This design comes from an exercise in tuning for small area on the open sky130 flow, not from production work.
At most, simulation tests tie the RTL to the original design; equivalence was not proved.
The series may have gaps, and a smaller design here may also do less where the tests do not look.
No functional check of the RTL was part of run 9.
The clock cells of runs 1 to 6 and 8 come from the design's own scripts or RTL, not from TritonCTS.
The clock input has no modelled driver; a real chip could not lean on it and would need a root buffer or a full tree.
Power is estimated from default activity; no workload was simulated.

Run 1, placement by cell class:
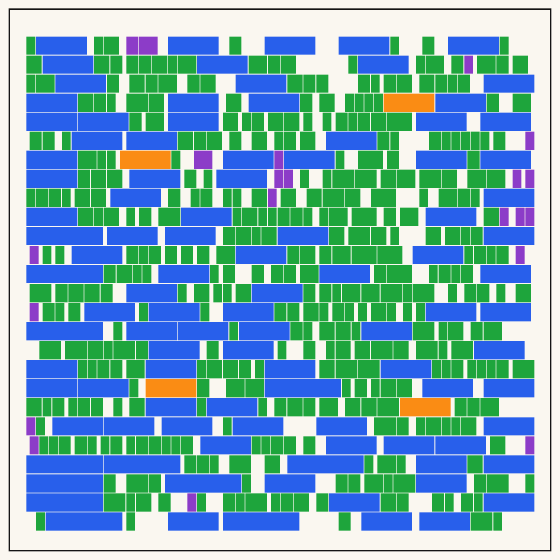
Run 1, zoomed window:
Scale bar: 20 um. Window x 14 to 64, y 27 to 77 um. Cells in gray, sequential cells in the stronger gray; small squares are vias.
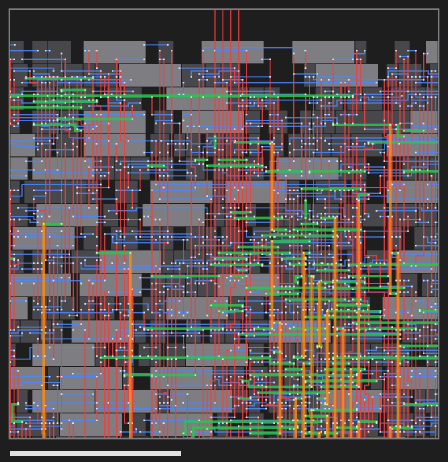
Run 1, power grid:
Scale bar: 20 um. Pins as bars on the die edge. Tap cells in gray.
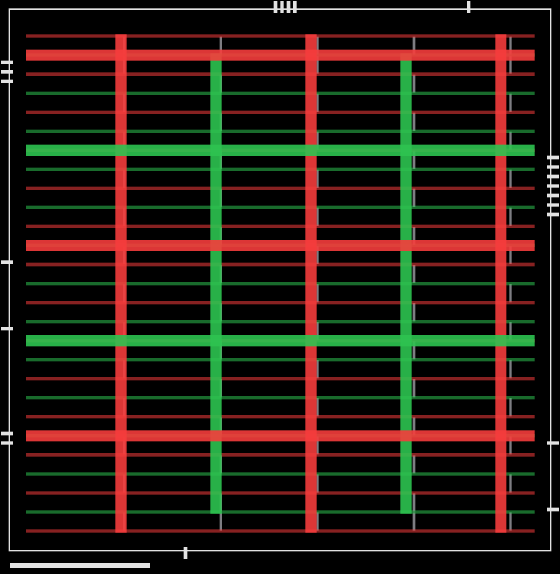
Run 1, metal 2:
Cells faint in the background.
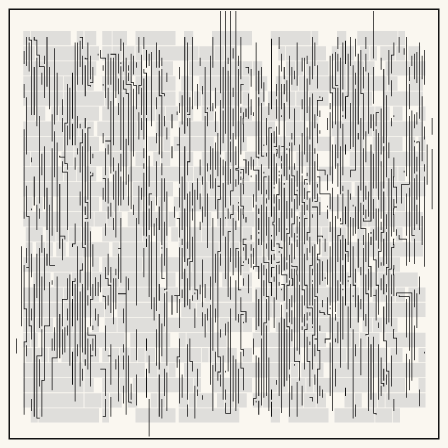
### design/flow/flow/run.sh
#!/bin/bash
# Own layout flow: the standard flow (standard.sh) with
#  - in place of ORFS's clock tree, MY_CTS_K buffers fed by the clock port,
#    each driving a compact group of registers (cts_clusters.tcl);
#  - the smallest buffer on every port.
# Every tool's output goes to a log file in this folder.
set -euo pipefail
W=$PWD
P=$FLOW_PLATFORM

# synth_recipe.tcl with the abc override after its first line.
{ head -1 synth_recipe.tcl; cat flow/abc_proc.tcl; tail -n +2 synth_recipe.tcl; } > synth_area.tcl

# standard.sh's make command with another WORK_HOME and synthesis script.
variant() { # variant WORK_HOME SYNTH_SCRIPT_AND_EXTRA > script
  sed -e "s#WORK_HOME=[^ ]*#WORK_HOME=$1#" -e "s#SYNTH_SCRIPT=[^ ]*#SYNTH_SCRIPT=$2#" standard.sh
}
regs() { grep -E '^\s*sky130_fd_sc_hd__[a-z0-9_]+ ' "$1" | awk '$1 ~ /__(df|edf|sdf|dl)/ {print $1, $2}' | sort; }
area() { grep 'Chip area' "$1" | awk '{print $NF}'; }

# Standard synthesis, for reference.
variant "$W/std" "$W/synth_recipe.tcl" > std.sh
bash std.sh synth > std_synth.log 2>&1
regs std/results/$P/Clock_one/base/1_2_yosys.v > std_regs.txt
echo "standard synthesis: $(area std/reports/$P/Clock_one/base/synth_stat.txt) um2, $(wc -l < std_regs.txt) registers"

best=""; best_area=""
for s in flow/abc_*.script; do
  n=$(basename $s .script)
  variant "$W/try_$n" "$W/synth_area.tcl ADDER_MAP_FILE=" > try_$n.sh
  MY_ABC_SCRIPT=$W/$s bash try_$n.sh synth > synth_$n.log 2>&1 || { echo "$n: synthesis failed"; continue; }
  regs try_$n/results/$P/Clock_one/base/1_2_yosys.v > regs_$n.txt
  if ! cmp -s regs_$n.txt std_regs.txt; then echo "$n: registers differ from the standard synthesis"; continue; fi
  a=$(area try_$n/reports/$P/Clock_one/base/synth_stat.txt)
  echo "$n: $a um2"
  if [[ -z "$best" ]] || awk "BEGIN{exit !($a < $best_area)}"; then best=$n; best_area=$a; fi
done
[[ -n "$best" ]] || { echo "no area synthesis kept the standard registers"; exit 1; }
echo "using $best"

variant "$W/orfs" "$W/synth_area.tcl ADDER_MAP_FILE=" > area.sh
MY_ABC_SCRIPT=$W/flow/$best.script bash area.sh synth > synth.log 2>&1
regs orfs/results/$P/Clock_one/base/1_2_yosys.v > regs_final.txt
cmp regs_final.txt std_regs.txt

export PRE_CTS_TCL=$W/flow/cts_clusters.tcl
export MY_CTS_K=4 MY_CTS_LEAF=sky130_fd_sc_hd__buf_12 MY_CTS_ROOT=
export BUFFER_PORTS_ARGS="-buffer_cell sky130_fd_sc_hd__buf_1"
bash standard.sh > layout.log 2>&1
tail -3 layout.log
### design/flow/flow/abc_a3.script
strash
ifraig
scorr
dc2
strash
&get -n
&dch -f
&nf
&put
### design/flow/flow/abc_b3.script
strash
ifraig
scorr
dc2
strash
&get -n
&dch -f
&nf -R 1000
&put
### design/flow/flow/abc_b5.script
strash
dc2
balance
rewrite
refactor
balance
rewrite
rewrite -z
balance
refactor -z
rewrite -z
balance
dc2
dch -f
&get -n
&nf -R 1000
&put
### design/flow/flow/abc_c1.script
strash
ifraig
scorr
dc2
strash
dch -f
amap
topo
### design/flow/flow/abc_c4.script
strash
ifraig
scorr
dc2
strash
&get -n
&dch -f
&nf -R 1000
&put
strash
&get -n
&dch -f
&nf -R 1000
&put
### design/flow/flow/abc_c5.script
strash
ifraig
scorr
dc2
strash
&get -n
&dch -f
&nf -R 10000 -E 1000
&put
### design/flow/flow/abc_proc.tcl
# Added to synth_recipe.tcl: Yosys's abc call runs the ABC script named by
# MY_ABC_SCRIPT instead of ORFS's speed script. Everything before it (and so
# every register) is as in the standard synthesis.
proc abc {args} {
  set i [lsearch -exact $args -script]
  if { $i >= 0 && [info exists ::env(MY_ABC_SCRIPT)] } {
    set args [lreplace $args [expr {$i + 1}] [expr {$i + 1}] $::env(MY_ABC_SCRIPT)]
  }
  yosys abc {*}$args
}
### design/flow/flow/cts_clusters.tcl
# Sourced before ORFS's CTS step: its clock_tree_synthesis call instead
# builds a two-level clock tree. The clock pins are split by recursive
# bisection into MY_CTS_K groups of nearly equal size, each driven by one
# MY_CTS_LEAF buffer at its centre; a MY_CTS_ROOT buffer at the centre of the
# leaf buffers drives them from the clock port.
proc cts_bisect {items k} {
  if {$k <= 1 || [llength $items] <= 1} { return [list $items] }
  set xs {}; set ys {}
  foreach it $items { lappend xs [lindex $it 0]; lappend ys [lindex $it 1] }
  set xs [lsort -real $xs]; set ys [lsort -real $ys]
  set dx [expr {[lindex $xs end] - [lindex $xs 0]}]
  set dy [expr {[lindex $ys end] - [lindex $ys 0]}]
  set idx [expr {$dx >= $dy ? 0 : 1}]
  set items [lsort -real -index $idx $items]
  set k1 [expr {$k / 2}]
  set n1 [expr {int(round([llength $items] * double($k1) / $k))}]
  return [concat [cts_bisect [lrange $items 0 [expr {$n1 - 1}]] $k1] \
                 [cts_bisect [lrange $items $n1 end] [expr {$k - $k1}]]]
}

proc clock_tree_synthesis {args} {
  set dbu [[ord::get_db_block] getDbUnitsPerMicron]
  set items {}
  foreach p [get_pins -of_objects [get_nets clk]] {
    if {[get_property $p direction] ne "input"} { continue }
    set b [[sta::sta_to_db_inst [get_cells -of_objects $p]] getBBox]
    lappend items [list [expr {([$b xMin] + [$b xMax]) / 2.0 / $dbu}] \
                        [expr {([$b yMin] + [$b yMax]) / 2.0 / $dbu}] $p]
  }
  set groups [cts_bisect $items $::env(MY_CTS_K)]
  set i 0; set lx 0.0; set ly 0.0
  foreach g $groups {
    set sx 0.0; set sy 0.0; set pins {}
    foreach it $g {
      set sx [expr {$sx + [lindex $it 0]}]; set sy [expr {$sy + [lindex $it 1]}]
      lappend pins [lindex $it 2]
    }
    set x [expr {$sx / [llength $g]}]; set y [expr {$sy / [llength $g]}]
    set lx [expr {$lx + $x}]; set ly [expr {$ly + $y}]
    puts "clock leaf $i: $::env(MY_CTS_LEAF) for [llength $g] pins at ($x, $y)"
    insert_buffer -buffer_cell $::env(MY_CTS_LEAF) -net clk -load_pins $pins \
      -location [list $x $y] -buffer_name clkbuf_leaf_$i -net_name clknet_leaf_$i
    incr i
  }
  if {[info exists ::env(MY_CTS_ROOT)] && $::env(MY_CTS_ROOT) ne ""} {
    set x [expr {$lx / $i}]; set y [expr {$ly / $i}]
    puts "clock root: $::env(MY_CTS_ROOT) for $i leaves at ($x, $y)"
    insert_buffer -buffer_cell $::env(MY_CTS_ROOT) -net clk -location [list $x $y] \
      -buffer_name clkbuf_root -net_name clknet_root
  }
  set_propagated_clock [all_clocks]
}
### design/flow/standard.sh
#!/bin/bash
# synth_recipe.tcl (not shown) runs the flow's synth.tcl, then flattens the netlist and writes it again
# the make line also repeats each setting of config.mk as NAME=value (left out here)
make -C /OpenROAD-flow-scripts/flow DESIGN_CONFIG=/design/flow/config.mk WORK_HOME=/design/flow/orfs CLKGATE_MAP_FILE= SYNTH_SCRIPT=/design/flow/synth_recipe.tcl "${@:-finish}"
### design/flow/config.mk
export PLATFORM = sky130hd
export DESIGN_NAME = Clock_one
export DESIGN_NICKNAME = Clock_one
export VERILOG_FILES = /design/flow/design.v
export SDC_FILE = /design/flow/constraint.sdc
export NUM_CORES = 4
export LEC_CHECK = 0
export CAP_MARGIN = 20
export CORE_MARGIN = 2
export CORE_UTILIZATION = 80
export SLEW_MARGIN = 20
### design/flow/constraint.sdc
create_clock -name core_clock -period 10.0 [get_ports {clk}]
set_input_delay 2.0000 -clock core_clock [delete_from_list [all_inputs] [get_ports {clk}]]
set_output_delay 2.0000 -clock core_clock [all_outputs]
set_load 0.01 [all_outputs]
### design/flow/design.v
module Clock_one #(parameter MAINCLOCK = 15)
	(
	 input    clk,
	 input    rst,
	 input    [1:0]swch,
	 input 	 BUT1,
	 input 	 BUT2,
	 output   [15:0]OUTCR
	 );
function [3:0] inc10(input [3:0] q);
	inc10 = {q[3] ? !q[0] : (q[0] & q[1] & q[2]),
	         q[2] ^ (q[0] & q[1]),
	         q[1] ^ (q[0] & !q[3]),
	         !q[0]};
endfunction
function [2:0] inc6(input [2:0] q);
	inc6 = {q[2] ? !q[0] : (q[0] & q[1]),
	        q[1] ^ (q[0] & !q[2]),
	        !q[0]};
endfunction
function [5:0] inc24(input [5:0] h);
	if (h[5] & h[1] & h[0]) inc24 = 6'd0;
	else inc24 = {h[5] | (h[4] & h[3] & h[0]), h[4] ^ (h[3] & h[0]), inc10(h[3:0])};
endfunction
reg  [15:0] RG;
reg         tikTak;
wire        rg_last = RG[15] & RG[14] & RG[9] & RG[8] & RG[6] & RG[4];
always @(posedge clk) begin
	if (rst | rg_last) RG <= 16'd0;
	else RG <= RG + 1'b1;
	tikTak <= !rst & rg_last;
end
wire sec1KHZ   = (RG[5:0] == 6'h28);
wire SETtikTak = (RG[13:0] == 14'd12501);
wire [3:0]  db_in = {BUT2, BUT1, swch[1], swch[0]};
reg  [3:0]  db_d, db_v, db_full, db_deb;
reg  [11:0] db_cnt;
integer i;
always @(posedge clk)
	if (rst) begin
		db_d    <= 4'b0;
		db_v    <= 4'b0;
		db_full <= 4'hf;
		db_deb  <= 4'b0;
	end
	else if (sec1KHZ) begin
		db_d <= db_in;
		db_v <= db_d;
		for (i = 0; i < 4; i = i + 1) begin
			if (db_full[i]) db_deb[i] <= db_v[i];
			if (db_d[i] != db_v[i]) db_full[i] <= 1'b0;
			else if (&db_cnt[3*i +: 3]) db_full[i] <= 1'b1;
		end
	end
always @(posedge clk)
	if (sec1KHZ)
		for (i = 0; i < 4; i = i + 1)
			db_cnt[3*i +: 3] <= (db_d[i] != db_v[i]) ? 3'd0 : db_cnt[3*i +: 3] + 1'b1;
wire in_BUT3 = db_deb[0];    
wire in_BUT4 = db_deb[1];    
wire in_BUT1 = db_deb[2];
wire in_BUT2 = db_deb[3];
wire mode_set   = in_BUT3 & in_BUT4;
wire mode_alarm = !in_BUT3 & !in_BUT4;
reg  [1:0] dyn_g;
always @(posedge clk)
	if (rst) dyn_g <= 2'b0;
	else if (sec1KHZ) dyn_g <= {dyn_g[0], !dyn_g[1]};
reg  [3:0] Reg_milisecth, Reg_milisecsec, Reg_milisecfrst;
wire ms_c0 = Reg_milisecth[3] & Reg_milisecth[0];
wire ms_c1 = ms_c0 & Reg_milisecsec[3] & Reg_milisecsec[0];
always @(posedge clk)
	if (rst) begin
		Reg_milisecth   <= 4'd0;
		Reg_milisecsec  <= 4'd0;
		Reg_milisecfrst <= 4'd0;
	end
	else if (sec1KHZ) begin
		Reg_milisecth <= inc10(Reg_milisecth);
		if (ms_c0) Reg_milisecsec <= inc10(Reg_milisecsec);
		if (ms_c1) Reg_milisecfrst <= inc10(Reg_milisecfrst);
	end
reg  [3:0] Reg_secundes;
reg  [2:0] Reg_secten;
reg  [3:0] Reg_minutes;
reg  [2:0] Reg_minten;
reg  [3:0] Reg_HourJun;
reg  [1:0] Reg_HourSen;
wire sec9     = Reg_secundes[3] & Reg_secundes[0];
wire sec59    = sec9 & Reg_secten[2] & Reg_secten[0];
wire min9     = Reg_minutes[3] & Reg_minutes[0];
wire min59    = min9 & Reg_minten[2] & Reg_minten[0];
wire min_inc  = (mode_set & SETtikTak & !in_BUT2) | (tikTak & sec59);
wire hour_inc = (mode_set & SETtikTak & !in_BUT1) | (tikTak & sec59 & min59);
always @(posedge clk)
	if (rst) begin
		Reg_secundes <= 4'd0;
		Reg_secten   <= 3'd0;
		Reg_minutes  <= 4'd0;
		Reg_minten   <= 3'd0;
		{Reg_HourSen, Reg_HourJun} <= 6'd0;
	end
	else begin
		if (tikTak) Reg_secundes <= inc10(Reg_secundes);
		if (tikTak & sec9) Reg_secten <= inc6(Reg_secten);
		if (min_inc) Reg_minutes <= inc10(Reg_minutes);
		if (min_inc & min9) Reg_minten <= inc6(Reg_minten);
		if (hour_inc) {Reg_HourSen, Reg_HourJun} <= inc24({Reg_HourSen, Reg_HourJun});
	end
reg prev_BUT1, prev_BUT2;
always @(posedge clk) begin
	prev_BUT1 <= !rst & in_BUT1;
	prev_BUT2 <= !rst & in_BUT2;
end
reg [3:0] Reg_HourTT;
reg [1:0] Reg_TT;
reg [3:0] Reg_minTT;
reg [2:0] Reg_mTT;
wire amin_inc  = prev_BUT2 & !in_BUT2 & mode_alarm;
wire ahour_inc = prev_BUT1 & !in_BUT1 & mode_alarm;
always @(posedge clk)
	if (rst) begin
		{Reg_TT, Reg_HourTT} <= 6'd0;
		Reg_minTT <= 4'd5;
		Reg_mTT   <= 3'd0;
	end
	else begin
		if (ahour_inc) {Reg_TT, Reg_HourTT} <= inc24({Reg_TT, Reg_HourTT});
		if (amin_inc) Reg_minTT <= inc10(Reg_minTT);
		if (amin_inc & Reg_minTT[3] & Reg_minTT[0]) Reg_mTT <= inc6(Reg_mTT);
	end
reg ALARM;
always @(posedge clk)
	ALARM <= RG[15] & ({Reg_HourSen, Reg_HourJun, Reg_minten, Reg_minutes}
	                   == {Reg_TT, Reg_HourTT, Reg_mTT, Reg_minTT});
reg [4:0] beep_cnt;
reg       clk_1k;
wire      beep_top = beep_cnt[4] & beep_cnt[3];    
always @(posedge clk) begin
	if (rst | beep_top) beep_cnt <= 5'd0;
	else beep_cnt <= beep_cnt + 1'b1;
	if (rst) clk_1k <= 1'b0;
	else if (beep_top & ALARM) clk_1k <= !clk_1k;
end
reg [3:0] digit;
always @* begin
	case ({in_BUT4, in_BUT3, dyn_g})
		4'b0000: digit = Reg_minTT;
		4'b0001: digit = {1'b0, Reg_mTT};
		4'b0011: digit = Reg_HourTT;
		4'b0010: digit = {2'b0, Reg_TT};
		4'b0100: digit = Reg_secundes;
		4'b0101: digit = {1'b0, Reg_secten};
		4'b0111: digit = Reg_minutes;
		4'b0110: digit = {1'b0, Reg_minten};
		4'b1000: digit = Reg_milisecth;
		4'b1001: digit = Reg_milisecsec;
		4'b1011: digit = Reg_milisecfrst;
		4'b1010: digit = Reg_secundes;
		4'b1100: digit = Reg_minutes;
		4'b1101: digit = {1'b0, Reg_minten};
		4'b1111: digit = Reg_HourJun;
		default: digit = {2'b0, Reg_HourSen};
	endcase
end
wire A = digit[3], B = digit[2], C = digit[1], D = digit[0];
assign OUTCR[10] = A | C | (B & D) | (!B & !D);
assign OUTCR[9]  = !B | (C & D) | (!C & !D);
assign OUTCR[8]  = B | !C | D;
assign OUTCR[7]  = A | (!B & !D) | (!B & C) | (C & !D) | (B & !C & D);
assign OUTCR[6]  = (!B & !D) | (C & !D);
assign OUTCR[5]  = A | (!C & !D) | (B & !C) | (B & !D);
assign OUTCR[4]  = A | (!B & C) | (B & !C) | (C & !D);
assign OUTCR[3] = dyn_g[1] | dyn_g[0];
assign OUTCR[2] = dyn_g[1] | !dyn_g[0];
assign OUTCR[1] = !(dyn_g[1] & dyn_g[0]);
assign OUTCR[0] = !dyn_g[1] | dyn_g[0];
assign OUTCR[11] = Reg_secundes[0];
assign OUTCR[12] = RG[15];
assign OUTCR[13] = clk_1k;
assign OUTCR[15:14] = 2'b11;
endmodule
==> impl_metrics.json, run 1 <==
{
  "status": "finished clean",
  "synth_warnings": 1,
  "worst_slew_pin_slew_ns": 0.861,
  "synth_seq_cells": 101,
  "io_buffers": 19,
  "largest_register": "RG",
  "path_buf_inv": 1,
  "worst-path-max-fanout": 9,
  "final_hold_viol_count": 0,
  "grt_pass1_wl_um": 16800,
  "grt_max_degree": 62,
  "firstDrtPassIters": 6,
  "end_kind": "output port",
  "cts.clk_slew.worst_paths_ns": 0.10,
  "start_kind": "register",
  "crit_type": "register to output port",
  "clkLatencyLatePin_ns": 0.14,
  "cts_resized": 0,
  "antenna_found_initial": 0,
  "ys.flop_type": "dfxtp_1",
  "postSynthAreaPerCell_um2": 8.62,
  "placed_cell_area_mm2": 0.00442,
  "max_slew_margin_pct": 42.2,
  "crit_required_ns": 8.00,
  "synth_top_cell_area_share_pct": 41.6,
  "maxSlewViolCount": 0,
  "drc": 0,
  "whs_endpoint": "beep_cnt[0]",
  "yosys-top-cells-area": "dfxtp_1, edfxtp_1, a21oi_1",
  "crit_start": "db_deb[1]",
  "fin_skew_ns": 0.00932,
  "largest_reg_flops": 16,
  "crit_cells": 9,
  "hold_start": "beep_cnt[0]",
  "antenna_cells": 0,
  "p_leak_nw": 1.61,
  "rsz0062_at_grt": "no",
  "final_cell_mix": "dfxtp_1, nor2_1, a21oi_1",
  "fin_cells": 588,
  "area_growth_pct": 5.17,
  "critical_path.top_delay_family": "compound AO/OA/AOI/OAI gates",
  "dpl.cell_count": 584,
  "gr-total-overflow": 0,
  "grt_pass1_vias": 3684,
  "drtIter0Drc": 482,
  "reg_top3": "RG x16, db_cnt x12, beep_cnt x5",
  "fmax_mhz": 210,
  "r2r_end": "RG[14]",
  "detail-route-antenna-nets": 0,
  "layout_commonest_cell": "dfxtp_1",
  "synthDistinctLibCells": 38,
  "drive_above_1_share_pct": 1.35,
  "hold_path_class": "register to register",
  "r2r_cells": 9,
  "grt_use_total_pct": 33.8,
  "place.gp.congestion": 0.994,
  "cts-hold-fix-buffers": 0,
  "ys_seq_area_share_pct": 50.0,
  "post_drt_wl_per_cell_um": 17.3,
  "dieArea_mm2": 0.00596,
  "min_path_cells": 1,
  "synth_async_sr_flop_share_pct": 0,
  "dp_hpwl_um": 7410,
  "worstPathCellList": "nand2b_1 > o22ai_1 > a222oi_1 > nand4_1 > a211oi_1 > o21ai_0 > nand2b_1 > nand3b_1 > buf_1",
  "critPathSlowestCell": "dfxtp_1",
  "synth_area_mm2": 0.00428,
  "synthCells": 497,
  "r2r_start": "RG[0]",
  "fill_cells": 278,
  "max_stage_delay_ns": 0.48,
  "finalSetupTns_ns": 0,
  "finalCritPeriodShare_pct": 47.6,
  "synth_edf_count": 12,
  "io_pins": 22,
  "fin_crit_ns": 4.76,
  "maxCapViolCount": 0,
  "setup_viol": 0,
  "cp_common_cell": "nand2b_1",
  "cts_setup_buffers": 0,
  "ff2ff_setup_slack_ns": 7.48,
  "start_util_pct": 83.3,
  "yosys.area.top_type": "dfxtp_1",
  "cp.arrival_ns": 2.76,
  "finalNetCount": 526,
  "viasPerCell": 6.70,
  "p_per_area_mw_per_mm2": 130,
  "cp-endpoint": "OUTCR[7]"
}
## Picture notes: 'placement by cell class'
legend:
  green:
    class: combinational and other logic
    cells: 392
    share_of_their_area: 48%
  orange:
    class: clock drivers
    cells: 4
    share_of_their_area: 1.8%
  purple:
    class: remaining buffers and delay cells
    cells: 21
    share_of_their_area: 2.0%
  blue:
    class: sequential cells
    cells: 101
    share_of_their_area: 48%
Seq/total area: 47.6%
Core Util, Final: 87.6%
Core ar.: 0.00514 mm2
Final Cell Area: 0.00450 mm2
num rows: 26

## Picture notes: 'zoomed window'
legend:
  blue:
    layer: metal 1
  green:
    layer: metal 3
  orange:
    layer: metal 4
  red:
    layer: metal 2
cells with their middle in the window: 251
most frequent: dfxtp_1 (39), nor2_1 (32), nor3_1 (31)
sequential cells in the window: 39
netlist names of flops here include: `RG` (5), `Reg_milisecfrst` (4), `Reg_milisecsec` (4)

## Picture notes: 'power grid'
legend:
  red:
    net: VSS
  green:
    net: VDD
signal pins: 22
met5 straps: 5
met4 straps: 5
die height: 77.2 um
Worst IR Drop VDD: 0.147 mV
Die Width: 77.2 um

## Picture notes: 'metal 2'
nets with wire on the layer: 458
wire length on this layer: 5,050 um
main direction: vertical
longest straight run: 40.1 um
share of all routed wire: 50%
DR vias: 3,940
final WL: 10,200 um
grt met2 use: 62.5%

==> run 1: through the flow <==
step | hold slack (ns) | utilization (%) | total power [mW] | setup WS, ns
after floorplan | 0.431 | - | 0.427 | 5.89
after global placement | 0.444 | 86.1 | 0.432 | 5.77
after detailed placement | 0.464 | 86.1 | 0.433 | 5.50
after CTS | 0.486 | 87.6 | 0.585 | 5.33
after global routing | 0.508 | 87.6 | 0.598 | 5.16
final | 0.480 | 87.6 | 0.586 | 5.24
==> run 1: per-layer routing <==
layer / part of all wire (%) / wire [um] / up-vias / GRT usage (%)
li1: - / - / 1850 / -
met1: 38 / 3910 / 1785 / 41.4
met2: 50 / 5050 / 252 / 62.5
met3: 7.9 / 807 / 53 / 3.18
met4: 3.7 / 380 / 0 / 10.5
met5: 0 / 0 / - / 0
==> run 1: cell type report, clock buffers not listed <==
cell class                 count  area, um2  area share (%)
inverter                      20       75.1            1.67
multi-input combinational    372       2030            45.1
sequential                   101       2140            47.6
timing repair buffer          21       87.6            1.94
tap                           70       87.6            1.94
==> run 1: synth_stat cells, types with 4 or more instances <==
master / n
a211oi_1: 8
nand2_1: 42
a221oi_1: 5
edfxtp_1: 12
nand2b_1: 6
nand3_1: 9
a222oi_1: 6
nand4_1: 6
a21oi_1: 55
a31oi_1: 4
xor2_1: 7
or2_0: 5
nor2b_1: 4
dfxtp_1: 89
and3_1: 32
nor2_1: 68
xnor2_1: 7
o22ai_1: 9
o21a_1: 7
clkinv_1: 20
buf_4: 5
o21bai_1: 4
nor3_1: 52
a22oi_1: 6
and2_0: 8
==> run 1: worst register-to-register path, stage by stage, from the launching register on <==
cell and delay (ns):
dfxtp_1 0.41, and2_0 0.22, and3_1 0.23, and3_1 0.28, and3_1 0.27, and3_1 0.24
and3_1 0.28, and3_1 0.26, nor2_1 0.06, a211oi_1 0.19
==> run 1: kinds of logic (layout without fill, tap and decap cells) <==
logic type             after synthesis  in the layout  share of synthesized area (%)
AND/OR/NAND/NOR                    239            239                           26.9
AO/OA/AOI/OAI                      117            117                           17.5
flip-flops                         101            101                           50.0
buffers and inverters               25             45                           2.63
XOR/XNOR                            14             14                           2.86
other                                1              2                         0.0876
==> run 1: report_power, final <==
group / switching (mW) / internal, mW / total, mW
Clock: 0.0976 / 0.0652 / 0.163
Sequential: 0.00183 / 0.411 / 0.412
Combinational: 0.00775 / 0.00335 / 0.0111
## Run 2: what changed since run 1
--- a/design/flow/design.v
+++ b/design/flow/design.v
@@ -63,11 +63,8 @@
 wire mode_set   = in_BUT3 & in_BUT4;
 wire mode_alarm = !in_BUT3 & !in_BUT4;
-reg  [1:0] dyn_g;
-always @(posedge clk)
-	if (rst) dyn_g <= 2'b0;
-	else if (sec1KHZ) dyn_g <= {dyn_g[0], !dyn_g[1]};
 reg  [3:0] Reg_milisecth, Reg_milisecsec, Reg_milisecfrst;
 wire ms_c0 = Reg_milisecth[3] & Reg_milisecth[0];
 wire ms_c1 = ms_c0 & Reg_milisecsec[3] & Reg_milisecsec[0];
+wire [1:0] dyn = {Reg_milisecth[1] ^ Reg_milisecsec[0], Reg_milisecth[0]};
 always @(posedge clk)
 	if (rst) begin
@@ -145,20 +142,20 @@
 reg [3:0] digit;
 always @* begin
-	case ({in_BUT4, in_BUT3, dyn_g})
+	case ({in_BUT4, in_BUT3, dyn})
 		4'b0000: digit = Reg_minTT;
 		4'b0001: digit = {1'b0, Reg_mTT};
-		4'b0011: digit = Reg_HourTT;
-		4'b0010: digit = {2'b0, Reg_TT};
+		4'b0010: digit = Reg_HourTT;
+		4'b0011: digit = {2'b0, Reg_TT};
 		4'b0100: digit = Reg_secundes;
 		4'b0101: digit = {1'b0, Reg_secten};
-		4'b0111: digit = Reg_minutes;
-		4'b0110: digit = {1'b0, Reg_minten};
+		4'b0110: digit = Reg_minutes;
+		4'b0111: digit = {1'b0, Reg_minten};
 		4'b1000: digit = Reg_milisecth;
 		4'b1001: digit = Reg_milisecsec;
-		4'b1011: digit = Reg_milisecfrst;
-		4'b1010: digit = Reg_secundes;
+		4'b1010: digit = Reg_milisecfrst;
+		4'b1011: digit = Reg_secundes;
 		4'b1100: digit = Reg_minutes;
 		4'b1101: digit = {1'b0, Reg_minten};
-		4'b1111: digit = Reg_HourJun;
+		4'b1110: digit = Reg_HourJun;
 		default: digit = {2'b0, Reg_HourSen};
 	endcase
@@ -172,8 +169,8 @@
 assign OUTCR[5]  = A | (!C & !D) | (B & !C) | (B & !D);
 assign OUTCR[4]  = A | (!B & C) | (B & !C) | (C & !D);
-assign OUTCR[3] = dyn_g[1] | dyn_g[0];
-assign OUTCR[2] = dyn_g[1] | !dyn_g[0];
-assign OUTCR[1] = !(dyn_g[1] & dyn_g[0]);
-assign OUTCR[0] = !dyn_g[1] | dyn_g[0];
+assign OUTCR[3] = dyn != 2'd0;
+assign OUTCR[2] = dyn != 2'd1;
+assign OUTCR[1] = dyn != 2'd2;
+assign OUTCR[0] = dyn != 2'd3;
 assign OUTCR[11] = Reg_secundes[0];
 assign OUTCR[12] = RG[15];
--- a/design/flow/config.mk
+++ b/design/flow/config.mk
@@ -6,6 +6,6 @@
 export NUM_CORES = 4
 export LEC_CHECK = 0
-export CAP_MARGIN = 20
+export CAP_MARGIN = 0
 export CORE_MARGIN = 2
 export CORE_UTILIZATION = 80
-export SLEW_MARGIN = 20
+export SLEW_MARGIN = 0
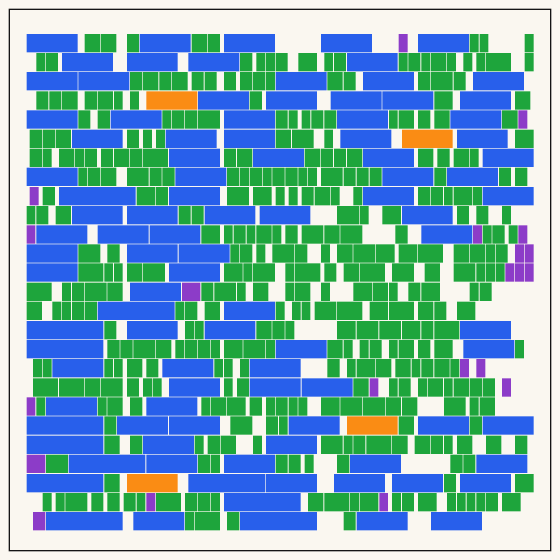
Run 2: placement by cell class
legend:
  blue:
    class: sequential cells
    cells: 99
    share_of_their_area: 48%
  green:
    class: combinational and other logic
    cells: 382
    share_of_their_area: 48%
  purple:
    class: remaining buffers and delay cells
    cells: 21
    share_of_their_area: 2.0%
  orange:
    class: clock drivers
    cells: 4
    share_of_their_area: 1.8%
Final Cell Area: 0.00446 mm2
Core ar.: 0.00511 mm2
Seq/total area: 47.1%
Core Util, Final: 87.4%

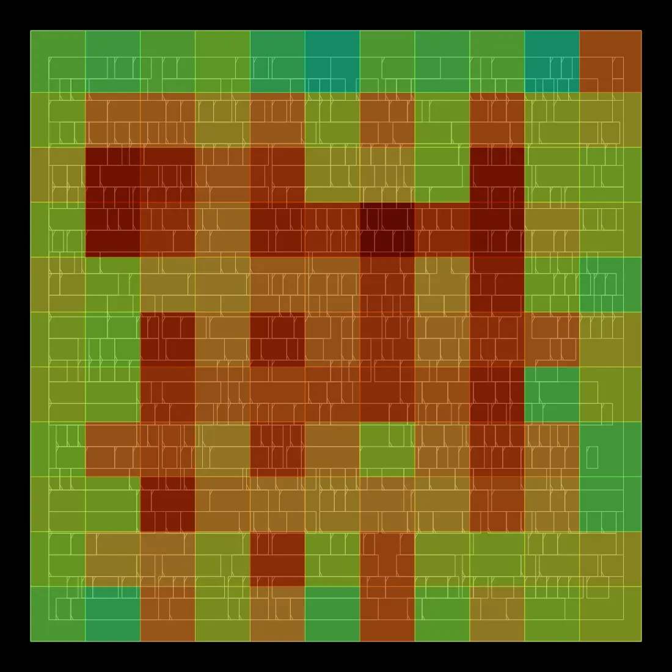
Run 2: congestion heat map
All-Layer GR Usage: 35.4%
GRT met1 Usage: 45.3%
GRT Max-Usage Layer: met2

==> impl_metrics.json, run 2 <==
{
  "status": "finished clean",
  "synth_seq_cells": 99,
  "final_cell_mix": "dfxtp_1, nor2_1, a21oi_1",
  "gr-total-overflow": 0,
  "synthDistinctLibCells": 38,
  "dieArea_mm2": 0.00590,
  "firstDrtPassIters": 6,
  "cts_setup_buffers": 0,
  "crit_type": "register to output port",
  "maxSlewViolCount": 0,
  "antenna_found_initial": 0,
  "dp_hpwl_um": 6930,
  "max_slew_margin_pct": 59.3,
  "fin_skew_ns": 0.0104,
  "dpl.cell_count": 572,
  "r2r_cells": 9,
  "finalSetupTns_ns": 0,
  "min_path_cells": 1,
  "die_w_um": 76.8,
  "start_util_pct": 83.0,
  "maxCapViolCount": 0,
  "path_buf_inv": 1,
  "crit_cells": 10,
  "hold_start": "RG[14]",
  "antenna_cells": 0,
  "hold_path_class": "register to register",
  "ir_drop_mv": 0.182,
  "synthCells": 485,
  "largest_register": "RG",
  "rsz0062_at_grt": "no",
  "rows": 26,
  "place.gp.congestion": 1.08,
  "postSynthAreaPerCell_um2": 8.74,
  "io_buffers": 19,
  "synth_top_cell_area_share_pct": 41.1,
  "drc": 0,
  "p_leak_nw": 1.58,
  "cts-hold-fix-buffers": 0,
  "grt_pass1_wl_um": 17500,
  "finalCritPeriodShare_pct": 46.4,
  "worstPathCellList": "xor2_1 > nand2b_1 > nor3_1 > a22oi_1 > and3_1 > nand3_1 > nor2_1 > or2_0 > a211o_1 > buf_1",
  "worst-path-max-fanout": 6,
  "finalPower_mw": 0.576,
  "start_kind": "register",
  "max_stage_delay_ns": 0.43,
  "reg_top3": "RG x16, db_cnt x12, beep_cnt x5",
  "whs_endpoint": "RG[14]",
  "area_growth_pct": 5.34,
  "layout_commonest_cell": "dfxtp_1",
  "synth_area_mm2": 0.00424,
  "cts.clk_slew.worst_paths_ns": 0.10,
  "post_drt_wl_per_cell_um": 17.3,
  "critPathSlowestCell": "dfxtp_1",
  "r2r_start": "db_deb[1]",
  "p_per_area_mw_per_mm2": 129,
  "cp.arrival_ns": 2.64,
  "final_hold_viol_count": 0,
  "grt_max_degree": 61,
  "detail-route-antenna-nets": 0,
  "ys_seq_area_share_pct": 49.6,
  "crit_required_ns": 8.00,
  "ys.flop_type": "dfxtp_1",
  "finalNetCount": 514,
  "yosys-top-cells-area": "dfxtp_1, edfxtp_1, a21oi_1",
  "drive_above_1_share_pct": 1.58,
  "viasPerCell": 6.80,
  "fill_cells": 256,
  "critical_path.top_delay_family": "simple AND/OR/NAND/NOR gates",
  "cts_resized": 0,
  "fmax_mhz": 215,
  "routed_wl_um": 9970,
  "clkLatencyLatePin_ns": 0.13,
  "synth_async_sr_flop_share_pct": 0,
  "io_pins": 22,
  "worst_slew_pin_slew_ns": 0.610,
  "synth_edf_count": 12,
  "ff2ff_setup_slack_ns": 7.15,
  "yosys-top-cells-count": "dfxtp_1, nor2_1, a21oi_1, nor3_1, nand2_1",
  "synth_warnings": 1,
  "vias": 3917,
  "fin_cells": 576,
  "r2r_end": "Reg_minten[1]",
  "fin_crit_ns": 4.64,
  "grt_pass1_vias": 3792,
  "yosys.area.top_type": "dfxtp_1",
  "synth.most_common_cell": "dfxtp_1",
  "largest_reg_flops": 16,
  "setup_viol": 0,
  "fp.dieH_um": 76.8,
  "end_kind": "output port",
  "drtIter0Drc": 557
}
==> run 2: kinds of logic (layout without fill, tap and decap cells) <==
kind of cell	Yosys count	after routing	synth area share, %
DFF	99	99	49.6
xor gates and xnor gates	17	17	3.51
AOI/OAI and AO/OA	124	124	18.3
buffers and inverters	25	45	2.66
other	1	2	0.0885
and+or+nand+nor	211	211	23.9
muxes	8	8	1.89
==> run 2: layout make-up, clock buffers not listed <==
| class | count | area (um2) | area share (%) |
|---|---|---|---|
| inverters | 20 | 75.1 | 1.68 |
| multi-input cells | 362 | 2030 | 45.5 |
| flip-flops and latches | 99 | 2100 | 47.1 |
| well taps | 70 | 87.6 | 1.96 |
| repair buffers | 21 | 87.6 | 1.96 |
==> run 2: worst max-delay path by stage <==
stage,start,end,slack [ns]
after floorplan,RG[0],Reg_milisecfrst[3],5.67
after global placement,Reg_milisecth[1],OUTCR[10],5.72
after detailed placement,Reg_milisecth[1],OUTCR[10],5.59
after CTS,Reg_milisecth[1],OUTCR[10],5.43
after global routing,Reg_milisecth[1],OUTCR[4],5.13
final,Reg_milisecth[1],OUTCR[10],5.36
==> run 2: stage by stage <==
step	cell area (um2)	setup WS [ns]	hold WS (ns)
3_5_place_dp	4380	5.59	0.468
5_1_grt	4460	5.13	0.521
2_1_floorplan	4240	5.67	0.433
4_1_cts	4460	5.43	0.494
6_report	4460	5.36	0.494
3_3_place_gp	4380	5.72	0.453
==> run 2: routing by layer <==
layer	GRT usage, %	share of wire [%]	vias up
li1	-	-	1806
met1	45.3	39	1809
met2	64.1	50	259
met3	3.76	8.4	43
met4	8.36	2.6	0
met5	0	0	-
==> run 2: report_power, final <==
part           internal, mW  switching, mW
registers             0.403        0.00240
logic               0.00381        0.00831
clock network        0.0652         0.0940
total                 0.472          0.105
## Run 3: what changed since run 2
--- a/design/flow/config.mk
+++ b/design/flow/config.mk
@@ -6,6 +6,6 @@
 export NUM_CORES = 4
 export LEC_CHECK = 0
-export CAP_MARGIN = 0
+export CAP_MARGIN = 20
 export CORE_MARGIN = 2
 export CORE_UTILIZATION = 80
-export SLEW_MARGIN = 0
+export SLEW_MARGIN = 20
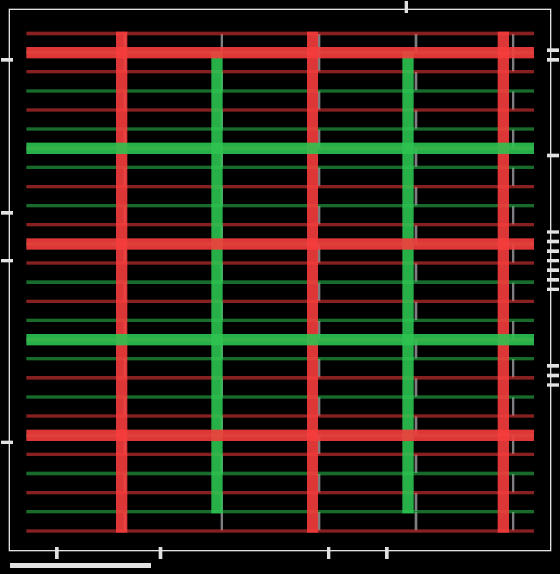
Run 3: power grid
Scale bar: 20 um. Pins as bars on the die edge. Tap cells in gray.
legend:
  green:
    net: VDD
  red:
    net: VSS
met1 rails: 27
signal pins: 22
rows: 26
met5 straps: 5
met4 straps: 5
Die Width: 76.8 um
die height: 76.8 um
Worst IR Drop VDD: 0.182 mV

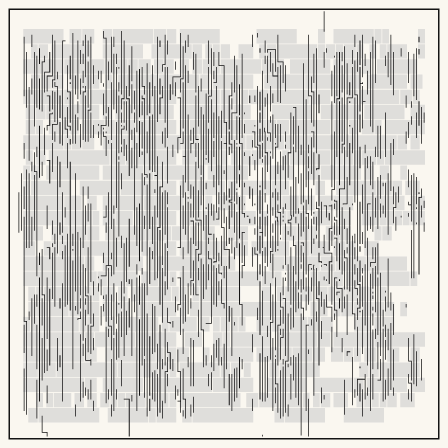
Run 3: metal 2
Cells faint in the background.
wire length on this layer: 5,010 um
nets with wire on the layer: 459
main direction: vertical
grt met2 use: 64.1%
final WL: 9970 um
DR vias: 3,917

==> impl_metrics.json, run 3 <==
{
  "status": "finished clean",
  "firstDrtPassIters": 6,
  "p_per_area_mw_per_mm2": 129,
  "io_pins": 22,
  "seq_area_mm2": 0.00210,
  "preCtsSetupSlack_ns": 5.59,
  "synth.most_common_cell": "dfxtp_1",
  "synth_seq_cells": 99,
  "yosys-top-cells-area": "dfxtp_1, edfxtp_1, a21oi_1",
  "finalSetupTns_ns": 0,
  "start_util_pct": 83.0,
  "gr-total-overflow": 0,
  "grt_use_total_pct": 35.4,
  "synth_async_sr_flop_share_pct": 0,
  "synth_area_mm2": 0.00424,
  "ff2ff_setup_slack_ns": 7.15,
  "finalPower_mw": 0.576,
  "fin_skew_ns": 0.0104,
  "yosys-top-cells-count": "dfxtp_1, nor2_1, a21oi_1, nor3_1, nand2_1",
  "place.gp.congestion": 1.08,
  "rows": 26,
  "area_growth_pct": 5.34,
  "max_slew_margin_pct": 59.3,
  "cts_resized": 0,
  "fill_cells": 256,
  "final_cell_mix": "dfxtp_1, nor2_1, a21oi_1",
  "synthDistinctLibCells": 38,
  "layout_commonest_cell": "dfxtp_1",
  "cts_setup_buffers": 0,
  "dieArea_mm2": 0.00590,
  "fin_cells": 576,
  "ys.flop_type": "dfxtp_1",
  "post_drt_wl_per_cell_um": 17.3,
  "cp.arrival_ns": 2.64,
  "clkLatencyLatePin_ns": 0.13,
  "maxCapViolCount": 0,
  "synth_warnings": 1,
  "dp_hpwl_um": 6930,
  "hold_path_class": "register to register",
  "worst-path-max-fanout": 6,
  "viasPerCell": 6.80,
  "ys_seq_area_share_pct": 49.6,
  "crit_required_ns": 8.00,
  "cts.clk_slew.worst_paths_ns": 0.10,
  "fmax_mhz": 215,
  "antenna_cells": 0,
  "drc": 0,
  "synth_top_cell_area_share_pct": 41.1,
  "antenna_found_initial": 0,
  "fin_crit_ns": 4.64,
  "placed_cell_area_mm2": 0.00438,
  "drive_above_1_share_pct": 1.58,
  "crit_start": "Reg_milisecth[1]",
  "grt_max_degree": 61,
  "detail-route-antenna-nets": 0,
  "stdcell_area_mm2": 0.00446,
  "crit_type": "register to output port",
  "largest_reg_flops": 16,
  "synthCells": 485,
  "yosys.area.top_type": "dfxtp_1",
  "grt_pass1_vias": 3792,
  "largest_register": "RG",
  "cp-endpoint": "OUTCR[10]",
  "finalCritPeriodShare_pct": 46.4,
  "r2r_start": "db_deb[1]",
  "io_buffers": 19,
  "setup_ws_ns": 5.36,
  "cts-hold-fix-buffers": 0,
  "final_hold_viol_count": 0,
  "worst_slew_pin_slew_ns": 0.610,
  "finalNetCount": 514,
  "p_leak_nw": 1.58,
  "r2r_cells": 9,
  "end_kind": "output port",
  "multi_input_area_mm2": 0.00203,
  "reg_top3": "RG x16, db_cnt x12, beep_cnt x5",
  "postSynthAreaPerCell_um2": 8.74,
  "dpl.cell_count": 572,
  "rsz0062_at_grt": "no",
  "core_mm2": 0.00511,
  "grt_pass1_wl_um": 17500,
  "r2r_end": "Reg_minten[1]",
  "drtIter0Drc": 557,
  "start_kind": "register",
  "maxSlewViolCount": 0,
  "synth_edf_count": 12,
  "setup_viol": 0
}
run 3: cell counts after synthesis:
Identical to the previous run, type by type.
run 3: layout make-up, clock buffers not listed:
class                      count  area share, %
multi-input combinational    362           45.5
sequential                    99           47.1
tap                           70           1.96
inverter                      20           1.68
timing repair buffer          21           1.96
run 3: where the power goes:
group          leakage (nW)  internal (mW)  switching [mW]
combinational         0.729        0.00381         0.00831
sequential            0.810          0.403         0.00240
clock                0.0376         0.0652          0.0940
run 3: worst max-delay path, cell delays in order, from the launching register on:
cell and delay, ns:
dfxtp_1 0.43, xor2_1 0.26, nand2b_1 0.19, nor3_1 0.40, a22oi_1 0.17, and3_1 0.21
nand3_1 0.16, nor2_1 0.08, or2_0 0.23, a211o_1 0.28, buf_1 0.13
run 3: per-stage QoR:
step,util [%],hold WS [ns]
2_1_floorplan,-,0.433
3_3_place_gp,85.8,0.453
3_5_place_dp,85.8,0.468
4_1_cts,87.4,0.494
5_1_grt,87.4,0.521
6_report,87.4,0.494
run 3: layer usage:
metal	GRT usage, %	vias to the layer above	routed length, um
met5	0	-	0
met1	45.3	1809	3860
met3	3.76	43	842
met2	64.1	259	5010
li1	-	1806	-
met4	8.36	0	264
run 3: kinds of logic (layout without fill, tap and decap cells):
logic type / Yosys count / in the layout / share of synthesized area, %
and+or+nand+nor: 211 / 211 / 23.9
AOI/OAI and AO/OA: 124 / 124 / 18.3
DFF: 99 / 99 / 49.6
buffers and inverters: 25 / 45 / 2.66
xor gates and xnor gates: 17 / 17 / 3.51
muxes: 8 / 8 / 1.89
other: 1 / 2 / 0.0885
run 3: worst min-delay path by stage:
stage          depth (start not counted)        start     endpoint  slack (ns)
2_1_floorplan                          1  beep_cnt[0]  beep_cnt[0]        0.43
3_3_place_gp                           1  beep_cnt[0]  beep_cnt[0]        0.45
3_5_place_dp                           1  beep_cnt[0]  beep_cnt[0]        0.47
4_1_cts                                1       RG[14]       RG[14]        0.49
5_1_grt                                1       RG[14]       RG[14]        0.52
6_report                               1       RG[14]       RG[14]        0.49
## Run 4: what changed since run 3
==> design/flow/flow/abc_e2.script (new file) <==
strash
ifraig
scorr
dc2
strash
&get -n
&dch -f
&nf -R 1000 -p -F 8 -A 4
&put
==> design/flow/flow/abc_e4.script (new file) <==
strash
ifraig
scorr
dc2
strash
&get -n
&dch -f
&nf -R 1000 -p -C 32
&put
==> design/flow/flow/abc_e7.script (new file) <==
strash
ifraig
scorr
dc2
strash
&get -n
&dch -f
&nf -R 1000 -p -C 32 -F 8 -A 4
&put
==> design/flow/flow/abc_e9.script (new file) <==
strash
ifraig
scorr
dc2
strash
&get -n
&dch -f
&nf -R 1000 -p -C 32
&put
strash
&get -n
&dch -f
&nf -R 1000 -p -C 32
&put
removed: design/flow/flow/abc_a3.script
removed: design/flow/flow/abc_b5.script
removed: design/flow/flow/abc_c1.script
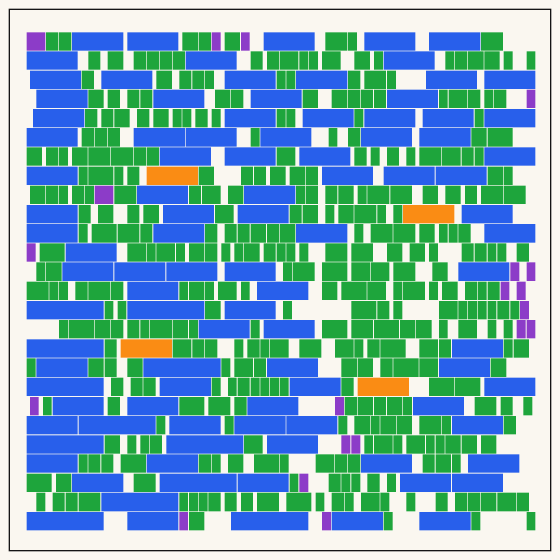
Run 4: placement by cell class
legend:
  blue:
    class: sequential cells
    cells: 99
    share_of_their_area: 48%
  green:
    class: combinational and other logic
    cells: 373
    share_of_their_area: 48%
  purple:
    class: remaining buffers and delay cells
    cells: 20
    share_of_their_area: 1.9%
  orange:
    class: clock drivers
    cells: 4
    share_of_their_area: 1.8%
Seq/total area: 47.5%
Core Util, Final: 86.7%
Final Cell Area: 0.00443 mm2

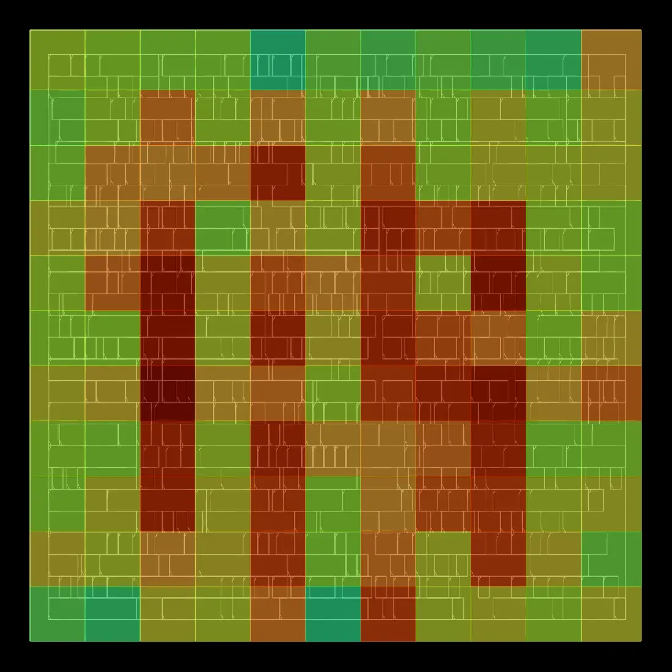
Run 4: congestion heat map
All-Layer GR Usage: 33.0%
GRT met1 Usage: 43.0%

==> impl_metrics.json, run 4 <==
{
  "maxSlewViolCount": 0,
  "post_drt_wl_per_cell_um": 16.8,
  "grt_max_degree": 61,
  "fin_crit_ns": 4.77,
  "dieArea_mm2": 0.00586,
  "drtIter0Drc": 517,
  "crit_required_ns": 8.00,
  "layout_commonest_cell": "dfxtp_1",
  "io_buffers": 19,
  "ys.flop_type": "dfxtp_1",
  "yosys-top-cells-count": "dfxtp_1, nor2_1, a21oi_1, nor3_1, nand2_1",
  "grt_pass1_vias": 3598,
  "synth_top_cell_area_share_pct": 41.4,
  "hold_start": "beep_cnt[0]",
  "cts_resized": 0,
  "rows": 26,
  "crit_start": "Reg_milisecth[1]",
  "max_slew_margin_pct": 57.9,
  "synthDistinctLibCells": 40,
  "worst-path-max-fanout": 6,
  "ir_drop_mv": 0.128,
  "maxCapViolCount": 0,
  "final_hold_viol_count": 0,
  "cp.arrival_ns": 2.77,
  "antenna_cells": 0,
  "fin_cells": 566,
  "area_growth_pct": 5.26,
  "setup_viol": 0,
  "fill_cells": 292,
  "reg_top3": "RG x16, db_cnt x12, beep_cnt x5",
  "synth_area_mm2": 0.00421,
  "firstDrtPassIters": 6,
  "p_per_area_mw_per_mm2": 130,
  "yosys.area.top_type": "dfxtp_1",
  "gr-total-overflow": 0,
  "start_kind": "register",
  "fmax_mhz": 210,
  "postSynthAreaPerCell_um2": 8.84,
  "place.gp.congestion": 0.983,
  "viasPerCell": 6.60,
  "largest_reg_flops": 16,
  "fin_skew_ns": 0.00806,
  "largest_register": "RG",
  "synthCells": 476,
  "die_w_um": 76.5,
  "status": "finished clean",
  "synth_async_sr_flop_share_pct": 0,
  "finalCritPeriodShare_pct": 47.7,
  "drive_above_1_share_pct": 1.41,
  "routed_wl_um": 9510,
  "synth_edf_count": 12,
  "drc": 0,
  "clkLatencyLatePin_ns": 0.13,
  "r2r_start": "db_deb[0]",
  "vias": 3733,
  "detail-route-antenna-nets": 0,
  "dpl.cell_count": 562,
  "final_cell_mix": "dfxtp_1, nor2_1, a21oi_1",
  "synth.most_common_cell": "dfxtp_1",
  "worst_slew_pin_slew_ns": 0.631,
  "dp_hpwl_um": 6890,
  "finalNetCount": 504,
  "p_leak_nw": 1.64,
  "ys_seq_area_share_pct": 50.0,
  "cts_setup_buffers": 0,
  "antenna_found_initial": 0,
  "cts-hold-fix-buffers": 0,
  "cts.clk_slew.worst_paths_ns": 0.10,
  "fp.dieH_um": 76.5,
  "synth_seq_cells": 99,
  "hold_path_class": "register to register",
  "start_util_pct": 82.4,
  "yosys-top-cells-area": "dfxtp_1, edfxtp_1, nor2_1",
  "core_mm2": 0.00511,
  "crit_type": "register to output port",
  "synth_warnings": 1,
  "grt_pass1_wl_um": 16200,
  "end_kind": "output port",
  "finalSetupTns_ns": 0,
  "io_pins": 22,
  "rsz0062_at_grt": "no"
}
==> run 4: area by class of cell, clock buffers not listed <==
cell class | count | area, um2 | share of cell area, %
flip-flops and latches | 99 | 2100 | 47.5
repair buffers | 20 | 82.6 | 1.86
inverters | 9 | 33.8 | 0.763
multi-input cells | 364 | 2040 | 46.1
well taps | 70 | 87.6 | 1.98
==> run 4: worst paths after layout <==
check | end | slack [ns] | depth (start not counted)
setup / recovery | OUTCR[10] | 5.23 | 10
hold / removal | beep_cnt[0] | 0.48 | 1
setup reg to reg | Reg_HourJun[3] | 7.22 | 9
hold reg to reg | beep_cnt[0] | 0.48 | 1
==> run 4: cells by family after synthesis <==
| group | Yosys count | synth area share, % |
|---|---|---|
| AOI/OAI and AO/OA | 104 | 15.7 |
| xor gates and xnor gates | 18 | 3.75 |
| DFF | 99 | 50.0 |
| buffers and inverters | 14 | 1.69 |
| muxes | 8 | 1.90 |
| other | 1 | 0.0891 |
| and+or+nand+nor | 232 | 26.9 |
==> run 4: stage by stage <==
stage / utilization [%] / setup WS, ns / total power [mW] / cell area, um2 / hold slack (ns)
after CTS: 86.7 / 5.30 / 0.575 / 4430 / 0.477
after global placement: 85.1 / 5.60 / 0.423 / 4350 / 0.444
final: 86.7 / 5.23 / 0.575 / 4430 / 0.476
after floorplan: - / 5.75 / 0.419 / 4210 / 0.426
after detailed placement: 85.1 / 5.52 / 0.424 / 4350 / 0.456
after global routing: 86.7 / 5.05 / 0.590 / 4430 / 0.502
==> run 4: per-layer routing <==
metal / global-route usage (%) / wire length, um / share of wire [%] / up-vias
met5: 0 / 0 / 0 / -
met4: 10.5 / 287 / 3.0 / 0
met3: 2.37 / 685 / 7.2 / 33
met2: 58.6 / 4620 / 49 / 204
met1: 43.0 / 3910 / 41 / 1717
li1: - / - / - / 1779
==> run 4: worst max-delay path, cell delays in order, from the launching register on <==
cell	delay, ns
dfxtp_1	0.45
xor2_1	0.30
or2_0	0.30
nor3_1	0.14
a222oi_1	0.33
nand2_1	0.11
or4_1	0.57
nor2_1	0.13
nor2_1	0.08
nand3_1	0.07
buf_1	0.15
==> run 4: report_power, final <==
part	leakage, nW	internal [mW]	switching (mW)
Combinational	0.792	0.00338	0.00767
Sequential	0.810	0.403	0.00180
Clock	0.0376	0.0652	0.0943
Total	1.64	0.471	0.104
## Run 5: what changed since run 4
--- a/design/flow/design.v
+++ b/design/flow/design.v
@@ -34,27 +34,31 @@
 wire SETtikTak = (RG[13:0] == 14'd12501);
 wire [3:0]  db_in = {BUT2, BUT1, swch[1], swch[0]};
-reg  [3:0]  db_d, db_v, db_full, db_deb;
-reg  [11:0] db_cnt;
+reg  [3:0]  db_deb;
+reg  [15:0] db_c;
+reg  [15:0] db_nc;
+reg  [3:0]  db_flip;
+reg         c3, c2, c1, c0, m;
 integer i;
+always @* begin
+	for (i = 0; i < 4; i = i + 1) begin
+		{c3, c2, c1, c0} = db_c[4*i +: 4];
+		m = db_in[i] ^ db_deb[i];
+		db_flip[i] = c3 & c1;
+		db_nc[4*i +: 4] = {
+			(c3 & !c1 & c0) | (c3 & !c1 & m) | (c2 & c1 & c0 & m),
+			(c2 & !c0 & m) | (c2 & !c1 & m) | (!c3 & !c2 & c1 & c0 & m),
+			(!c1 & c0 & m) | (c3 & c0 & !m) | (!c3 & c1 & !c0 & m),
+			(!c3 & !c0 & m) | (!c1 & !c0 & m) | (c3 & !c1 & c0 & !m) | (c3 & c1 & !c0 & !m)};
+	end
+end
 always @(posedge clk)
 	if (rst) begin
-		db_d    <= 4'b0;
-		db_v    <= 4'b0;
-		db_full <= 4'hf;
-		db_deb  <= 4'b0;
+		db_deb <= 4'b0;
+		db_c   <= 16'b0;
 	end
 	else if (sec1KHZ) begin
-		db_d <= db_in;
-		db_v <= db_d;
-		for (i = 0; i < 4; i = i + 1) begin
-			if (db_full[i]) db_deb[i] <= db_v[i];
-			if (db_d[i] != db_v[i]) db_full[i] <= 1'b0;
-			else if (&db_cnt[3*i +: 3]) db_full[i] <= 1'b1;
-		end
+		db_deb <= db_deb ^ db_flip;
+		db_c   <= db_nc;
 	end
-always @(posedge clk)
-	if (sec1KHZ)
-		for (i = 0; i < 4; i = i + 1)
-			db_cnt[3*i +: 3] <= (db_d[i] != db_v[i]) ? 3'd0 : db_cnt[3*i +: 3] + 1'b1;
 wire in_BUT3 = db_deb[0];    
 wire in_BUT4 = db_deb[1];    
==> impl_metrics.json, run 5 <==
{
  "rsz0062_at_grt": "no",
  "maxSlewViolCount": 0,
  "crit_type": "register to output port",
  "grt_max_degree": 65,
  "worst_slew_pin_slew_ns": 0.855,
  "antenna_cells": 0,
  "drive_above_1_share_pct": 1.35,
  "drtIter0Drc": 545,
  "maxCapViolCount": 0,
  "ys.flop_type": "dfxtp_1",
  "ir_drop_mv": 0.141,
  "viasPerCell": 6.64,
  "layout_commonest_cell": "dfxtp_1",
  "synth.most_common_cell": "dfxtp_1",
  "hold_path_class": "register to register",
  "antenna_found_initial": 0,
  "gr-total-overflow": 0,
  "dp_hpwl_um": 6850,
  "dpl.cell_count": 584,
  "worst-path-max-fanout": 6,
  "start_util_pct": 81.5,
  "use_met1_pct": 41.3,
  "status": "finished clean",
  "rows": 26,
  "p_leak_nw": 1.58,
  "grt_pass1_wl_um": 14900,
  "global_route.usage.met3_pct": 4.50,
  "fmax_mhz": 211,
  "fill_cells": 301,
  "start_kind": "register",
  "die_w_um": 75.5,
  "ys_seq_area_share_pct": 44.6,
  "hold_start": "RG[0]",
  "vias": 3906,
  "firstDrtPassIters": 8,
  "synthDistinctLibCells": 43,
  "postSynthAreaPerCell_um2": 8.22,
  "cts_setup_buffers": 0,
  "crit_required_ns": 8.00,
  "cts-hold-fix-buffers": 0,
  "use_met2_pct": 56.6,
  "finalNetCount": 526,
  "yosys-top-cells-area": "dfxtp_1, nor2_1, a21oi_1",
  "cp.arrival_ns": 2.74,
  "setup_viol": 0,
  "synth_seq_cells": 91,
  "fin_crit_ns": 4.74,
  "end_kind": "output port",
  "reg_top3": "RG x16, db_c x16, beep_cnt x5",
  "cts_resized": 0,
  "final_hold_viol_count": 0,
  "io_pins": 22,
  "fp.dieH_um": 75.5,
  "r2r_start": "db_deb[1]",
  "dieArea_mm2": 0.00569,
  "synth_edf_count": 0,
  "fin_skew_ns": 0.00876,
  "final_cell_mix": "dfxtp_1, nor2_1, a21oi_1",
  "grt.busiest_layer": "met2",
  "grt_use_total_pct": 32.5,
  "grt_pass1_vias": 3387,
  "finalSetupTns_ns": 0,
  "p_per_area_mw_per_mm2": 124,
  "fin_cells": 588,
  "synthCells": 497,
  "finalCritPeriodShare_pct": 47.4,
  "yosys.area.top_type": "dfxtp_1",
  "clkLatencyLatePin_ns": 0.13,
  "detail-route-antenna-nets": 0,
  "area_growth_pct": 5.42,
  "synth_area_mm2": 0.00409,
  "max_slew_margin_pct": 42.8,
  "routed_wl_um": 9410,
  "drc": 0,
  "place.gp.congestion": 0.943,
  "synth_async_sr_flop_share_pct": 0,
  "io_buffers": 19,
  "synth_top_cell_area_share_pct": 44.6,
  "post_drt_wl_per_cell_um": 16.0,
  "cts.clk_slew.worst_paths_ns": 0.09,
  "crit_start": "Reg_milisecth[1]",
  "yosys-top-cells-count": "dfxtp_1, nor2_1, a21oi_1, nor3_1, nand2_1",
  "synth_warnings": 1
}
==> run 5: cell count changes after synthesis, sizes merged, moves of 4 or more <==
cell and change:
edfxtp -12, a31oi +11, mux2i -8, nand3 +6, nand2b +5, or2 -5, a211oi +4, a21oi -4
a22oi +4, and2 +4, clkinv +4, dfxtp +4, xor2 +4
==> run 5: worst paths after layout <==
check / end / slack (ns) / depth (start not counted)
worst max-delay path: OUTCR[8] / 5.26 / 10
worst min register to register: RG[0] / 0.48 / 1
worst min-delay path: RG[0] / 0.48 / 1
worst max register to register: Reg_minten[1] / 7.24 / 9
==> run 5: cells by family after synthesis <==
logic type      count (synthesis)  synth area share, %
simple gates                  241                 28.8
compound gates                127                 20.3
flops                          91                 44.6
xor+xnor                       19                 4.07
buf+inv                        18                 2.11
other cells                     1               0.0918
==> run 5: area by class of cell, clock buffers not listed <==
type	count	area [um2]	area share, %
inverters	13	48.8	1.13
repair buffers	21	87.6	2.03
well taps	70	87.6	2.03
multi-input cells	389	2180	50.6
flip-flops and latches	91	1820	42.3
==> run 5: where the power goes <==
part           switching [mW]  internal [mW]  leakage [nW]  total (mW)
Sequential            0.00168          0.364         0.734       0.366
Clock                  0.0875         0.0651        0.0376       0.153
Combinational         0.00969        0.00423         0.811      0.0139
==> run 5: stage by stage <==
stage / worst slack (ns) / utilization (%) / hold WS, ns / total power [mW] / instance area (um2)
2_1_floorplan: 5.80 / - / 0.431 / 0.382 / 4090
3_3_place_gp: 5.63 / 84.4 / 0.445 / 0.387 / 4230
3_5_place_dp: 5.51 / 84.4 / 0.461 / 0.388 / 4230
4_1_cts: 5.33 / 86.0 / 0.481 / 0.531 / 4310
5_1_grt: 4.97 / 86.0 / 0.515 / 0.543 / 4310
6_report: 5.26 / 86.0 / 0.478 / 0.532 / 4310
==> run 5: routing by layer <==
| layer | routed length [um] | up-vias |
|---|---|---|
| li1 | - | 1873 |
| met1 | 3840 | 1796 |
| met2 | 4560 | 192 |
| met3 | 655 | 45 |
| met4 | 363 | 0 |
| met5 | 0 | - |
==> run 5: worst max-delay path, cell delays in order (launching register included) <==
cell	delay, ns
dfxtp_1	0.45
xor2_1	0.27
or2_0	0.29
o22ai_1	0.20
a222oi_1	0.39
nand4_1	0.13
a221o_1	0.30
clkinv_1	0.10
o21ai_0	0.16
nand2b_1	0.19
buf_1	0.13
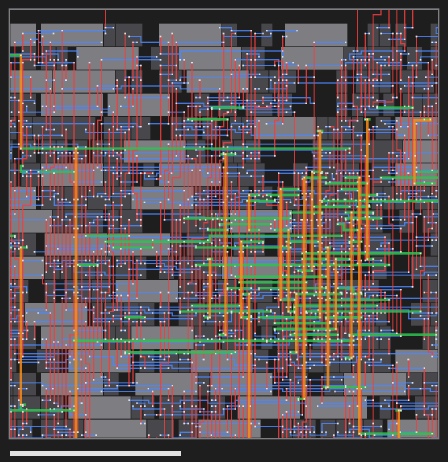
Run 5: zoomed window
Scale bar: 20 um. Window x 13 to 63, y 25 to 75 um. Cells in gray, sequential cells in the stronger gray; small squares are vias.
legend:
  green:
    layer: metal 3
  blue:
    layer: metal 1
  orange:
    layer: metal 4
  red:
    layer: metal 2
most frequent: dfxtp_1 (42), nor2_1 (35), nor3_1 (23)
cells with their middle in the window: 255
netlist names of flops here include: `RG` (4), `Reg_HourJun` (4), `Reg_HourTT` (4)
sequential cells in the window: 42

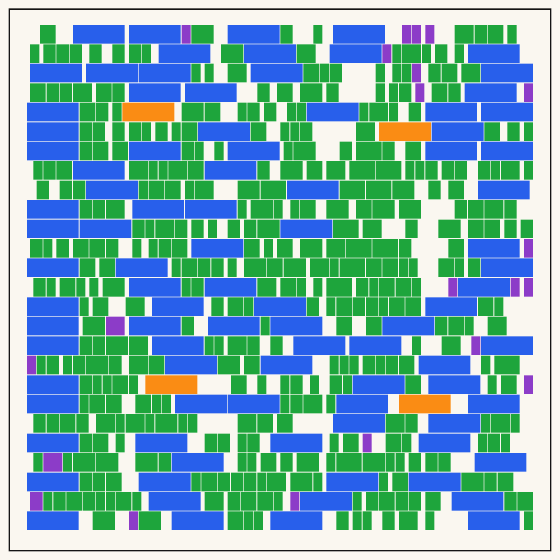
Run 5: placement by cell class
legend:
  orange:
    class: clock drivers
    cells: 4
    share_of_their_area: 1.9%
  purple:
    class: remaining buffers and delay cells
    cells: 21
    share_of_their_area: 2.1%
  blue:
    class: sequential cells
    cells: 91
    share_of_their_area: 43%
  green:
    class: combinational and other logic
    cells: 402
    share_of_their_area: 53%
Final Cell Area: 0.00431 mm2
Seq/total area: 42.3%
Core ar.: 0.00501 mm2

## Run 6: what changed since run 5
--- a/design/flow/design.v
+++ b/design/flow/design.v
@@ -24,11 +24,10 @@
 endfunction
 reg  [15:0] RG;
-reg         tikTak;
-wire        rg_last = RG[15] & RG[14] & RG[9] & RG[8] & RG[6] & RG[4];
-always @(posedge clk) begin
-	if (rst | rg_last) RG <= 16'd0;
+wire        tikTak = RG[15] & RG[14] & RG[9] & RG[8] & RG[6] & RG[4] & RG[0];
+wire        rg15 = RG[15] & !tikTak;
+always @(posedge clk)
+	if (rst) RG <= 16'd0;
+	else if (tikTak) RG <= 16'd1;
 	else RG <= RG + 1'b1;
-	tikTak <= !rst & rg_last;
-end
 wire sec1KHZ   = (RG[5:0] == 6'h28);
 wire SETtikTak = (RG[13:0] == 14'd12501);
@@ -133,5 +132,5 @@
 reg ALARM;
 always @(posedge clk)
-	ALARM <= RG[15] & ({Reg_HourSen, Reg_HourJun, Reg_minten, Reg_minutes}
+	ALARM <= rg15 & ({Reg_HourSen, Reg_HourJun, Reg_minten, Reg_minutes}
 	                   == {Reg_TT, Reg_HourTT, Reg_mTT, Reg_minTT});
 reg [4:0] beep_cnt;
@@ -178,5 +177,5 @@
 assign OUTCR[0] = dyn != 2'd3;
 assign OUTCR[11] = Reg_secundes[0];
-assign OUTCR[12] = RG[15];
+assign OUTCR[12] = rg15;
 assign OUTCR[13] = clk_1k;
 assign OUTCR[15:14] = 2'b11;
==> impl_metrics.json, run 6 <==
{
  "firstDrtPassIters": 10,
  "synth_area_mm2": 0.00407,
  "p_leak_nw": 1.52,
  "cp.arrival_ns": 2.76,
  "cts-hold-fix-buffers": 0,
  "switchingPower_mw": 0.101,
  "grt_max_degree": 65,
  "synth_top_cell_area_share_pct": 44.3,
  "fill_cells": 249,
  "grt_pass1_vias": 3587,
  "synth_async_sr_flop_share_pct": 0,
  "ys_seq_area_share_pct": 44.3,
  "synthMuxAreaShare_pct": 0,
  "end_kind": "output port",
  "yosys-top-cells-count": "dfxtp_1, nor2_1, a21oi_1, nor3_1, nand2_1",
  "synth_xor_area_share_pct": 4.74,
  "pwr-share-clk_pct": 29.1,
  "yosys-top-cells-area": "dfxtp_1, nor2_1, a21oi_1",
  "area_growth_pct": 5.35,
  "detail-route-antenna-nets": 0,
  "rsz0062_at_grt": "no",
  "p_per_area_mw_per_mm2": 124,
  "antenna_cells": 0,
  "reg_top3": "RG x16, db_c x16, beep_cnt x5",
  "drive_above_1_share_pct": 1.35,
  "maxCapViolCount": 0,
  "io_buffers": 19,
  "critical_path.top_delay_family": "compound AO/OA/AOI/OAI gates",
  "synthCells": 496,
  "clkLatencyLatePin_ns": 0.13,
  "gr-total-overflow": 0,
  "synth_top_family_by_area": "simple AND/OR/NAND/NOR gates",
  "cts_setup_buffers": 0,
  "worst_slew_pin_slew_ns": 0.771,
  "post_drt_wl_per_cell_um": 16.6,
  "cts.clk_slew.worst_paths_ns": 0.09,
  "hold_path_class": "register to register",
  "synth-simple-area-share_pct": 28.0,
  "grt_pass1_wl_um": 16000,
  "worst-path-max-fanout": 6,
  "fin_crit_ns": 4.76,
  "io_pins": 22,
  "fin_skew_ns": 0.00606,
  "hold_slack_ns": 0.495,
  "drc": 0,
  "postSynthAreaPerCell_um2": 8.20,
  "synthDistinctLibCells": 38,
  "maxSlewViolCount": 0,
  "place.gp.congestion": 1.01,
  "critPathSlowestCell": "dfxtp_1",
  "dieArea_mm2": 0.00567,
  "start_kind": "register",
  "synth_warnings": 1,
  "swShare_pct": 19.0,
  "worstPathCellList": "xor2_1 > nand2b_1 > o22ai_1 > a222oi_1 > nand4_1 > a221o_1 > a21oi_1 > nand2_1 > nand3_1 > buf_1",
  "layout_commonest_cell": "dfxtp_1",
  "final_hold_viol_count": 0,
  "antenna_found_initial": 0,
  "finalSetupTns_ns": 0,
  "vias": 3910,
  "status": "finished clean",
  "max_slew_margin_pct": 48.5,
  "fmax_mhz": 210,
  "viasPerCell": 6.70,
  "crit_type": "register to output port",
  "power_frac_comb_pct": 2.6,
  "finalPower_mw": 0.531,
  "start_util_pct": 84.5,
  "final_cell_mix": "dfxtp_1, nor2_1, a21oi_1",
  "synth_edf_count": 0,
  "routed_wl_um": 9710,
  "ys.flop_type": "dfxtp_1",
  "p_int_mw": 0.429,
  "crit_required_ns": 8.00,
  "finalNetCount": 525,
  "synth_fa_ha_area_share_pct": 0,
  "drtIter0Drc": 632,
  "max_stage_delay_ns": 0.44,
  "path_buf_inv": 1,
  "pwr-share-seq_pct": 68.3,
  "synth_compound_area_share_pct": 20.7,
  "yosys.area.top_type": "dfxtp_1",
  "grt_use_total_pct": 35.5,
  "cts_resized": 0,
  "finalCritPeriodShare_pct": 47.6,
  "setup_viol": 0,
  "synth_seq_cells": 90,
  "dp_hpwl_um": 6800,
  "synth.most_common_cell": "dfxtp_1"
}
run 6: path summary, 6_finish.rpt:
path	startpoint	endpoint	slack (ns)	cells past startpoint
setup / recovery	Reg_milisecth[1]	OUTCR[7]	5.24	10
hold / removal	RG[14]	RG[14]	0.49	1
setup reg to reg	RG[0]	RG[14]	7.33	9
hold reg to reg	RG[14]	RG[14]	0.49	1
run 6: power groups by stage:
stage,registers (mW),clock network [mW],logic [mW]
floorplan,0.370,0,0.00774
global placement,0.370,0,0.0128
detailed placement,0.370,0,0.0132
CTS,0.363,0.153,0.0133
global route,0.363,0.164,0.0151
finish,0.363,0.154,0.0136
run 6: cell families after synthesis:
family / after synthesis
xor gates and xnor gates: 22
other: 1
and+or+nand+nor: 233
buffers and inverters: 18
AOI/OAI and AO/OA: 132
DFF: 90
run 6: area by class of cell, clock buffers not listed:
cell class              instances  area, um2  area share (%)
multi-input cells             389       2180            51.0
flip-flops and latches         90       1800            42.0
repair buffers                 21       87.6            2.04
well taps                      67       83.8            1.96
inverters                      13       48.8            1.14
run 6: worst register-to-register path: stages (launching register included):
cell	delay, ns
dfxtp_1	0.46
and3_1	0.27
and2_0	0.27
and3_1	0.31
and3_1	0.22
and2_0	0.24
and3_1	0.28
and4_1	0.30
o21ai_0	0.12
a21oi_1	0.14
run 6: metrics by stage:
step	util (%)	area, um2	instances	setup WS [ns]
floorplan	-	4070	497	5.81
global route	89.0	4290	584	5.00
finish	89.0	4290	584	5.24
CTS	89.0	4290	584	5.35
global placement	87.3	4210	580	5.73
detailed placement	87.3	4210	580	5.52
run 6: routing by layer:
layer	global-route usage, %	share of wire (%)	vias up
li1	-	-	1866
met4	11.7	4.2	0
met1	44.5	40	1785
met3	7.80	6.8	59
met5	0	0	-
met2	61.2	49	200
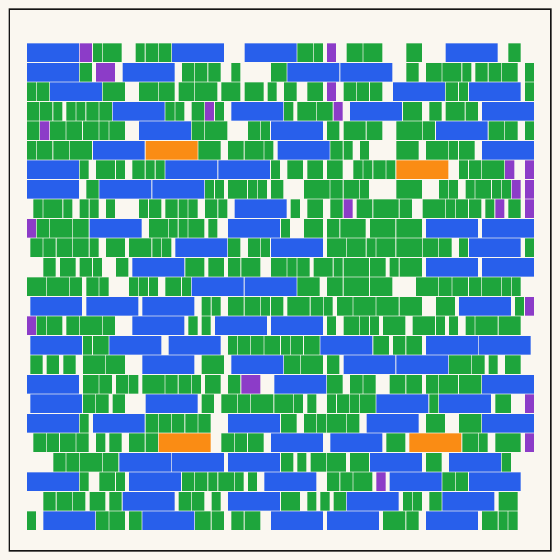
Run 6: placement by cell class
legend:
  blue:
    class: sequential cells
    cells: 90
    share_of_their_area: 43%
  green:
    class: combinational and other logic
    cells: 402
    share_of_their_area: 53%
  purple:
    class: remaining buffers and delay cells
    cells: 21
    share_of_their_area: 2.1%
  orange:
    class: clock drivers
    cells: 4
    share_of_their_area: 1.9%
Final Cell Area: 0.00429 mm2
Core Util, Final: 89.0%
Seq/total area: 42.0%
num rows: 25

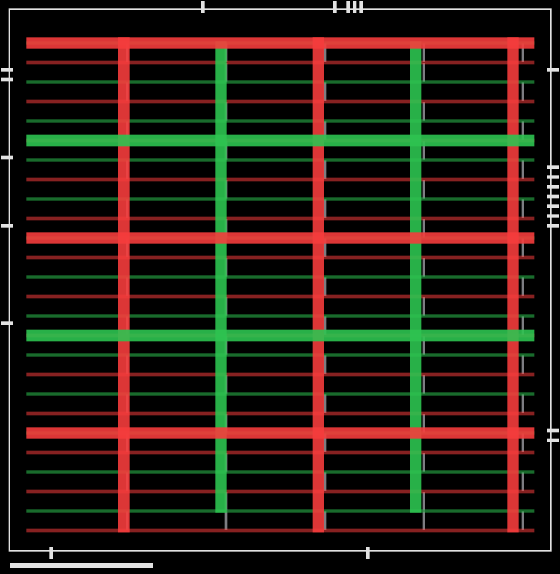
Run 6: power grid
Scale bar: 20 um. Pins as bars on the die edge. Tap cells in gray.
legend:
  red:
    net: VSS
  green:
    net: VDD
signal pins: 22
rows: 25
met4 straps: 5
tap cells: 67
Die Width: 75.3 um
Worst IR Drop VDD: 0.125 mV
Core ar.: 0.00482 mm2

## Run 7: what changed since run 6
--- a/design/flow/design.v
+++ b/design/flow/design.v
@@ -24,40 +24,37 @@
 endfunction
 reg  [15:0] RG;
-wire        tikTak = RG[15] & RG[14] & RG[9] & RG[8] & RG[6] & RG[4] & RG[0];
-wire        rg15 = RG[15] & !tikTak;
-always @(posedge clk)
-	if (rst) RG <= 16'd0;
-	else if (tikTak) RG <= 16'd1;
+reg         tikTak;
+wire        rg_last = RG[15] & RG[14] & RG[9] & RG[8] & RG[6] & RG[4];
+always @(posedge clk) begin
+	if (rst | rg_last) RG <= 16'd0;
 	else RG <= RG + 1'b1;
+	tikTak <= !rst & rg_last;
+end
 wire sec1KHZ   = (RG[5:0] == 6'h28);
 wire SETtikTak = (RG[13:0] == 14'd12501);
 wire [3:0]  db_in = {BUT2, BUT1, swch[1], swch[0]};
-reg  [3:0]  db_deb;
-reg  [15:0] db_c;
-reg  [15:0] db_nc;
-reg  [3:0]  db_flip;
-reg         c3, c2, c1, c0, m;
+reg  [3:0]  db_d, db_v, db_full, db_deb;
+reg  [11:0] db_cnt;
 integer i;
-always @* begin
-	for (i = 0; i < 4; i = i + 1) begin
-		{c3, c2, c1, c0} = db_c[4*i +: 4];
-		m = db_in[i] ^ db_deb[i];
-		db_flip[i] = c3 & c1;
-		db_nc[4*i +: 4] = {
-			(c3 & !c1 & c0) | (c3 & !c1 & m) | (c2 & c1 & c0 & m),
-			(c2 & !c0 & m) | (c2 & !c1 & m) | (!c3 & !c2 & c1 & c0 & m),
-			(!c1 & c0 & m) | (c3 & c0 & !m) | (!c3 & c1 & !c0 & m),
-			(!c3 & !c0 & m) | (!c1 & !c0 & m) | (c3 & !c1 & c0 & !m) | (c3 & c1 & !c0 & !m)};
-	end
-end
 always @(posedge clk)
 	if (rst) begin
-		db_deb <= 4'b0;
-		db_c   <= 16'b0;
+		db_d    <= 4'b0;
+		db_v    <= 4'b0;
+		db_full <= 4'hf;
+		db_deb  <= 4'b0;
 	end
 	else if (sec1KHZ) begin
-		db_deb <= db_deb ^ db_flip;
-		db_c   <= db_nc;
+		db_d <= db_in;
+		db_v <= db_d;
+		for (i = 0; i < 4; i = i + 1) begin
+			if (db_full[i]) db_deb[i] <= db_v[i];
+			if (db_d[i] != db_v[i]) db_full[i] <= 1'b0;
+			else if (&db_cnt[3*i +: 3]) db_full[i] <= 1'b1;
+		end
 	end
+always @(posedge clk)
+	if (sec1KHZ)
+		for (i = 0; i < 4; i = i + 1)
+			db_cnt[3*i +: 3] <= (db_d[i] != db_v[i]) ? 3'd0 : db_cnt[3*i +: 3] + 1'b1;
 wire in_BUT3 = db_deb[0];    
 wire in_BUT4 = db_deb[1];    
@@ -66,8 +63,11 @@
 wire mode_set   = in_BUT3 & in_BUT4;
 wire mode_alarm = !in_BUT3 & !in_BUT4;
+reg  [1:0] dyn_g;
+always @(posedge clk)
+	if (rst) dyn_g <= 2'b0;
+	else if (sec1KHZ) dyn_g <= {dyn_g[0], !dyn_g[1]};
 reg  [3:0] Reg_milisecth, Reg_milisecsec, Reg_milisecfrst;
 wire ms_c0 = Reg_milisecth[3] & Reg_milisecth[0];
 wire ms_c1 = ms_c0 & Reg_milisecsec[3] & Reg_milisecsec[0];
-wire [1:0] dyn = {Reg_milisecth[1] ^ Reg_milisecsec[0], Reg_milisecth[0]};
 always @(posedge clk)
 	if (rst) begin
@@ -132,5 +132,5 @@
 reg ALARM;
 always @(posedge clk)
-	ALARM <= rg15 & ({Reg_HourSen, Reg_HourJun, Reg_minten, Reg_minutes}
+	ALARM <= RG[15] & ({Reg_HourSen, Reg_HourJun, Reg_minten, Reg_minutes}
 	                   == {Reg_TT, Reg_HourTT, Reg_mTT, Reg_minTT});
 reg [4:0] beep_cnt;
@@ -145,20 +145,20 @@
 reg [3:0] digit;
 always @* begin
-	case ({in_BUT4, in_BUT3, dyn})
+	case ({in_BUT4, in_BUT3, dyn_g})
 		4'b0000: digit = Reg_minTT;
 		4'b0001: digit = {1'b0, Reg_mTT};
-		4'b0010: digit = Reg_HourTT;
-		4'b0011: digit = {2'b0, Reg_TT};
+		4'b0011: digit = Reg_HourTT;
+		4'b0010: digit = {2'b0, Reg_TT};
 		4'b0100: digit = Reg_secundes;
 		4'b0101: digit = {1'b0, Reg_secten};
-		4'b0110: digit = Reg_minutes;
-		4'b0111: digit = {1'b0, Reg_minten};
+		4'b0111: digit = Reg_minutes;
+		4'b0110: digit = {1'b0, Reg_minten};
 		4'b1000: digit = Reg_milisecth;
 		4'b1001: digit = Reg_milisecsec;
-		4'b1010: digit = Reg_milisecfrst;
-		4'b1011: digit = Reg_secundes;
+		4'b1011: digit = Reg_milisecfrst;
+		4'b1010: digit = Reg_secundes;
 		4'b1100: digit = Reg_minutes;
 		4'b1101: digit = {1'b0, Reg_minten};
-		4'b1110: digit = Reg_HourJun;
+		4'b1111: digit = Reg_HourJun;
 		default: digit = {2'b0, Reg_HourSen};
 	endcase
@@ -172,10 +172,10 @@
 assign OUTCR[5]  = A | (!C & !D) | (B & !C) | (B & !D);
 assign OUTCR[4]  = A | (!B & C) | (B & !C) | (C & !D);
-assign OUTCR[3] = dyn != 2'd0;
-assign OUTCR[2] = dyn != 2'd1;
-assign OUTCR[1] = dyn != 2'd2;
-assign OUTCR[0] = dyn != 2'd3;
+assign OUTCR[3] = dyn_g[1] | dyn_g[0];
+assign OUTCR[2] = dyn_g[1] | !dyn_g[0];
+assign OUTCR[1] = !(dyn_g[1] & dyn_g[0]);
+assign OUTCR[0] = !dyn_g[1] | dyn_g[0];
 assign OUTCR[11] = Reg_secundes[0];
-assign OUTCR[12] = rg15;
+assign OUTCR[12] = RG[15];
 assign OUTCR[13] = clk_1k;
 assign OUTCR[15:14] = 2'b11;
--- a/design/flow/flow/run.sh
+++ b/design/flow/flow/run.sh
@@ -1,6 +1,5 @@
 #!/bin/bash
 # Own layout flow: the standard flow (standard.sh) with
-#  - in place of ORFS's clock tree, MY_CTS_K buffers fed by the clock port,
-#    each driving a compact group of registers (cts_clusters.tcl);
+#  - a one-level clock tree without dummy loads;
 #  - the smallest buffer on every port.
 # Every tool's output goes to a log file in this folder.
@@ -44,6 +43,5 @@
 cmp regs_final.txt std_regs.txt
 
-export PRE_CTS_TCL=$W/flow/cts_clusters.tcl
-export MY_CTS_K=4 MY_CTS_LEAF=sky130_fd_sc_hd__buf_12 MY_CTS_ROOT=
+export CTS_ARGS="-sink_clustering_enable -sink_clustering_size 100 -sink_clustering_max_diameter 500 -buf_list sky130_fd_sc_hd__clkbuf_16 -dont_use_dummy_load -repair_clock_nets"
 export BUFFER_PORTS_ARGS="-buffer_cell sky130_fd_sc_hd__buf_1"
 bash standard.sh > layout.log 2>&1
==> design/flow/flow/abc_a1.script (new file) <==
strash
dch -f
map -a
topo
==> design/flow/flow/abc_a2.script (new file) <==
&get -n
&st
&dch -f
&nf -a
&put
==> design/flow/flow/abc_a3.script (new file) <==
strash
ifraig
scorr
dc2
strash
&get -n
&dch -f
&nf
&put
--- a/design/flow/config.mk
+++ b/design/flow/config.mk
@@ -8,4 +8,4 @@
 export CAP_MARGIN = 20
 export CORE_MARGIN = 2
-export CORE_UTILIZATION = 80
+export CORE_UTILIZATION = 40
 export SLEW_MARGIN = 20
removed: design/flow/flow/abc_b3.script
removed: design/flow/flow/abc_c4.script
removed: design/flow/flow/abc_c5.script
removed: design/flow/flow/abc_e2.script
removed: design/flow/flow/abc_e4.script
removed: design/flow/flow/abc_e7.script
removed: design/flow/flow/abc_e9.script
removed: design/flow/flow/cts_clusters.tcl
==> impl_metrics.json, run 7 <==
{
  "status": "finished clean",
  "yosys-top-cells-area": "dfxtp_1, edfxtp_1, a21oi_1",
  "vias": 3794,
  "r2r_cells": 6,
  "final_cell_mix": "dfxtp_1, a21oi_1, nor2_1",
  "synth_top_cell_area_share_pct": 40.0,
  "rows": 38,
  "largest_reg_flops": 16,
  "synth_seq_cells": 101,
  "global_route.usage.met3_pct": 5.99,
  "cp-endpoint": "OUTCR[7]",
  "synth_edf_count": 12,
  "max_slew_margin_pct": 53.6,
  "finalCritPeriodShare_pct": 49.7,
  "fill_cells": 1067,
  "cts_max_level": 3,
  "antenna_found_initial": 0,
  "yosys-top-cells-count": "dfxtp_1, a21oi_1, nor2_1, nand2_1, nor3_1",
  "hold_path_class": "register to register",
  "grt_pass1_wl_um": 16900,
  "clk_path_buf_depth": 2,
  "layout_commonest_cell": "dfxtp_1",
  "fin_skew_ns": 0.0267,
  "critPathSlowestCell": "dfxtp_1",
  "drive_above_1_share_pct": 2.40,
  "area_growth_pct": 10.8,
  "gr-total-overflow": 0,
  "synth_warnings": 1,
  "antenna_cells": 0,
  "top_layer": "met4",
  "rsz0062_at_grt": "no",
  "dp_hpwl_um": 7220,
  "detail-route-antenna-nets": 0,
  "drt-met1-wl_um": 4930,
  "multi_input_area_mm2": 0.00221,
  "route.met3.wl_um": 455,
  "p_leak_nw": 1.76,
  "seq_area_mm2": 0.00214,
  "grt_max_degree": 63,
  "routed_wl_um": 10200,
  "drtIter0Drc": 155,
  "cts_buffers": 9,
  "setup_viol": 0,
  "hold_slack_ns": 0.471,
  "dieArea_mm2": 0.0120,
  "cts_tree": "built",
  "maxSlewViolCount": 0,
  "end_kind": "output port",
  "start_kind": "register",
  "ff2ff_setup_slack_ns": 7.14,
  "synthCells": 514,
  "grt.busiest_layer": "met2",
  "placed_cell_area_mm2": 0.00472,
  "cts.clk_slew.worst_paths_ns": 0.07,
  "clkLatencyLatePin_ns": 0.35,
  "cts-hold-fix-buffers": 0,
  "route.met2.wl_um": 4630,
  "r2r_end": "Reg_HourJun[3]",
  "cts-root-buf": "clkbuf_16",
  "place.gp.congestion": 0.886,
  "r2r_start": "db_deb[0]",
  "viasPerCell": 5.57,
  "cp.arrival_ns": 2.97,
  "max_stage_delay_ns": 0.77,
  "worstPathCellList": "nor4bb_1 > a32oi_1 > nand4_1 > nor3_1 > o22ai_1 > o211ai_1 > buf_1",
  "finalSetupTns_ns": 0,
  "largest_register": "RG",
  "worst-path-max-fanout": 21,
  "ys.flop_type": "dfxtp_1",
  "fin_crit_ns": 4.97,
  "reg_top3": "RG x16, db_cnt x12, beep_cnt x5",
  "yosys.area.top_type": "dfxtp_1",
  "io_pins": 22,
  "cts.sink_count": 101,
  "ys_seq_area_share_pct": 48.0,
  "drc": 0,
  "synth.most_common_cell": "dfxtp_1",
  "p_per_area_mw_per_mm2": 145,
  "worst_slew_pin_slew_ns": 0.695,
  "synth_async_sr_flop_share_pct": 0,
  "maxCapViolCount": 0,
  "cts_setup_buffers": 0,
  "stdcell_area_mm2": 0.00494,
  "postSynthAreaPerCell_um2": 8.68,
  "final_hold_viol_count": 0,
  "io_buffers": 19,
  "crit_required_ns": 8.00,
  "start_util_pct": 41.1,
  "fmax_mhz": 201,
  "cts_resized": 0,
  "firstDrtPassIters": 4,
  "synth_area_mm2": 0.00446,
  "grt_pass1_vias": 3418,
  "synthDistinctLibCells": 43,
  "crit_start": "db_deb[1]",
  "finalNetCount": 549,
  "crit_type": "register to output port"
}
run 7: changes by cell type in the layout (fill, tap and decap cells not counted), moves of 7 or more:
| cell | previous run | this run |
|---|---|---|
| a222oi_1 | 9 | 0 |
| clkbuf_16 | 0 | 9 |
| a21oi_1 | 50 | 60 |
| nand2_1 | 32 | 42 |
| nor2_1 | 75 | 51 |
| edfxtp_1 | 0 | 12 |
| or2_0 | 2 | 9 |
| nand3_1 | 20 | 12 |
| o21ai_0 | 14 | 24 |
| xor2_1 | 14 | 6 |
| nor3b_1 | 9 | 1 |
| a31oi_1 | 13 | 5 |
run 7: metrics by stage:
stage          std cells  total power, mW  util, %  worst slack (ns)
2_1_floorplan        515            0.428        -              5.98
3_3_place_gp         671            0.433     43.2              5.56
3_5_place_dp         672            0.433     43.5              5.42
4_1_cts              681            0.726     45.6              5.04
5_1_grt              681            0.742     45.6              4.71
6_report             681            0.715     45.6              5.03
run 7: logic make-up after synthesis:
| family | count (synthesis) | synth area share, % |
|---|---|---|
| xor+xnor | 13 | 2.55 |
| other cells | 1 | 0.0841 |
| buf+inv | 24 | 2.44 |
| simple gates | 236 | 28.2 |
| compound gates | 139 | 18.7 |
| flops | 101 | 48.0 |
run 7: worst min path at each step:
stage / cells after the start / endpoint / start
5_1_grt: 1 / beep_cnt[0] / beep_cnt[0]
4_1_cts: 2 / db_v[3] / db_d[3]
2_1_floorplan: 1 / beep_cnt[0] / beep_cnt[0]
3_3_place_gp: 1 / beep_cnt[0] / beep_cnt[0]
6_report: 2 / db_v[3] / db_d[3]
3_5_place_dp: 1 / beep_cnt[0] / beep_cnt[0]
run 7: power breakdown:
group | internal, mW | leakage, nW | total, mW | switching, mW
Sequential | 0.411 | 0.826 | 0.413 | 0.00197
Combinational | 0.00395 | 0.825 | 0.0117 | 0.00775
Clock | 0.158 | 0.111 | 0.291 | 0.132
run 7: cell type report:
class / count / share of cell area [%]
inverter: 19 / 1.44
clock buffer: 9 / 4.56
sequential: 101 / 43.4
tap: 140 / 3.55
timing repair buffer: 22 / 2.33
multi-input combinational: 390 / 44.8
run 7: critical path: cells and delay by family (launching register included):
| family | cells | cell delay [ns] |
|---|---|---|
| AND/OR/NAND/NOR | 3 | 0.94 |
| flip-flops | 1 | 0.77 |
| AO/OA/AOI/OAI | 3 | 0.74 |
| buffers and inverters | 1 | 0.17 |
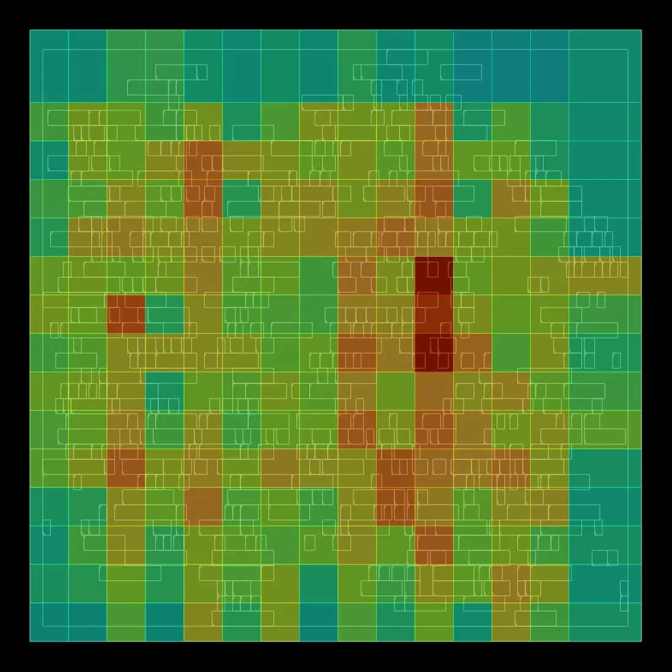
Run 7: congestion heat map
GRT met1 Usage: 23.7%
grt met2 use: 29.1%
Routed WL per cell: 15.0 um
All-Layer GR Usage: 18.4%
Core Util, Final: 45.6%

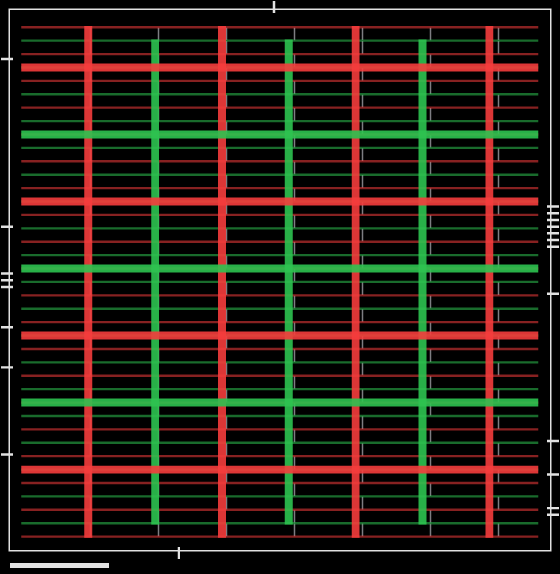
Run 7: power grid
Scale bar: 20 um. Pins as bars on the die edge. Tap cells in gray.
legend:
  red:
    net: VSS
  green:
    net: VDD
signal pins: 22
tap cells: 140
rows: 38
met5 straps: 7
met1 rails: 39
die height: 110 um
Die Width: 110 um
Worst IR Drop VDD: 0.150 mV
Core ar.: 0.0108 mm2

==> run 8: a larger rewrite; changed files in full <==
removed: design/flow/flow/abc_a1.script
removed: design/flow/flow/abc_a2.script
removed: design/flow/flow/abc_a3.script
==> design/flow/design.v <==
module Clock_one #(parameter MAINCLOCK = 15)
	(
	 input    clk,
	 input    rst,
	 input    [1:0]swch,
	 input 	 BUT1,
	 input 	 BUT2,
	 output   [15:0]OUTCR
	 );
function [3:0] inc10(input [3:0] q);
	inc10 = {q[3] ? !q[0] : (q[0] & q[1] & q[2]),
	         q[2] ^ (q[0] & q[1]),
	         q[1] ^ (q[0] & !q[3]),
	         !q[0]};
endfunction
function [2:0] inc6(input [2:0] q);
	inc6 = {q[2] ? !q[0] : (q[0] & q[1]),
	        q[1] ^ (q[0] & !q[2]),
	        !q[0]};
endfunction
function [5:0] inc24(input [5:0] h);
	if (h[5] & h[1] & h[0]) inc24 = 6'd0;
	else inc24 = {h[5] | (h[4] & h[3] & h[0]), h[4] ^ (h[3] & h[0]), inc10(h[3:0])};
endfunction
reg  [15:0] RG;
wire        tikTak = RG[15] & RG[14] & RG[9] & RG[8] & RG[6] & RG[4] & RG[0];
wire        rg15 = RG[15] & !tikTak;
always @(posedge clk)
	if (rst) RG <= 16'd0;
	else if (tikTak) RG <= 16'd1;
	else RG <= RG + 1'b1;
wire sec1KHZ   = (RG[5:0] == 6'h28);
wire SETtikTak = (RG[13:0] == 14'd12501);
wire [3:0]  db_in = {BUT2, BUT1, swch[1], swch[0]};
reg  [3:0]  db_deb;
reg  [15:0] db_c;
reg  [15:0] db_nc;
reg  [3:0]  db_flip;
reg         c3, c2, c1, c0, m;
integer i;
always @* begin
	for (i = 0; i < 4; i = i + 1) begin
		{c3, c2, c1, c0} = db_c[4*i +: 4];
		m = db_in[i] ^ db_deb[i];
		db_flip[i] = c3 & c1;
		db_nc[4*i +: 4] = {
			(c3 & !c1 & c0) | (c3 & !c1 & m) | (c2 & c1 & c0 & m),
			(c2 & !c0 & m) | (c2 & !c1 & m) | (!c3 & !c2 & c1 & c0 & m),
			(!c1 & c0 & m) | (c3 & c0 & !m) | (!c3 & c1 & !c0 & m),
			(!c3 & !c0 & m) | (!c1 & !c0 & m) | (c3 & !c1 & c0 & !m) | (c3 & c1 & !c0 & !m)};
	end
end
always @(posedge clk)
	if (rst) begin
		db_deb <= 4'b0;
		db_c   <= 16'b0;
	end
	else if (sec1KHZ) begin
		db_deb <= db_deb ^ db_flip;
		db_c   <= db_nc;
	end
wire in_BUT3 = db_deb[0];    
wire in_BUT4 = db_deb[1];    
wire in_BUT1 = db_deb[2];
wire in_BUT2 = db_deb[3];
wire mode_set   = in_BUT3 & in_BUT4;
wire mode_alarm = !in_BUT3 & !in_BUT4;
reg  [3:0] Reg_milisecth, Reg_milisecsec, Reg_milisecfrst;
wire ms_c0 = Reg_milisecth[3] & Reg_milisecth[0];
wire ms_c1 = ms_c0 & Reg_milisecsec[3] & Reg_milisecsec[0];
wire [1:0] dyn = {Reg_milisecth[1] ^ Reg_milisecsec[0], Reg_milisecth[0]};
always @(posedge clk)
	if (rst) begin
		Reg_milisecth   <= 4'd0;
		Reg_milisecsec  <= 4'd0;
		Reg_milisecfrst <= 4'd0;
	end
	else if (sec1KHZ) begin
		Reg_milisecth <= inc10(Reg_milisecth);
		if (ms_c0) Reg_milisecsec <= inc10(Reg_milisecsec);
		if (ms_c1) Reg_milisecfrst <= inc10(Reg_milisecfrst);
	end
reg  [3:0] Reg_secundes;
reg  [2:0] Reg_secten;
reg  [3:0] Reg_minutes;
reg  [2:0] Reg_minten;
reg  [3:0] Reg_HourJun;
reg  [1:0] Reg_HourSen;
wire sec9     = Reg_secundes[3] & Reg_secundes[0];
wire sec59    = sec9 & Reg_secten[2] & Reg_secten[0];
wire min9     = Reg_minutes[3] & Reg_minutes[0];
wire min59    = min9 & Reg_minten[2] & Reg_minten[0];
wire min_inc  = (mode_set & SETtikTak & !in_BUT2) | (tikTak & sec59);
wire hour_inc = (mode_set & SETtikTak & !in_BUT1) | (tikTak & sec59 & min59);
always @(posedge clk)
	if (rst) begin
		Reg_secundes <= 4'd0;
		Reg_secten   <= 3'd0;
		Reg_minutes  <= 4'd0;
		Reg_minten   <= 3'd0;
		{Reg_HourSen, Reg_HourJun} <= 6'd0;
	end
	else begin
		if (tikTak) Reg_secundes <= inc10(Reg_secundes);
		if (tikTak & sec9) Reg_secten <= inc6(Reg_secten);
		if (min_inc) Reg_minutes <= inc10(Reg_minutes);
		if (min_inc & min9) Reg_minten <= inc6(Reg_minten);
		if (hour_inc) {Reg_HourSen, Reg_HourJun} <= inc24({Reg_HourSen, Reg_HourJun});
	end
reg prev_BUT1, prev_BUT2;
always @(posedge clk) begin
	prev_BUT1 <= !rst & in_BUT1;
	prev_BUT2 <= !rst & in_BUT2;
end
reg [3:0] Reg_HourTT;
reg [1:0] Reg_TT;
reg [3:0] Reg_minTT;
reg [2:0] Reg_mTT;
wire amin_inc  = prev_BUT2 & !in_BUT2 & mode_alarm;
wire ahour_inc = prev_BUT1 & !in_BUT1 & mode_alarm;
always @(posedge clk)
	if (rst) begin
		{Reg_TT, Reg_HourTT} <= 6'd0;
		Reg_minTT <= 4'd5;
		Reg_mTT   <= 3'd0;
	end
	else begin
		if (ahour_inc) {Reg_TT, Reg_HourTT} <= inc24({Reg_TT, Reg_HourTT});
		if (amin_inc) Reg_minTT <= inc10(Reg_minTT);
		if (amin_inc & Reg_minTT[3] & Reg_minTT[0]) Reg_mTT <= inc6(Reg_mTT);
	end
reg ALARM;
always @(posedge clk)
	ALARM <= rg15 & ({Reg_HourSen, Reg_HourJun, Reg_minten, Reg_minutes}
	                   == {Reg_TT, Reg_HourTT, Reg_mTT, Reg_minTT});
reg [4:0] beep_cnt;
reg       clk_1k;
wire      beep_top = beep_cnt[4] & beep_cnt[3];    
always @(posedge clk) begin
	if (rst | beep_top) beep_cnt <= 5'd0;
	else beep_cnt <= beep_cnt + 1'b1;
	if (rst) clk_1k <= 1'b0;
	else if (beep_top & ALARM) clk_1k <= !clk_1k;
end
reg [3:0] digit;
always @* begin
	case ({in_BUT4, in_BUT3, dyn})
		4'b0000: digit = Reg_minTT;
		4'b0001: digit = {1'b0, Reg_mTT};
		4'b0010: digit = Reg_HourTT;
		4'b0011: digit = {2'b0, Reg_TT};
		4'b0100: digit = Reg_secundes;
		4'b0101: digit = {1'b0, Reg_secten};
		4'b0110: digit = Reg_minutes;
		4'b0111: digit = {1'b0, Reg_minten};
		4'b1000: digit = Reg_milisecth;
		4'b1001: digit = Reg_milisecsec;
		4'b1010: digit = Reg_milisecfrst;
		4'b1011: digit = Reg_secundes;
		4'b1100: digit = Reg_minutes;
		4'b1101: digit = {1'b0, Reg_minten};
		4'b1110: digit = Reg_HourJun;
		default: digit = {2'b0, Reg_HourSen};
	endcase
end
wire A = digit[3], B = digit[2], C = digit[1], D = digit[0];
assign OUTCR[10] = A | C | (B & D) | (!B & !D);
assign OUTCR[9]  = !B | (C & D) | (!C & !D);
assign OUTCR[8]  = B | !C | D;
assign OUTCR[7]  = A | (!B & !D) | (!B & C) | (C & !D) | (B & !C & D);
assign OUTCR[6]  = (!B & !D) | (C & !D);
assign OUTCR[5]  = A | (!C & !D) | (B & !C) | (B & !D);
assign OUTCR[4]  = A | (!B & C) | (B & !C) | (C & !D);
assign OUTCR[3] = dyn != 2'd0;
assign OUTCR[2] = dyn != 2'd1;
assign OUTCR[1] = dyn != 2'd2;
assign OUTCR[0] = dyn != 2'd3;
assign OUTCR[11] = Reg_secundes[0];
assign OUTCR[12] = rg15;
assign OUTCR[13] = clk_1k;
assign OUTCR[15:14] = 2'b11;
endmodule
==> design/flow/flow/run.sh <==
#!/bin/bash
# Own layout flow: the standard flow (standard.sh) with
#  - in place of ORFS's clock tree, a two-level inverter tree: one inverter
#    fed by the clock port drives MY_CTS_K inverters, each driving a compact
#    group of registers (cts_inv.tcl);
#  - the smallest buffer on every port.
# Every tool's output goes to a log file in this folder.
set -euo pipefail
W=$PWD
P=$FLOW_PLATFORM

# synth_recipe.tcl with the abc override after its first line.
{ head -1 synth_recipe.tcl; cat flow/abc_proc.tcl; tail -n +2 synth_recipe.tcl; } > synth_area.tcl

# standard.sh's make command with another WORK_HOME and synthesis script.
variant() { # variant WORK_HOME SYNTH_SCRIPT_AND_EXTRA > script
  sed -e "s#WORK_HOME=[^ ]*#WORK_HOME=$1#" -e "s#SYNTH_SCRIPT=[^ ]*#SYNTH_SCRIPT=$2#" standard.sh
}
regs() { grep -E '^\s*sky130_fd_sc_hd__[a-z0-9_]+ ' "$1" | awk '$1 ~ /__(df|edf|sdf|dl)/ {print $1, $2}' | sort; }
area() { grep 'Chip area' "$1" | awk '{print $NF}'; }

# Standard synthesis, for reference.
variant "$W/std" "$W/synth_recipe.tcl" > std.sh
bash std.sh synth > std_synth.log 2>&1
regs std/results/$P/Clock_one/base/1_2_yosys.v > std_regs.txt
echo "standard synthesis: $(area std/reports/$P/Clock_one/base/synth_stat.txt) um2, $(wc -l < std_regs.txt) registers"

best=""; best_area=""
for s in flow/abc_*.script; do
  n=$(basename $s .script)
  variant "$W/try_$n" "$W/synth_area.tcl ADDER_MAP_FILE=" > try_$n.sh
  MY_ABC_SCRIPT=$W/$s bash try_$n.sh synth > synth_$n.log 2>&1 || { echo "$n: synthesis failed"; continue; }
  regs try_$n/results/$P/Clock_one/base/1_2_yosys.v > regs_$n.txt
  if ! cmp -s regs_$n.txt std_regs.txt; then echo "$n: registers differ from the standard synthesis"; continue; fi
  a=$(area try_$n/reports/$P/Clock_one/base/synth_stat.txt)
  echo "$n: $a um2"
  if [[ -z "$best" ]] || awk "BEGIN{exit !($a < $best_area)}"; then best=$n; best_area=$a; fi
done
[[ -n "$best" ]] || { echo "no area synthesis kept the standard registers"; exit 1; }
echo "using $best"

variant "$W/orfs" "$W/synth_area.tcl ADDER_MAP_FILE=" > area.sh
MY_ABC_SCRIPT=$W/flow/$best.script bash area.sh synth > synth.log 2>&1
regs orfs/results/$P/Clock_one/base/1_2_yosys.v > regs_final.txt
cmp regs_final.txt std_regs.txt

export PRE_CTS_TCL=$W/flow/cts_inv.tcl
export MY_CTS_K=6 MY_CTS_LEAF=sky130_fd_sc_hd__inv_6 MY_CTS_ROOT=sky130_fd_sc_hd__inv_8
export BUFFER_PORTS_ARGS="-buffer_cell sky130_fd_sc_hd__buf_1"
bash standard.sh > layout.log 2>&1
tail -3 layout.log
==> design/flow/flow/abc_b3.script <==
strash
ifraig
scorr
dc2
strash
&get -n
&dch -f
&nf -R 1000
&put
==> design/flow/flow/abc_c4.script <==
strash
ifraig
scorr
dc2
strash
&get -n
&dch -f
&nf -R 1000
&put
strash
&get -n
&dch -f
&nf -R 1000
&put
==> design/flow/flow/abc_c5.script <==
strash
ifraig
scorr
dc2
strash
&get -n
&dch -f
&nf -R 10000 -E 1000
&put
==> design/flow/flow/abc_e2.script <==
strash
ifraig
scorr
dc2
strash
&get -n
&dch -f
&nf -R 1000 -p -F 8 -A 4
&put
==> design/flow/flow/abc_e4.script <==
strash
ifraig
scorr
dc2
strash
&get -n
&dch -f
&nf -R 1000 -p -C 32
&put
==> design/flow/flow/abc_e7.script <==
strash
ifraig
scorr
dc2
strash
&get -n
&dch -f
&nf -R 1000 -p -C 32 -F 8 -A 4
&put
==> design/flow/flow/abc_e9.script <==
strash
ifraig
scorr
dc2
strash
&get -n
&dch -f
&nf -R 1000 -p -C 32
&put
strash
&get -n
&dch -f
&nf -R 1000 -p -C 32
&put
==> design/flow/flow/cts_inv.tcl <==
# Sourced before ORFS's CTS step: its clock_tree_synthesis call instead
# builds a two-level inverter clock tree. The clock pins are split by
# recursive bisection into MY_CTS_K groups of nearly equal size, each driven
# by one MY_CTS_LEAF inverter at its centre; one MY_CTS_ROOT inverter at the
# centre of the leaves, fed by the clock port, drives the leaf inverters, so
# every register sees the clock through two inversions.
proc cts_bisect {items k} {
  if {$k <= 1 || [llength $items] <= 1} { return [list $items] }
  set xs {}; set ys {}
  foreach it $items { lappend xs [lindex $it 0]; lappend ys [lindex $it 1] }
  set xs [lsort -real $xs]; set ys [lsort -real $ys]
  set dx [expr {[lindex $xs end] - [lindex $xs 0]}]
  set dy [expr {[lindex $ys end] - [lindex $ys 0]}]
  set idx [expr {$dx >= $dy ? 0 : 1}]
  set items [lsort -real -index $idx $items]
  set k1 [expr {$k / 2}]
  set n1 [expr {int(round([llength $items] * double($k1) / $k))}]
  return [concat [cts_bisect [lrange $items 0 [expr {$n1 - 1}]] $k1] \
                 [cts_bisect [lrange $items $n1 end] [expr {$k - $k1}]]]
}

proc cts_place {name x y} {
  set inst [[ord::get_db_block] findInst $name]
  set dbu [[ord::get_db_block] getDbUnitsPerMicron]
  $inst setLocation [expr {int($x * $dbu)}] [expr {int($y * $dbu)}]
  $inst setPlacementStatus PLACED
}

proc clock_tree_synthesis {args} {
  set dbu [[ord::get_db_block] getDbUnitsPerMicron]
  set clk_net [get_nets clk]
  set items {}
  foreach p [get_pins -of_objects $clk_net] {
    if {[get_property $p direction] ne "input"} { continue }
    set b [[sta::sta_to_db_inst [get_cells -of_objects $p]] getBBox]
    lappend items [list [expr {([$b xMin] + [$b xMax]) / 2.0 / $dbu}] \
                        [expr {([$b yMin] + [$b yMax]) / 2.0 / $dbu}] $p]
  }
  set root_net [make_net clknet_root]
  set groups [cts_bisect $items $::env(MY_CTS_K)]
  set i 0; set lx 0.0; set ly 0.0
  foreach g $groups {
    set sx 0.0; set sy 0.0
    set leaf_net [make_net clknet_leaf_$i]
    foreach it $g {
      set sx [expr {$sx + [lindex $it 0]}]; set sy [expr {$sy + [lindex $it 1]}]
      disconnect_pin $clk_net [lindex $it 2]
      connect_pin $leaf_net [lindex $it 2]
    }
    set x [expr {$sx / [llength $g]}]; set y [expr {$sy / [llength $g]}]
    set lx [expr {$lx + $x}]; set ly [expr {$ly + $y}]
    set inst [make_instance clkinv_leaf_$i $::env(MY_CTS_LEAF)]
    connect_pin $root_net [get_pins clkinv_leaf_$i/A]
    connect_pin $leaf_net [get_pins clkinv_leaf_$i/Y]
    cts_place clkinv_leaf_$i $x $y
    puts "clock leaf $i: $::env(MY_CTS_LEAF) for [llength $g] pins at ($x, $y)"
    incr i
  }
  set x [expr {$lx / $i}]; set y [expr {$ly / $i}]
  make_instance clkinv_root $::env(MY_CTS_ROOT)
  connect_pin $clk_net [get_pins clkinv_root/A]
  connect_pin $root_net [get_pins clkinv_root/Y]
  cts_place clkinv_root $x $y
  puts "clock root: $::env(MY_CTS_ROOT) for $i leaves at ($x, $y)"
  set_propagated_clock [all_clocks]
}
==> design/flow/config.mk <==
export PLATFORM = sky130hd
export DESIGN_NAME = Clock_one
export DESIGN_NICKNAME = Clock_one
export VERILOG_FILES = /design/flow/design.v
export SDC_FILE = /design/flow/constraint.sdc
export NUM_CORES = 4
export LEC_CHECK = 0
export CAP_MARGIN = 20
export CORE_MARGIN = 2
export CORE_UTILIZATION = 80
export SLEW_MARGIN = 20
==> impl_metrics.json, run 8 <==
{
  "yosys-top-cells-area": "dfxtp_1, nor2_1, a21oi_1",
  "status": "finished clean",
  "dieArea_mm2": 0.00567,
  "routed_wl_um": 9570,
  "synth_top_cell_area_share_pct": 44.3,
  "rsz0062_at_grt": "no",
  "cp.arrival_ns": 2.83,
  "end_kind": "output port",
  "setup_viol": 0,
  "grt_pass1_wl_um": 15900,
  "antenna_found_initial": 0,
  "io_buffers": 19,
  "area_growth_pct": 4.95,
  "maxSlewViolCount": 0,
  "dp_hpwl_um": 6800,
  "clkLatencyLatePin_ns": 0.16,
  "worst-path-max-fanout": 6,
  "fill_cells": 251,
  "viasPerCell": 6.70,
  "ys_seq_area_share_pct": 44.3,
  "swShare_pct": 26.0,
  "fin_crit_ns": 4.83,
  "cts-hold-fix-buffers": 0,
  "detail-route-antenna-nets": 0,
  "gr-total-overflow": 0,
  "layout_commonest_cell": "dfxtp_1",
  "p_per_area_mw_per_mm2": 122,
  "postSynthAreaPerCell_um2": 8.20,
  "ys.flop_type": "dfxtp_1",
  "drtIter0Drc": 661,
  "yosys-top-cells-count": "dfxtp_1, nor2_1, a21oi_1, nor3_1, nand2_1",
  "crit_type": "register to output port",
  "yosys.area.top_type": "dfxtp_1",
  "worst_slew_pin_slew_ns": 0.766,
  "hold_path_class": "register to register",
  "synthCells": 496,
  "final_hold_viol_count": 0,
  "rows": 25,
  "finalCritPeriodShare_pct": 48.3,
  "fin_skew_ns": 0.00777,
  "setup_ws_ns": 5.17,
  "synthDistinctLibCells": 38,
  "cts.clk_slew.worst_paths_ns": 0.10,
  "synth_area_mm2": 0.00407,
  "firstDrtPassIters": 9,
  "place.gp.congestion": 1.01,
  "preCtsSetupSlack_ns": 5.52,
  "ff2ff_setup_slack_ns": 7.35,
  "ir_drop_mv": 0.104,
  "post-route-util_pct": 88.6,
  "post_drt_wl_per_cell_um": 16.3,
  "pwr-share-seq_pct": 69.8,
  "cts_setup_buffers": 0,
  "fmax_mhz": 207,
  "synth_edf_count": 0,
  "antenna_cells": 0,
  "start_util_pct": 84.5,
  "die_w_um": 75.3,
  "drive_above_1_share_pct": 1.92,
  "grt_pass1_vias": 3544,
  "reg_top3": "RG x16, db_c x16, beep_cnt x5"
}
-- run 8: cell types whose count changed after synthesis, moves of 8 or more --
cell | before | now
a21oi_1 | 60 | 50
a31oi_1 | 5 | 13
nand3_1 | 12 | 20
nor3b_1 | 1 | 9
nand2_1 | 42 | 32
nor2_1 | 51 | 75
edfxtp_1 | 12 | 0
o21ai_0 | 24 | 14
xor2_1 | 6 | 14
a222oi_1 | 0 | 9
-- run 8: cell families (layout without fill, tap and decap cells) --
kind of cell | after synthesis | after routing | share of synthesized area (%)
AOI/OAI and AO/OA | 132 | 132 | 20.7
xor gates and xnor gates | 22 | 22 | 4.74
buffers and inverters | 18 | 41 | 2.12
DFF | 90 | 90 | 44.3
other | 1 | 2 | 0.0922
and+or+nand+nor | 233 | 233 | 28.0
-- run 8: power groups by stage --
stage	registers, mW	clock network [mW]	logic, mW
floorplan	0.370	0	0.00774
global placement	0.370	0	0.0128
detailed placement	0.370	0	0.0132
CTS	0.362	0.142	0.0133
global route	0.362	0.155	0.0153
finish	0.362	0.143	0.0136
-- run 8: cell type report --
type / count / area (um2) / area share (%)
Tap cell: 67 / 83.8 / 1.96
Sequential cell: 90 / 1800 / 42.2
Multi-Input combinational cell: 389 / 2180 / 51.2
Timing Repair Buffer: 21 / 87.6 / 2.05
Inverter: 20 / 113 / 2.64
-- run 8: critical path, cell delays in order, from the launching register on --
cell and delay (ns):
dfxtp_1 0.44, xor2_1 0.31, or2_0 0.35, o22ai_1 0.23
a222oi_1 0.42, nand4_1 0.30, a21oi_1 0.29, nand2_1 0.10
nand3_1 0.09, buf_1 0.15
-- run 8: layer usage --
metal  GRT usage (%)  part of all wire [%]  vias up
met5               0                     0        -
met4            13.5                   3.8        0
met3            6.75                   7.3       52
met2            59.6                    49      200
met1            44.4                    40     1803
li1                -                     -     1877
-- run 8: worst paths after layout --
kind                    end              from  cells after the start
max                OUTCR[7]  Reg_milisecth[1]                      9
min                  RG[14]            RG[14]                      1
max reg2reg  Reg_HourJun[1]             RG[4]                     10
min reg2reg          RG[14]            RG[14]                      1
-- run 8: metrics by stage --
stage          instance area [um2]  power [mW]  instances
5_1_grt                       4270       0.533        587
4_1_cts                       4270       0.517        587
2_1_floorplan                 4070       0.378        497
3_3_place_gp                  4210       0.383        580
3_5_place_dp                  4210       0.384        580
6_report                      4270       0.519        587
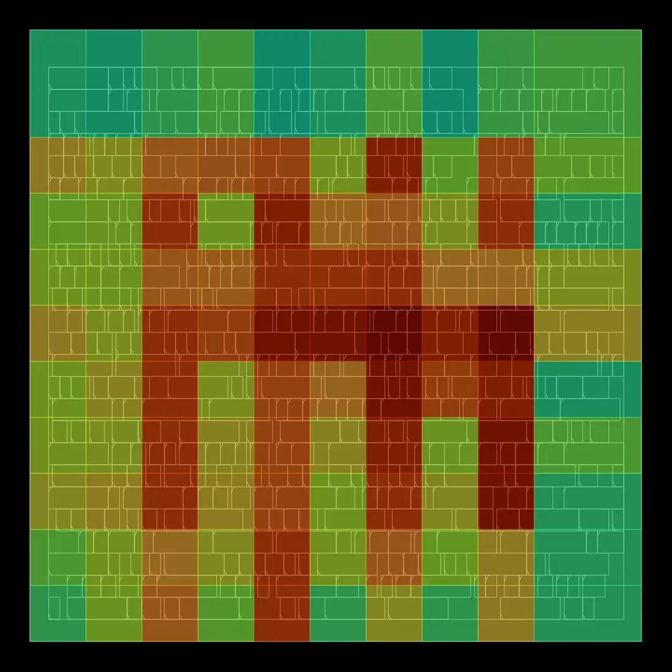
Run 8: congestion heat map
grt met2 use: 59.6%
All-Layer GR Usage: 35.1%
met3 usage: 6.75%

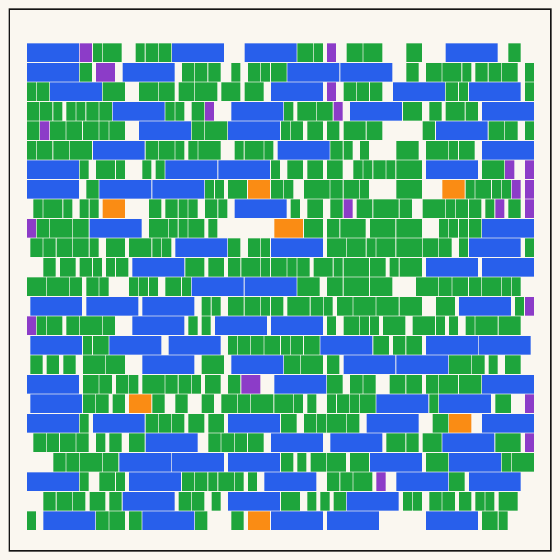
Run 8: placement by cell class
legend:
  orange:
    class: clock drivers
    cells: 7
    share_of_their_area: 1.5%
  green:
    class: combinational and other logic
    cells: 402
    share_of_their_area: 53%
  blue:
    class: sequential cells
    cells: 90
    share_of_their_area: 43%
  purple:
    class: remaining buffers and delay cells
    cells: 21
    share_of_their_area: 2.1%
Core ar.: 0.00482 mm2
Seq/total area: 42.2%
Final Cell Area: 0.00427 mm2

## Run 9: large edit since run 8, in outline
design/flow/design.v: 182 -> 233 lines; modules unchanged: 0
  UnBounceBB: new, 29 lines
  onbeep: new, 18 lines
  bcd_digit: new, 15 lines
  digit_mux: new, 31 lines
  Bublik_two: new, 6 lines
  Bublik_segment: new, 13 lines
  Clock_one: edited, 182 -> 121 lines
==> module UnBounceBB as of run 9 <==
module UnBounceBB(
input  iclk,
input  rst ,
input  en  ,
input  iin ,
output iout
);
reg       d;
reg       v;
reg [3:0] c;
reg       deb;
assign iout = deb;
always @(posedge iclk)
	begin
        if (rst) begin
            d   <= 1'b0;
            v   <= 1'b0;
            c   <= 4'd8;
            deb <= 1'b0;
        end
        else if (en) begin
            d <= iin;
            v <= d;
            if (c[3]) deb <= v;
            if (d != v) c <= 4'd0;
            else if (!c[3]) c <= c + 1'b1;
        end
	end
endmodule
==> module Bublik_two as of run 9 <==
module Bublik_two(
		input  [1:0] inrg,
		output [3:0] DNM
	);
	assign DNM = ~(4'b1000 >> inrg);
endmodule
==> module digit_mux as of run 9 <==
module digit_mux(
		input  [1:0] sel,
		input  [1:0] dyn,
		input  [3:0] minTT, input [2:0] mTT, input [3:0] HourTT, input [1:0] TT,
		input  [3:0] msth, input [3:0] mssec, input [3:0] msfrst,
		input  [3:0] sec, input [2:0] secten,
		input  [3:0] min, input [2:0] minten,
		input  [3:0] hj, input [1:0] hs,
		output reg [3:0] out
	);
	always @* begin
		case ({sel, dyn})
			4'b0000: out = minTT;
			4'b0001: out = {1'b0, mTT};
			4'b0010: out = HourTT;
			4'b0011: out = {2'b0, TT};
			4'b0100: out = sec;
			4'b0101: out = {1'b0, secten};
			4'b0110: out = min;
			4'b0111: out = {1'b0, minten};
			4'b1000: out = msth;
			4'b1001: out = mssec;
			4'b1010: out = msfrst;
			4'b1011: out = sec;
			4'b1100: out = min;
			4'b1101: out = {1'b0, minten};
			4'b1110: out = hj;
			default: out = {2'b0, hs};
		endcase
	end
endmodule
==> module bcd_digit as of run 9 <==
module bcd_digit(
		input  clk,
		input  rst,
		input  en,
		output reg [3:0] q
	);
	always @(posedge clk)
		if (rst) q <= 4'd0;
		else if (en) begin
			q[0] <= !q[0];
			q[1] <= q[1] ^ (q[0] & !q[3]);
			q[2] <= q[2] ^ (q[0] & q[1]);
			q[3] <= q[3] ? !q[0] : (q[0] & q[1] & q[2]);
		end
endmodule
==> module Bublik_segment as of run 9 <==
module Bublik_segment(
		input  [3:0] inrg,
		output [6:0] DNMSEG
	);
	wire A = inrg[3], B = inrg[2], C = inrg[1], D = inrg[0];
	assign DNMSEG[6] = A | C | (B & D) | (!B & !D);
	assign DNMSEG[5] = !B | (C & D) | (!C & !D);
	assign DNMSEG[4] = B | !C | D;
	assign DNMSEG[3] = A | (!B & !D) | (!B & C) | (C & !D) | (B & !C & D);
	assign DNMSEG[2] = (!B & !D) | (C & !D);
	assign DNMSEG[1] = A | (!C & !D) | (B & !C) | (B & !D);
	assign DNMSEG[0] = A | (!B & C) | (B & !C) | (C & !D);
endmodule
==> module onbeep as of run 9 <==
module onbeep
(
	input  clk,
	input  rst,
	input  en,
	output beep
);
reg [4:0] cnt;
reg clk_1k;
wire top = cnt[4] & cnt[3];    
assign beep = clk_1k;
always @(posedge clk)
	if (rst | top) cnt <= 5'd0;
	else cnt <= cnt + 1'b1;
always @(posedge clk)
	if (rst) clk_1k <= 1'b0;
	else if (top & en) clk_1k <= !clk_1k;
endmodule
==> design/flow/run.sh (new file) <==
#!/bin/bash
# synth_recipe.tcl (not shown) runs the flow's synth.tcl, then flattens the netlist and writes it again
# the make line also repeats each setting of config.mk as NAME=value (left out here)
make -C /OpenROAD-flow-scripts/flow DESIGN_CONFIG=/design/flow/config.mk WORK_HOME=/design/flow/orfs CLKGATE_MAP_FILE= SYNTH_SCRIPT=/design/flow/synth_recipe.tcl finish
--- a/design/flow/config.mk
+++ b/design/flow/config.mk
@@ -8,4 +8,7 @@
 export CAP_MARGIN = 20
 export CORE_MARGIN = 2
-export CORE_UTILIZATION = 80
+export CORE_UTILIZATION = 40
+export CTS_BUF_LIST = sky130_fd_sc_hd__clkbuf_8
+export CTS_CLUSTER_DIAMETER = 500
+export CTS_CLUSTER_SIZE = 100
 export SLEW_MARGIN = 20
removed: design/flow/flow/run.sh
removed: design/flow/flow/abc_b3.script
removed: design/flow/flow/abc_c4.script
removed: design/flow/flow/abc_c5.script
removed: design/flow/flow/abc_e2.script
removed: design/flow/flow/abc_e4.script
removed: design/flow/flow/abc_e7.script
removed: design/flow/flow/abc_e9.script
removed: design/flow/flow/abc_proc.tcl
removed: design/flow/flow/cts_inv.tcl
removed: design/flow/standard.sh
==> impl_metrics.json, run 9 <==
{
  "final_hold_viol_count": 0,
  "synth_edf_count": 0,
  "r2r_end": "Reg_minten[1]",
  "synthDistinctLibCells": 65,
  "drc": 0,
  "clkLatencyLatePin_ns": 0.39,
  "worst-path-max-fanout": 27,
  "critPathSlowestCell": "dfxtp_1",
  "crit_start": "ubnc_c.deb",
  "cts_tree": "built",
  "synth_top_family_by_area": "simple AND/OR/NAND/NOR gates",
  "max_stage_delay_ns": 0.95,
  "rsz0062_at_grt": "no",
  "io_buffers": 19,
  "path_buf_inv": 1,
  "fill_cells": 1312,
  "crit_cells": 7,
  "ir_drop_mv": 0.0830,
  "reg_top3": "RG x16, beepalarm.cnt x5",
  "hold_slack_ns": 0.458,
  "start_kind": "register",
  "p_leak_nw": 2.07,
  "ff2ff_setup_slack_ns": 7.45,
  "layout_commonest_cell": "dfxtp_1",
  "r2r_cells": 6,
  "yosys-top-cells-count": "dfxtp_1, nor2_1, nand2_1, a21oi_1, xnor2_1",
  "viasPerCell": 5.22,
  "grt_pass1_wl_um": 18800,
  "drtIter0Drc": 279,
  "finalSetupTns_ns": 0,
  "area_growth_pct": 7.80,
  "hold_path_class": "register to register",
  "synth-simple-area-share_pct": 26.4,
  "io_pins": 22,
  "cts_setup_buffers": 0,
  "firstDrtPassIters": 4,
  "place.gp.congestion": 0.870,
  "cts-root-buf": "clkbuf_8",
  "p_int_mw": 0.511,
  "crit_required_ns": 8.00,
  "maxSlewViolCount": 0,
  "start_util_pct": 41.5,
  "post_drt_wl_per_cell_um": 14.0,
  "synth_area_mm2": 0.00528,
  "synth.most_common_cell": "dfxtp_1",
  "dieArea_mm2": 0.0141,
  "synth_async_sr_flop_share_pct": 0,
  "cts_max_level": 3,
  "crit_type": "register to output port",
  "fin_crit_ns": 5.57,
  "grt_pass1_vias": 3917,
  "synthCells": 636,
  "status": "finished clean",
  "synth_seq_cells": 101,
  "dp_hpwl_um": 8010,
  "critical_path.top_delay_family": "compound AO/OA/AOI/OAI gates",
  "p_per_area_mw_per_mm2": 117,
  "cts_resized": 0,
  "power_frac_comb_pct": 2.3,
  "maxCapViolCount": 0,
  "synth_compound_area_share_pct": 14.4,
  "yosys-top-cells-area": "dfxtp_1, nor2_1, nand2_1",
  "cp-endpoint": "OUTCR[7]",
  "cp.arrival_ns": 3.57,
  "pwr-share-seq_pct": 60.9,
  "finalCritPeriodShare_pct": 55.7,
  "clk_path_buf_depth": 2,
  "yosys.area.top_type": "dfxtp_1",
  "r2r_start": "ubnc_c.deb",
  "postSynthAreaPerCell_um2": 8.29,
  "antenna_cells": 0,
  "worstPathCellList": "nand2_1 > a2111oi_2 > a2111oi_2 > a21oi_2 > nor4_1 > a211oi_1 > clkdlybuf4s50_1",
  "final_cell_mix": "dfxtp_1, nor2_1, nand2_1",
  "die_w_um": 119,
  "grt_max_degree": 82,
  "synth_fa_ha_area_share_pct": 4.74,
  "synth_warnings": 5,
  "synth_xor_area_share_pct": 8.80,
  "synth_top_cell_area_share_pct": 38.3,
  "cp_common_cell": "a2111oi_2",
  "antenna_found_initial": 0,
  "pwr-share-clk_pct": 36.9,
  "finalNetCount": 658,
  "core_mm2": 0.0127,
  "cts.sink_count": 101,
  "switchingPower_mw": 0.156,
  "detail-route-antenna-nets": 0,
  "fmax_mhz": 180,
  "setup_viol": 0,
  "swShare_pct": 23.4,
  "synthMuxAreaShare_pct": 2.61,
  "ys_seq_area_share_pct": 38.3,
  "fin_skew_ns": 0.0138,
  "cts-hold-fix-buffers": 0,
  "largest_register": "RG",
  "end_kind": "output port",
  "worst_slew_pin_slew_ns": 0.954,
  "cts.clk_slew.worst_paths_ns": 0.09,
  "cts_buffers": 9,
  "fp.dieH_um": 119,
  "max_slew_margin_pct": 36.3,
  "drive_above_1_share_pct": 5.35,
  "grt_use_total_pct": 16.6,
  "largest_reg_flops": 16,
  "ys.flop_type": "dfxtp_1",
  "gr-total-overflow": 0
}
run 9: routing by layer:
| metal | wire [um] | GRT usage (%) | vias up |
|---|---|---|---|
| met3 | 428 | 4.65 | 21 |
| met2 | 5260 | 27.3 | 63 |
| met4 | 263 | 6.77 | 0 |
| met1 | 5400 | 20.6 | 1969 |
| met5 | 0 | 0 | - |
| li1 | - | - | 2164 |
run 9: worst min path at each step:
| stage | from | end | slack (ns) | cells after the start |
|---|---|---|---|---|
| 2_1_floorplan | beepalarm.cnt[0] | beepalarm.cnt[0] | 0.42 | 1 |
| 3_3_place_gp | beepalarm.cnt[0] | beepalarm.cnt[0] | 0.43 | 1 |
| 3_5_place_dp | beepalarm.cnt[0] | beepalarm.cnt[0] | 0.44 | 1 |
| 4_1_cts | beepalarm.cnt[0] | beepalarm.cnt[0] | 0.46 | 1 |
| 5_1_grt | beepalarm.cnt[0] | beepalarm.cnt[0] | 0.47 | 1 |
| 6_report | beepalarm.cnt[0] | beepalarm.cnt[0] | 0.46 | 1 |
run 9: layout make-up:
class	instances	area [um2]	area share, %
Clock buffer	11	151	2.66
Clock inverter	4	25.0	0.440
Inverter	14	52.6	0.924
Multi-Input combinational cell	485	3020	53.1
Sequential cell	101	2020	35.6
Tap cell	172	215	3.78
Timing Repair Buffer	21	200	3.52
run 9: stage by stage:
step	power [mW]	setup WS, ns	util (%)	instance area, um2	instances
after floorplan	0.427	5.84	-	5280	637
after global placement	0.430	4.98	43.3	5510	793
after detailed placement	0.431	4.87	43.3	5510	793
after CTS	0.677	4.43	44.7	5680	808
after global routing	0.695	4.18	44.7	5690	808
final	0.668	4.43	44.7	5690	808
run 9: power by group through the flow:
stage	clock network, mW	registers, mW	logic, mW
6_report	0.246	0.406	0.0151
5_1_grt	0.271	0.407	0.0172
4_1_cts	0.255	0.406	0.0153
3_5_place_dp	0	0.416	0.0153
3_3_place_gp	0	0.416	0.0148
2_1_floorplan	0	0.415	0.0114
run 9: logic make-up (layout without fill, tap and decap cells):
family                     count (synthesis)  count (layout)
AOI/OAI and AO/OA                        110             110
xor gates and xnor gates                  53              53
adders and majority gates                 20              20
buffers and inverters                     51              50
DFF                                      101             101
muxes                                     13              13
other                                      1               2
and+or+nand+nor                          287             287
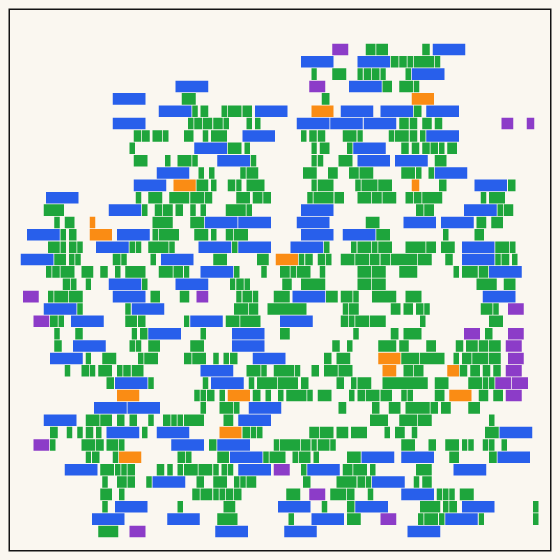
Run 9: placement by cell class
legend:
  orange:
    class: clock drivers and dummy loads
    cells: 15
    share_of_their_area: 3.2%
  blue:
    class: sequential cells
    cells: 101
    share_of_their_area: 37%
  purple:
    class: remaining buffers and delay cells
    cells: 21
    share_of_their_area: 3.7%
  green:
    class: combinational and other logic
    cells: 499
    share_of_their_area: 56%
num rows: 41
Seq/total area: 35.6%
Final Cell Area: 0.00569 mm2

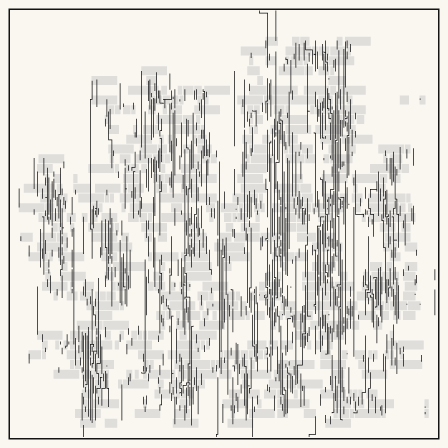
Run 9: metal 2
Cells faint in the background.
share of all routed wire: 46%
main direction: vertical
nets with wire on the layer: 533
longest straight run: 57.1 um
DR vias: 4,217
final WL: 11,400 um
grt met2 use: 27.3%


==> screenshots <==
Congestion heat map.
picture 1
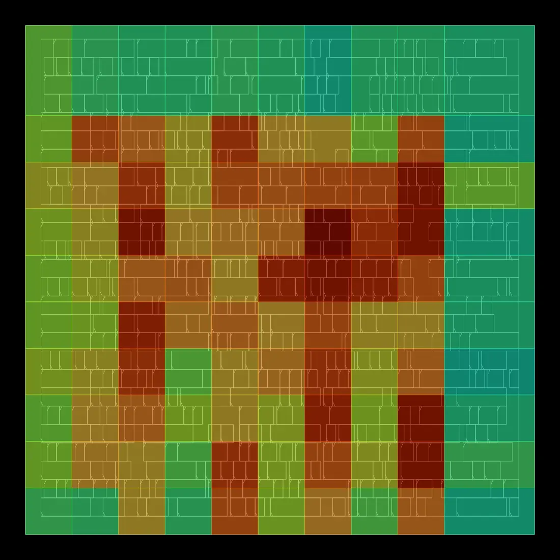
picture 2
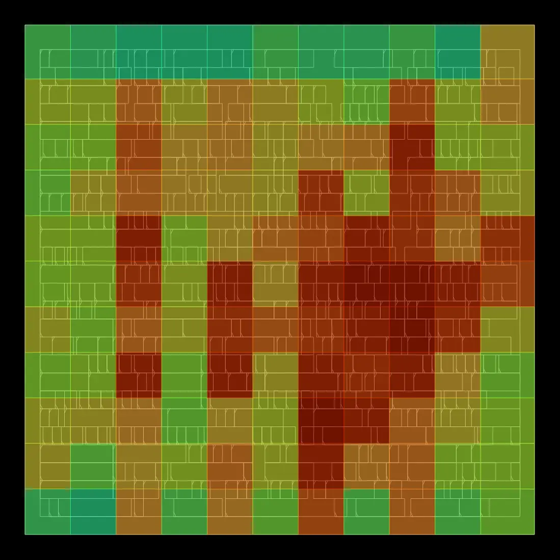
picture 3
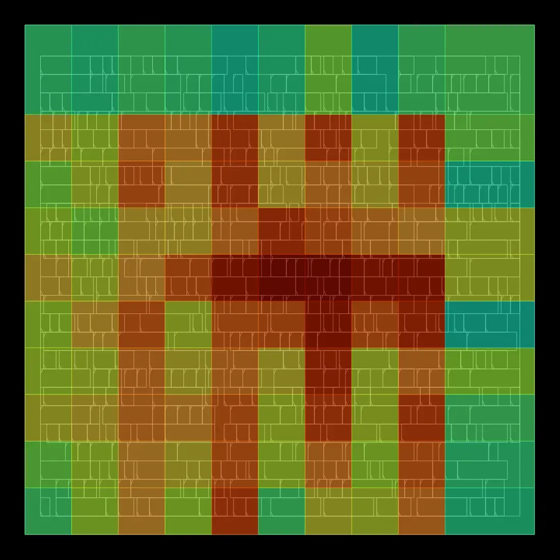
picture 4
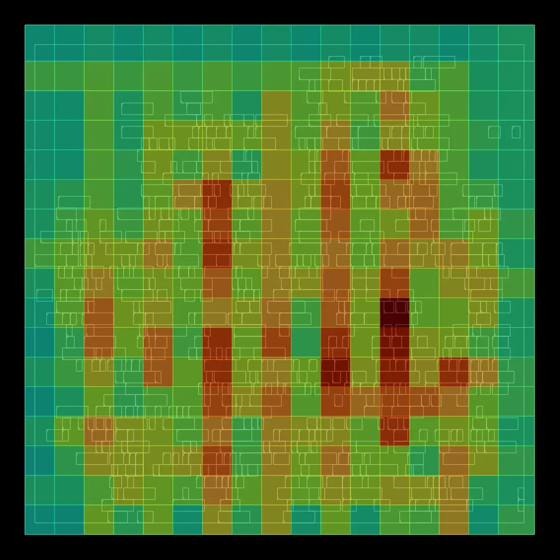
Picture 2 comes from run 1.
Picture 1 comes from run 5.
Picture 4 comes from run 9.
Picture 3 comes from run 6.
Of these, lowest utilization: picture 4
Of these, lowest track usage: picture 4


==> notes/layouts.md <==
Pictures saved along the way, in no particular order.

Metal 2.
Cells faint in the background.
Plate I
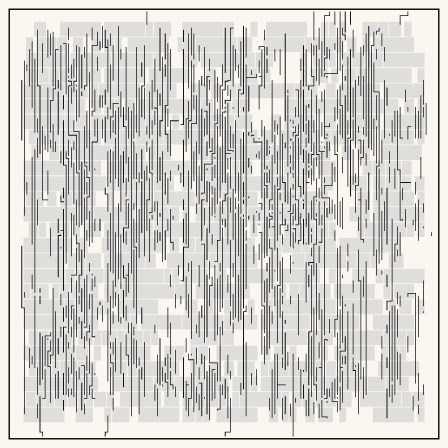
Plate II
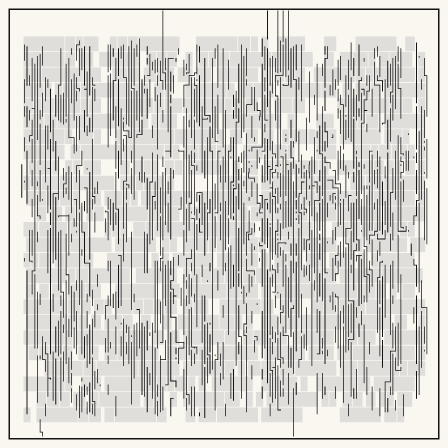
Plate III
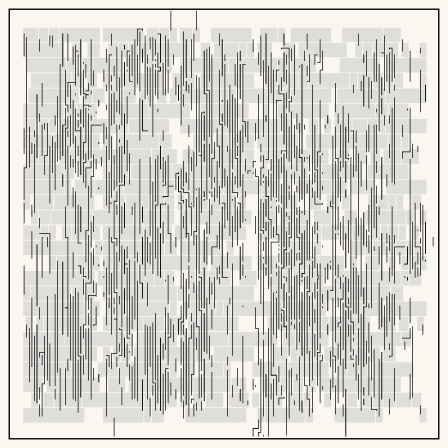
Plate IV
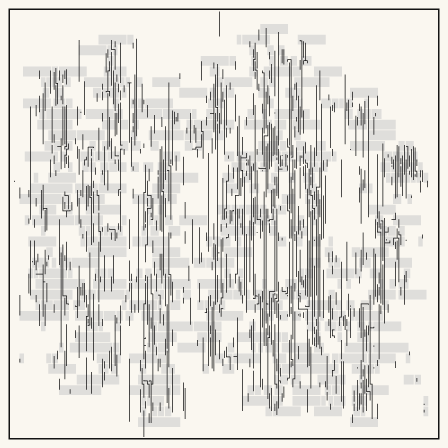
- run 7 = Plate IV
- run 5 = Plate I
- run 4 = Plate III
- run 8 = Plate II

[re-timing with driven ports]
The flow's constraints put no driver on any port. The routed layouts listed below were extracted and timed again, unchanged, in two steps. Step 1 (the two cells are an assumption about what drives the block):
set clk [get_ports {clk}]
set_driving_cell -lib_cell sky130_fd_sc_hd__clkbuf_16 $clk
set_driving_cell -lib_cell sky130_fd_sc_hd__buf_2 [delete_from_list [all_inputs] $clk]
Step 2, shift: input delay + t, output delay - t, t = (earliest + latest rising clock arrival at the registers) / 2. This alone moves slack from input paths to output paths. Slacks: ideal ports / drivers / drivers and shift; pairs: ideal ports / drivers.
| run | t (ns) | setup slack, ns | worst hold slack (ns) | cell pins on the clock port's net |
|---|---|---|---|---|
| run 1 | 0.214 | 5.243 / 5.159 / 5.373 | 0.480 / 0.481 / 0.481 | 4 |
| run 2 | 0.218 | 5.357 / 5.267 / 5.485 | 0.494 / 0.494 / 0.494 | 4 |
| run 3 | 0.218 | 5.357 / 5.267 / 5.485 | 0.494 / 0.494 / 0.494 | 4 |
| run 4 | 0.210 | 5.233 / 5.151 / 5.361 | 0.476 / 0.476 / 0.476 | 4 |
| run 5 | 0.207 | 5.260 / 5.175 / 5.382 | 0.478 / 0.478 / 0.478 | 4 |
| run 6 | 0.209 | 5.237 / 5.151 / 5.360 | 0.495 / 0.495 / 0.495 | 4 |
| run 7 | 0.378 | 5.033 / 4.995 / 5.372 | 0.471 / 0.471 / 0.471 | 1 |
| run 8 | 0.208 | 5.168 / 5.121 / 5.329 | 0.496 / 0.496 / 0.496 | 1 |
| run 9 | 0.417 | 4.432 / 4.400 / 4.817 | 0.458 / 0.458 / 0.458 | 1 |
After both steps setup and hold are still met in every run listed.
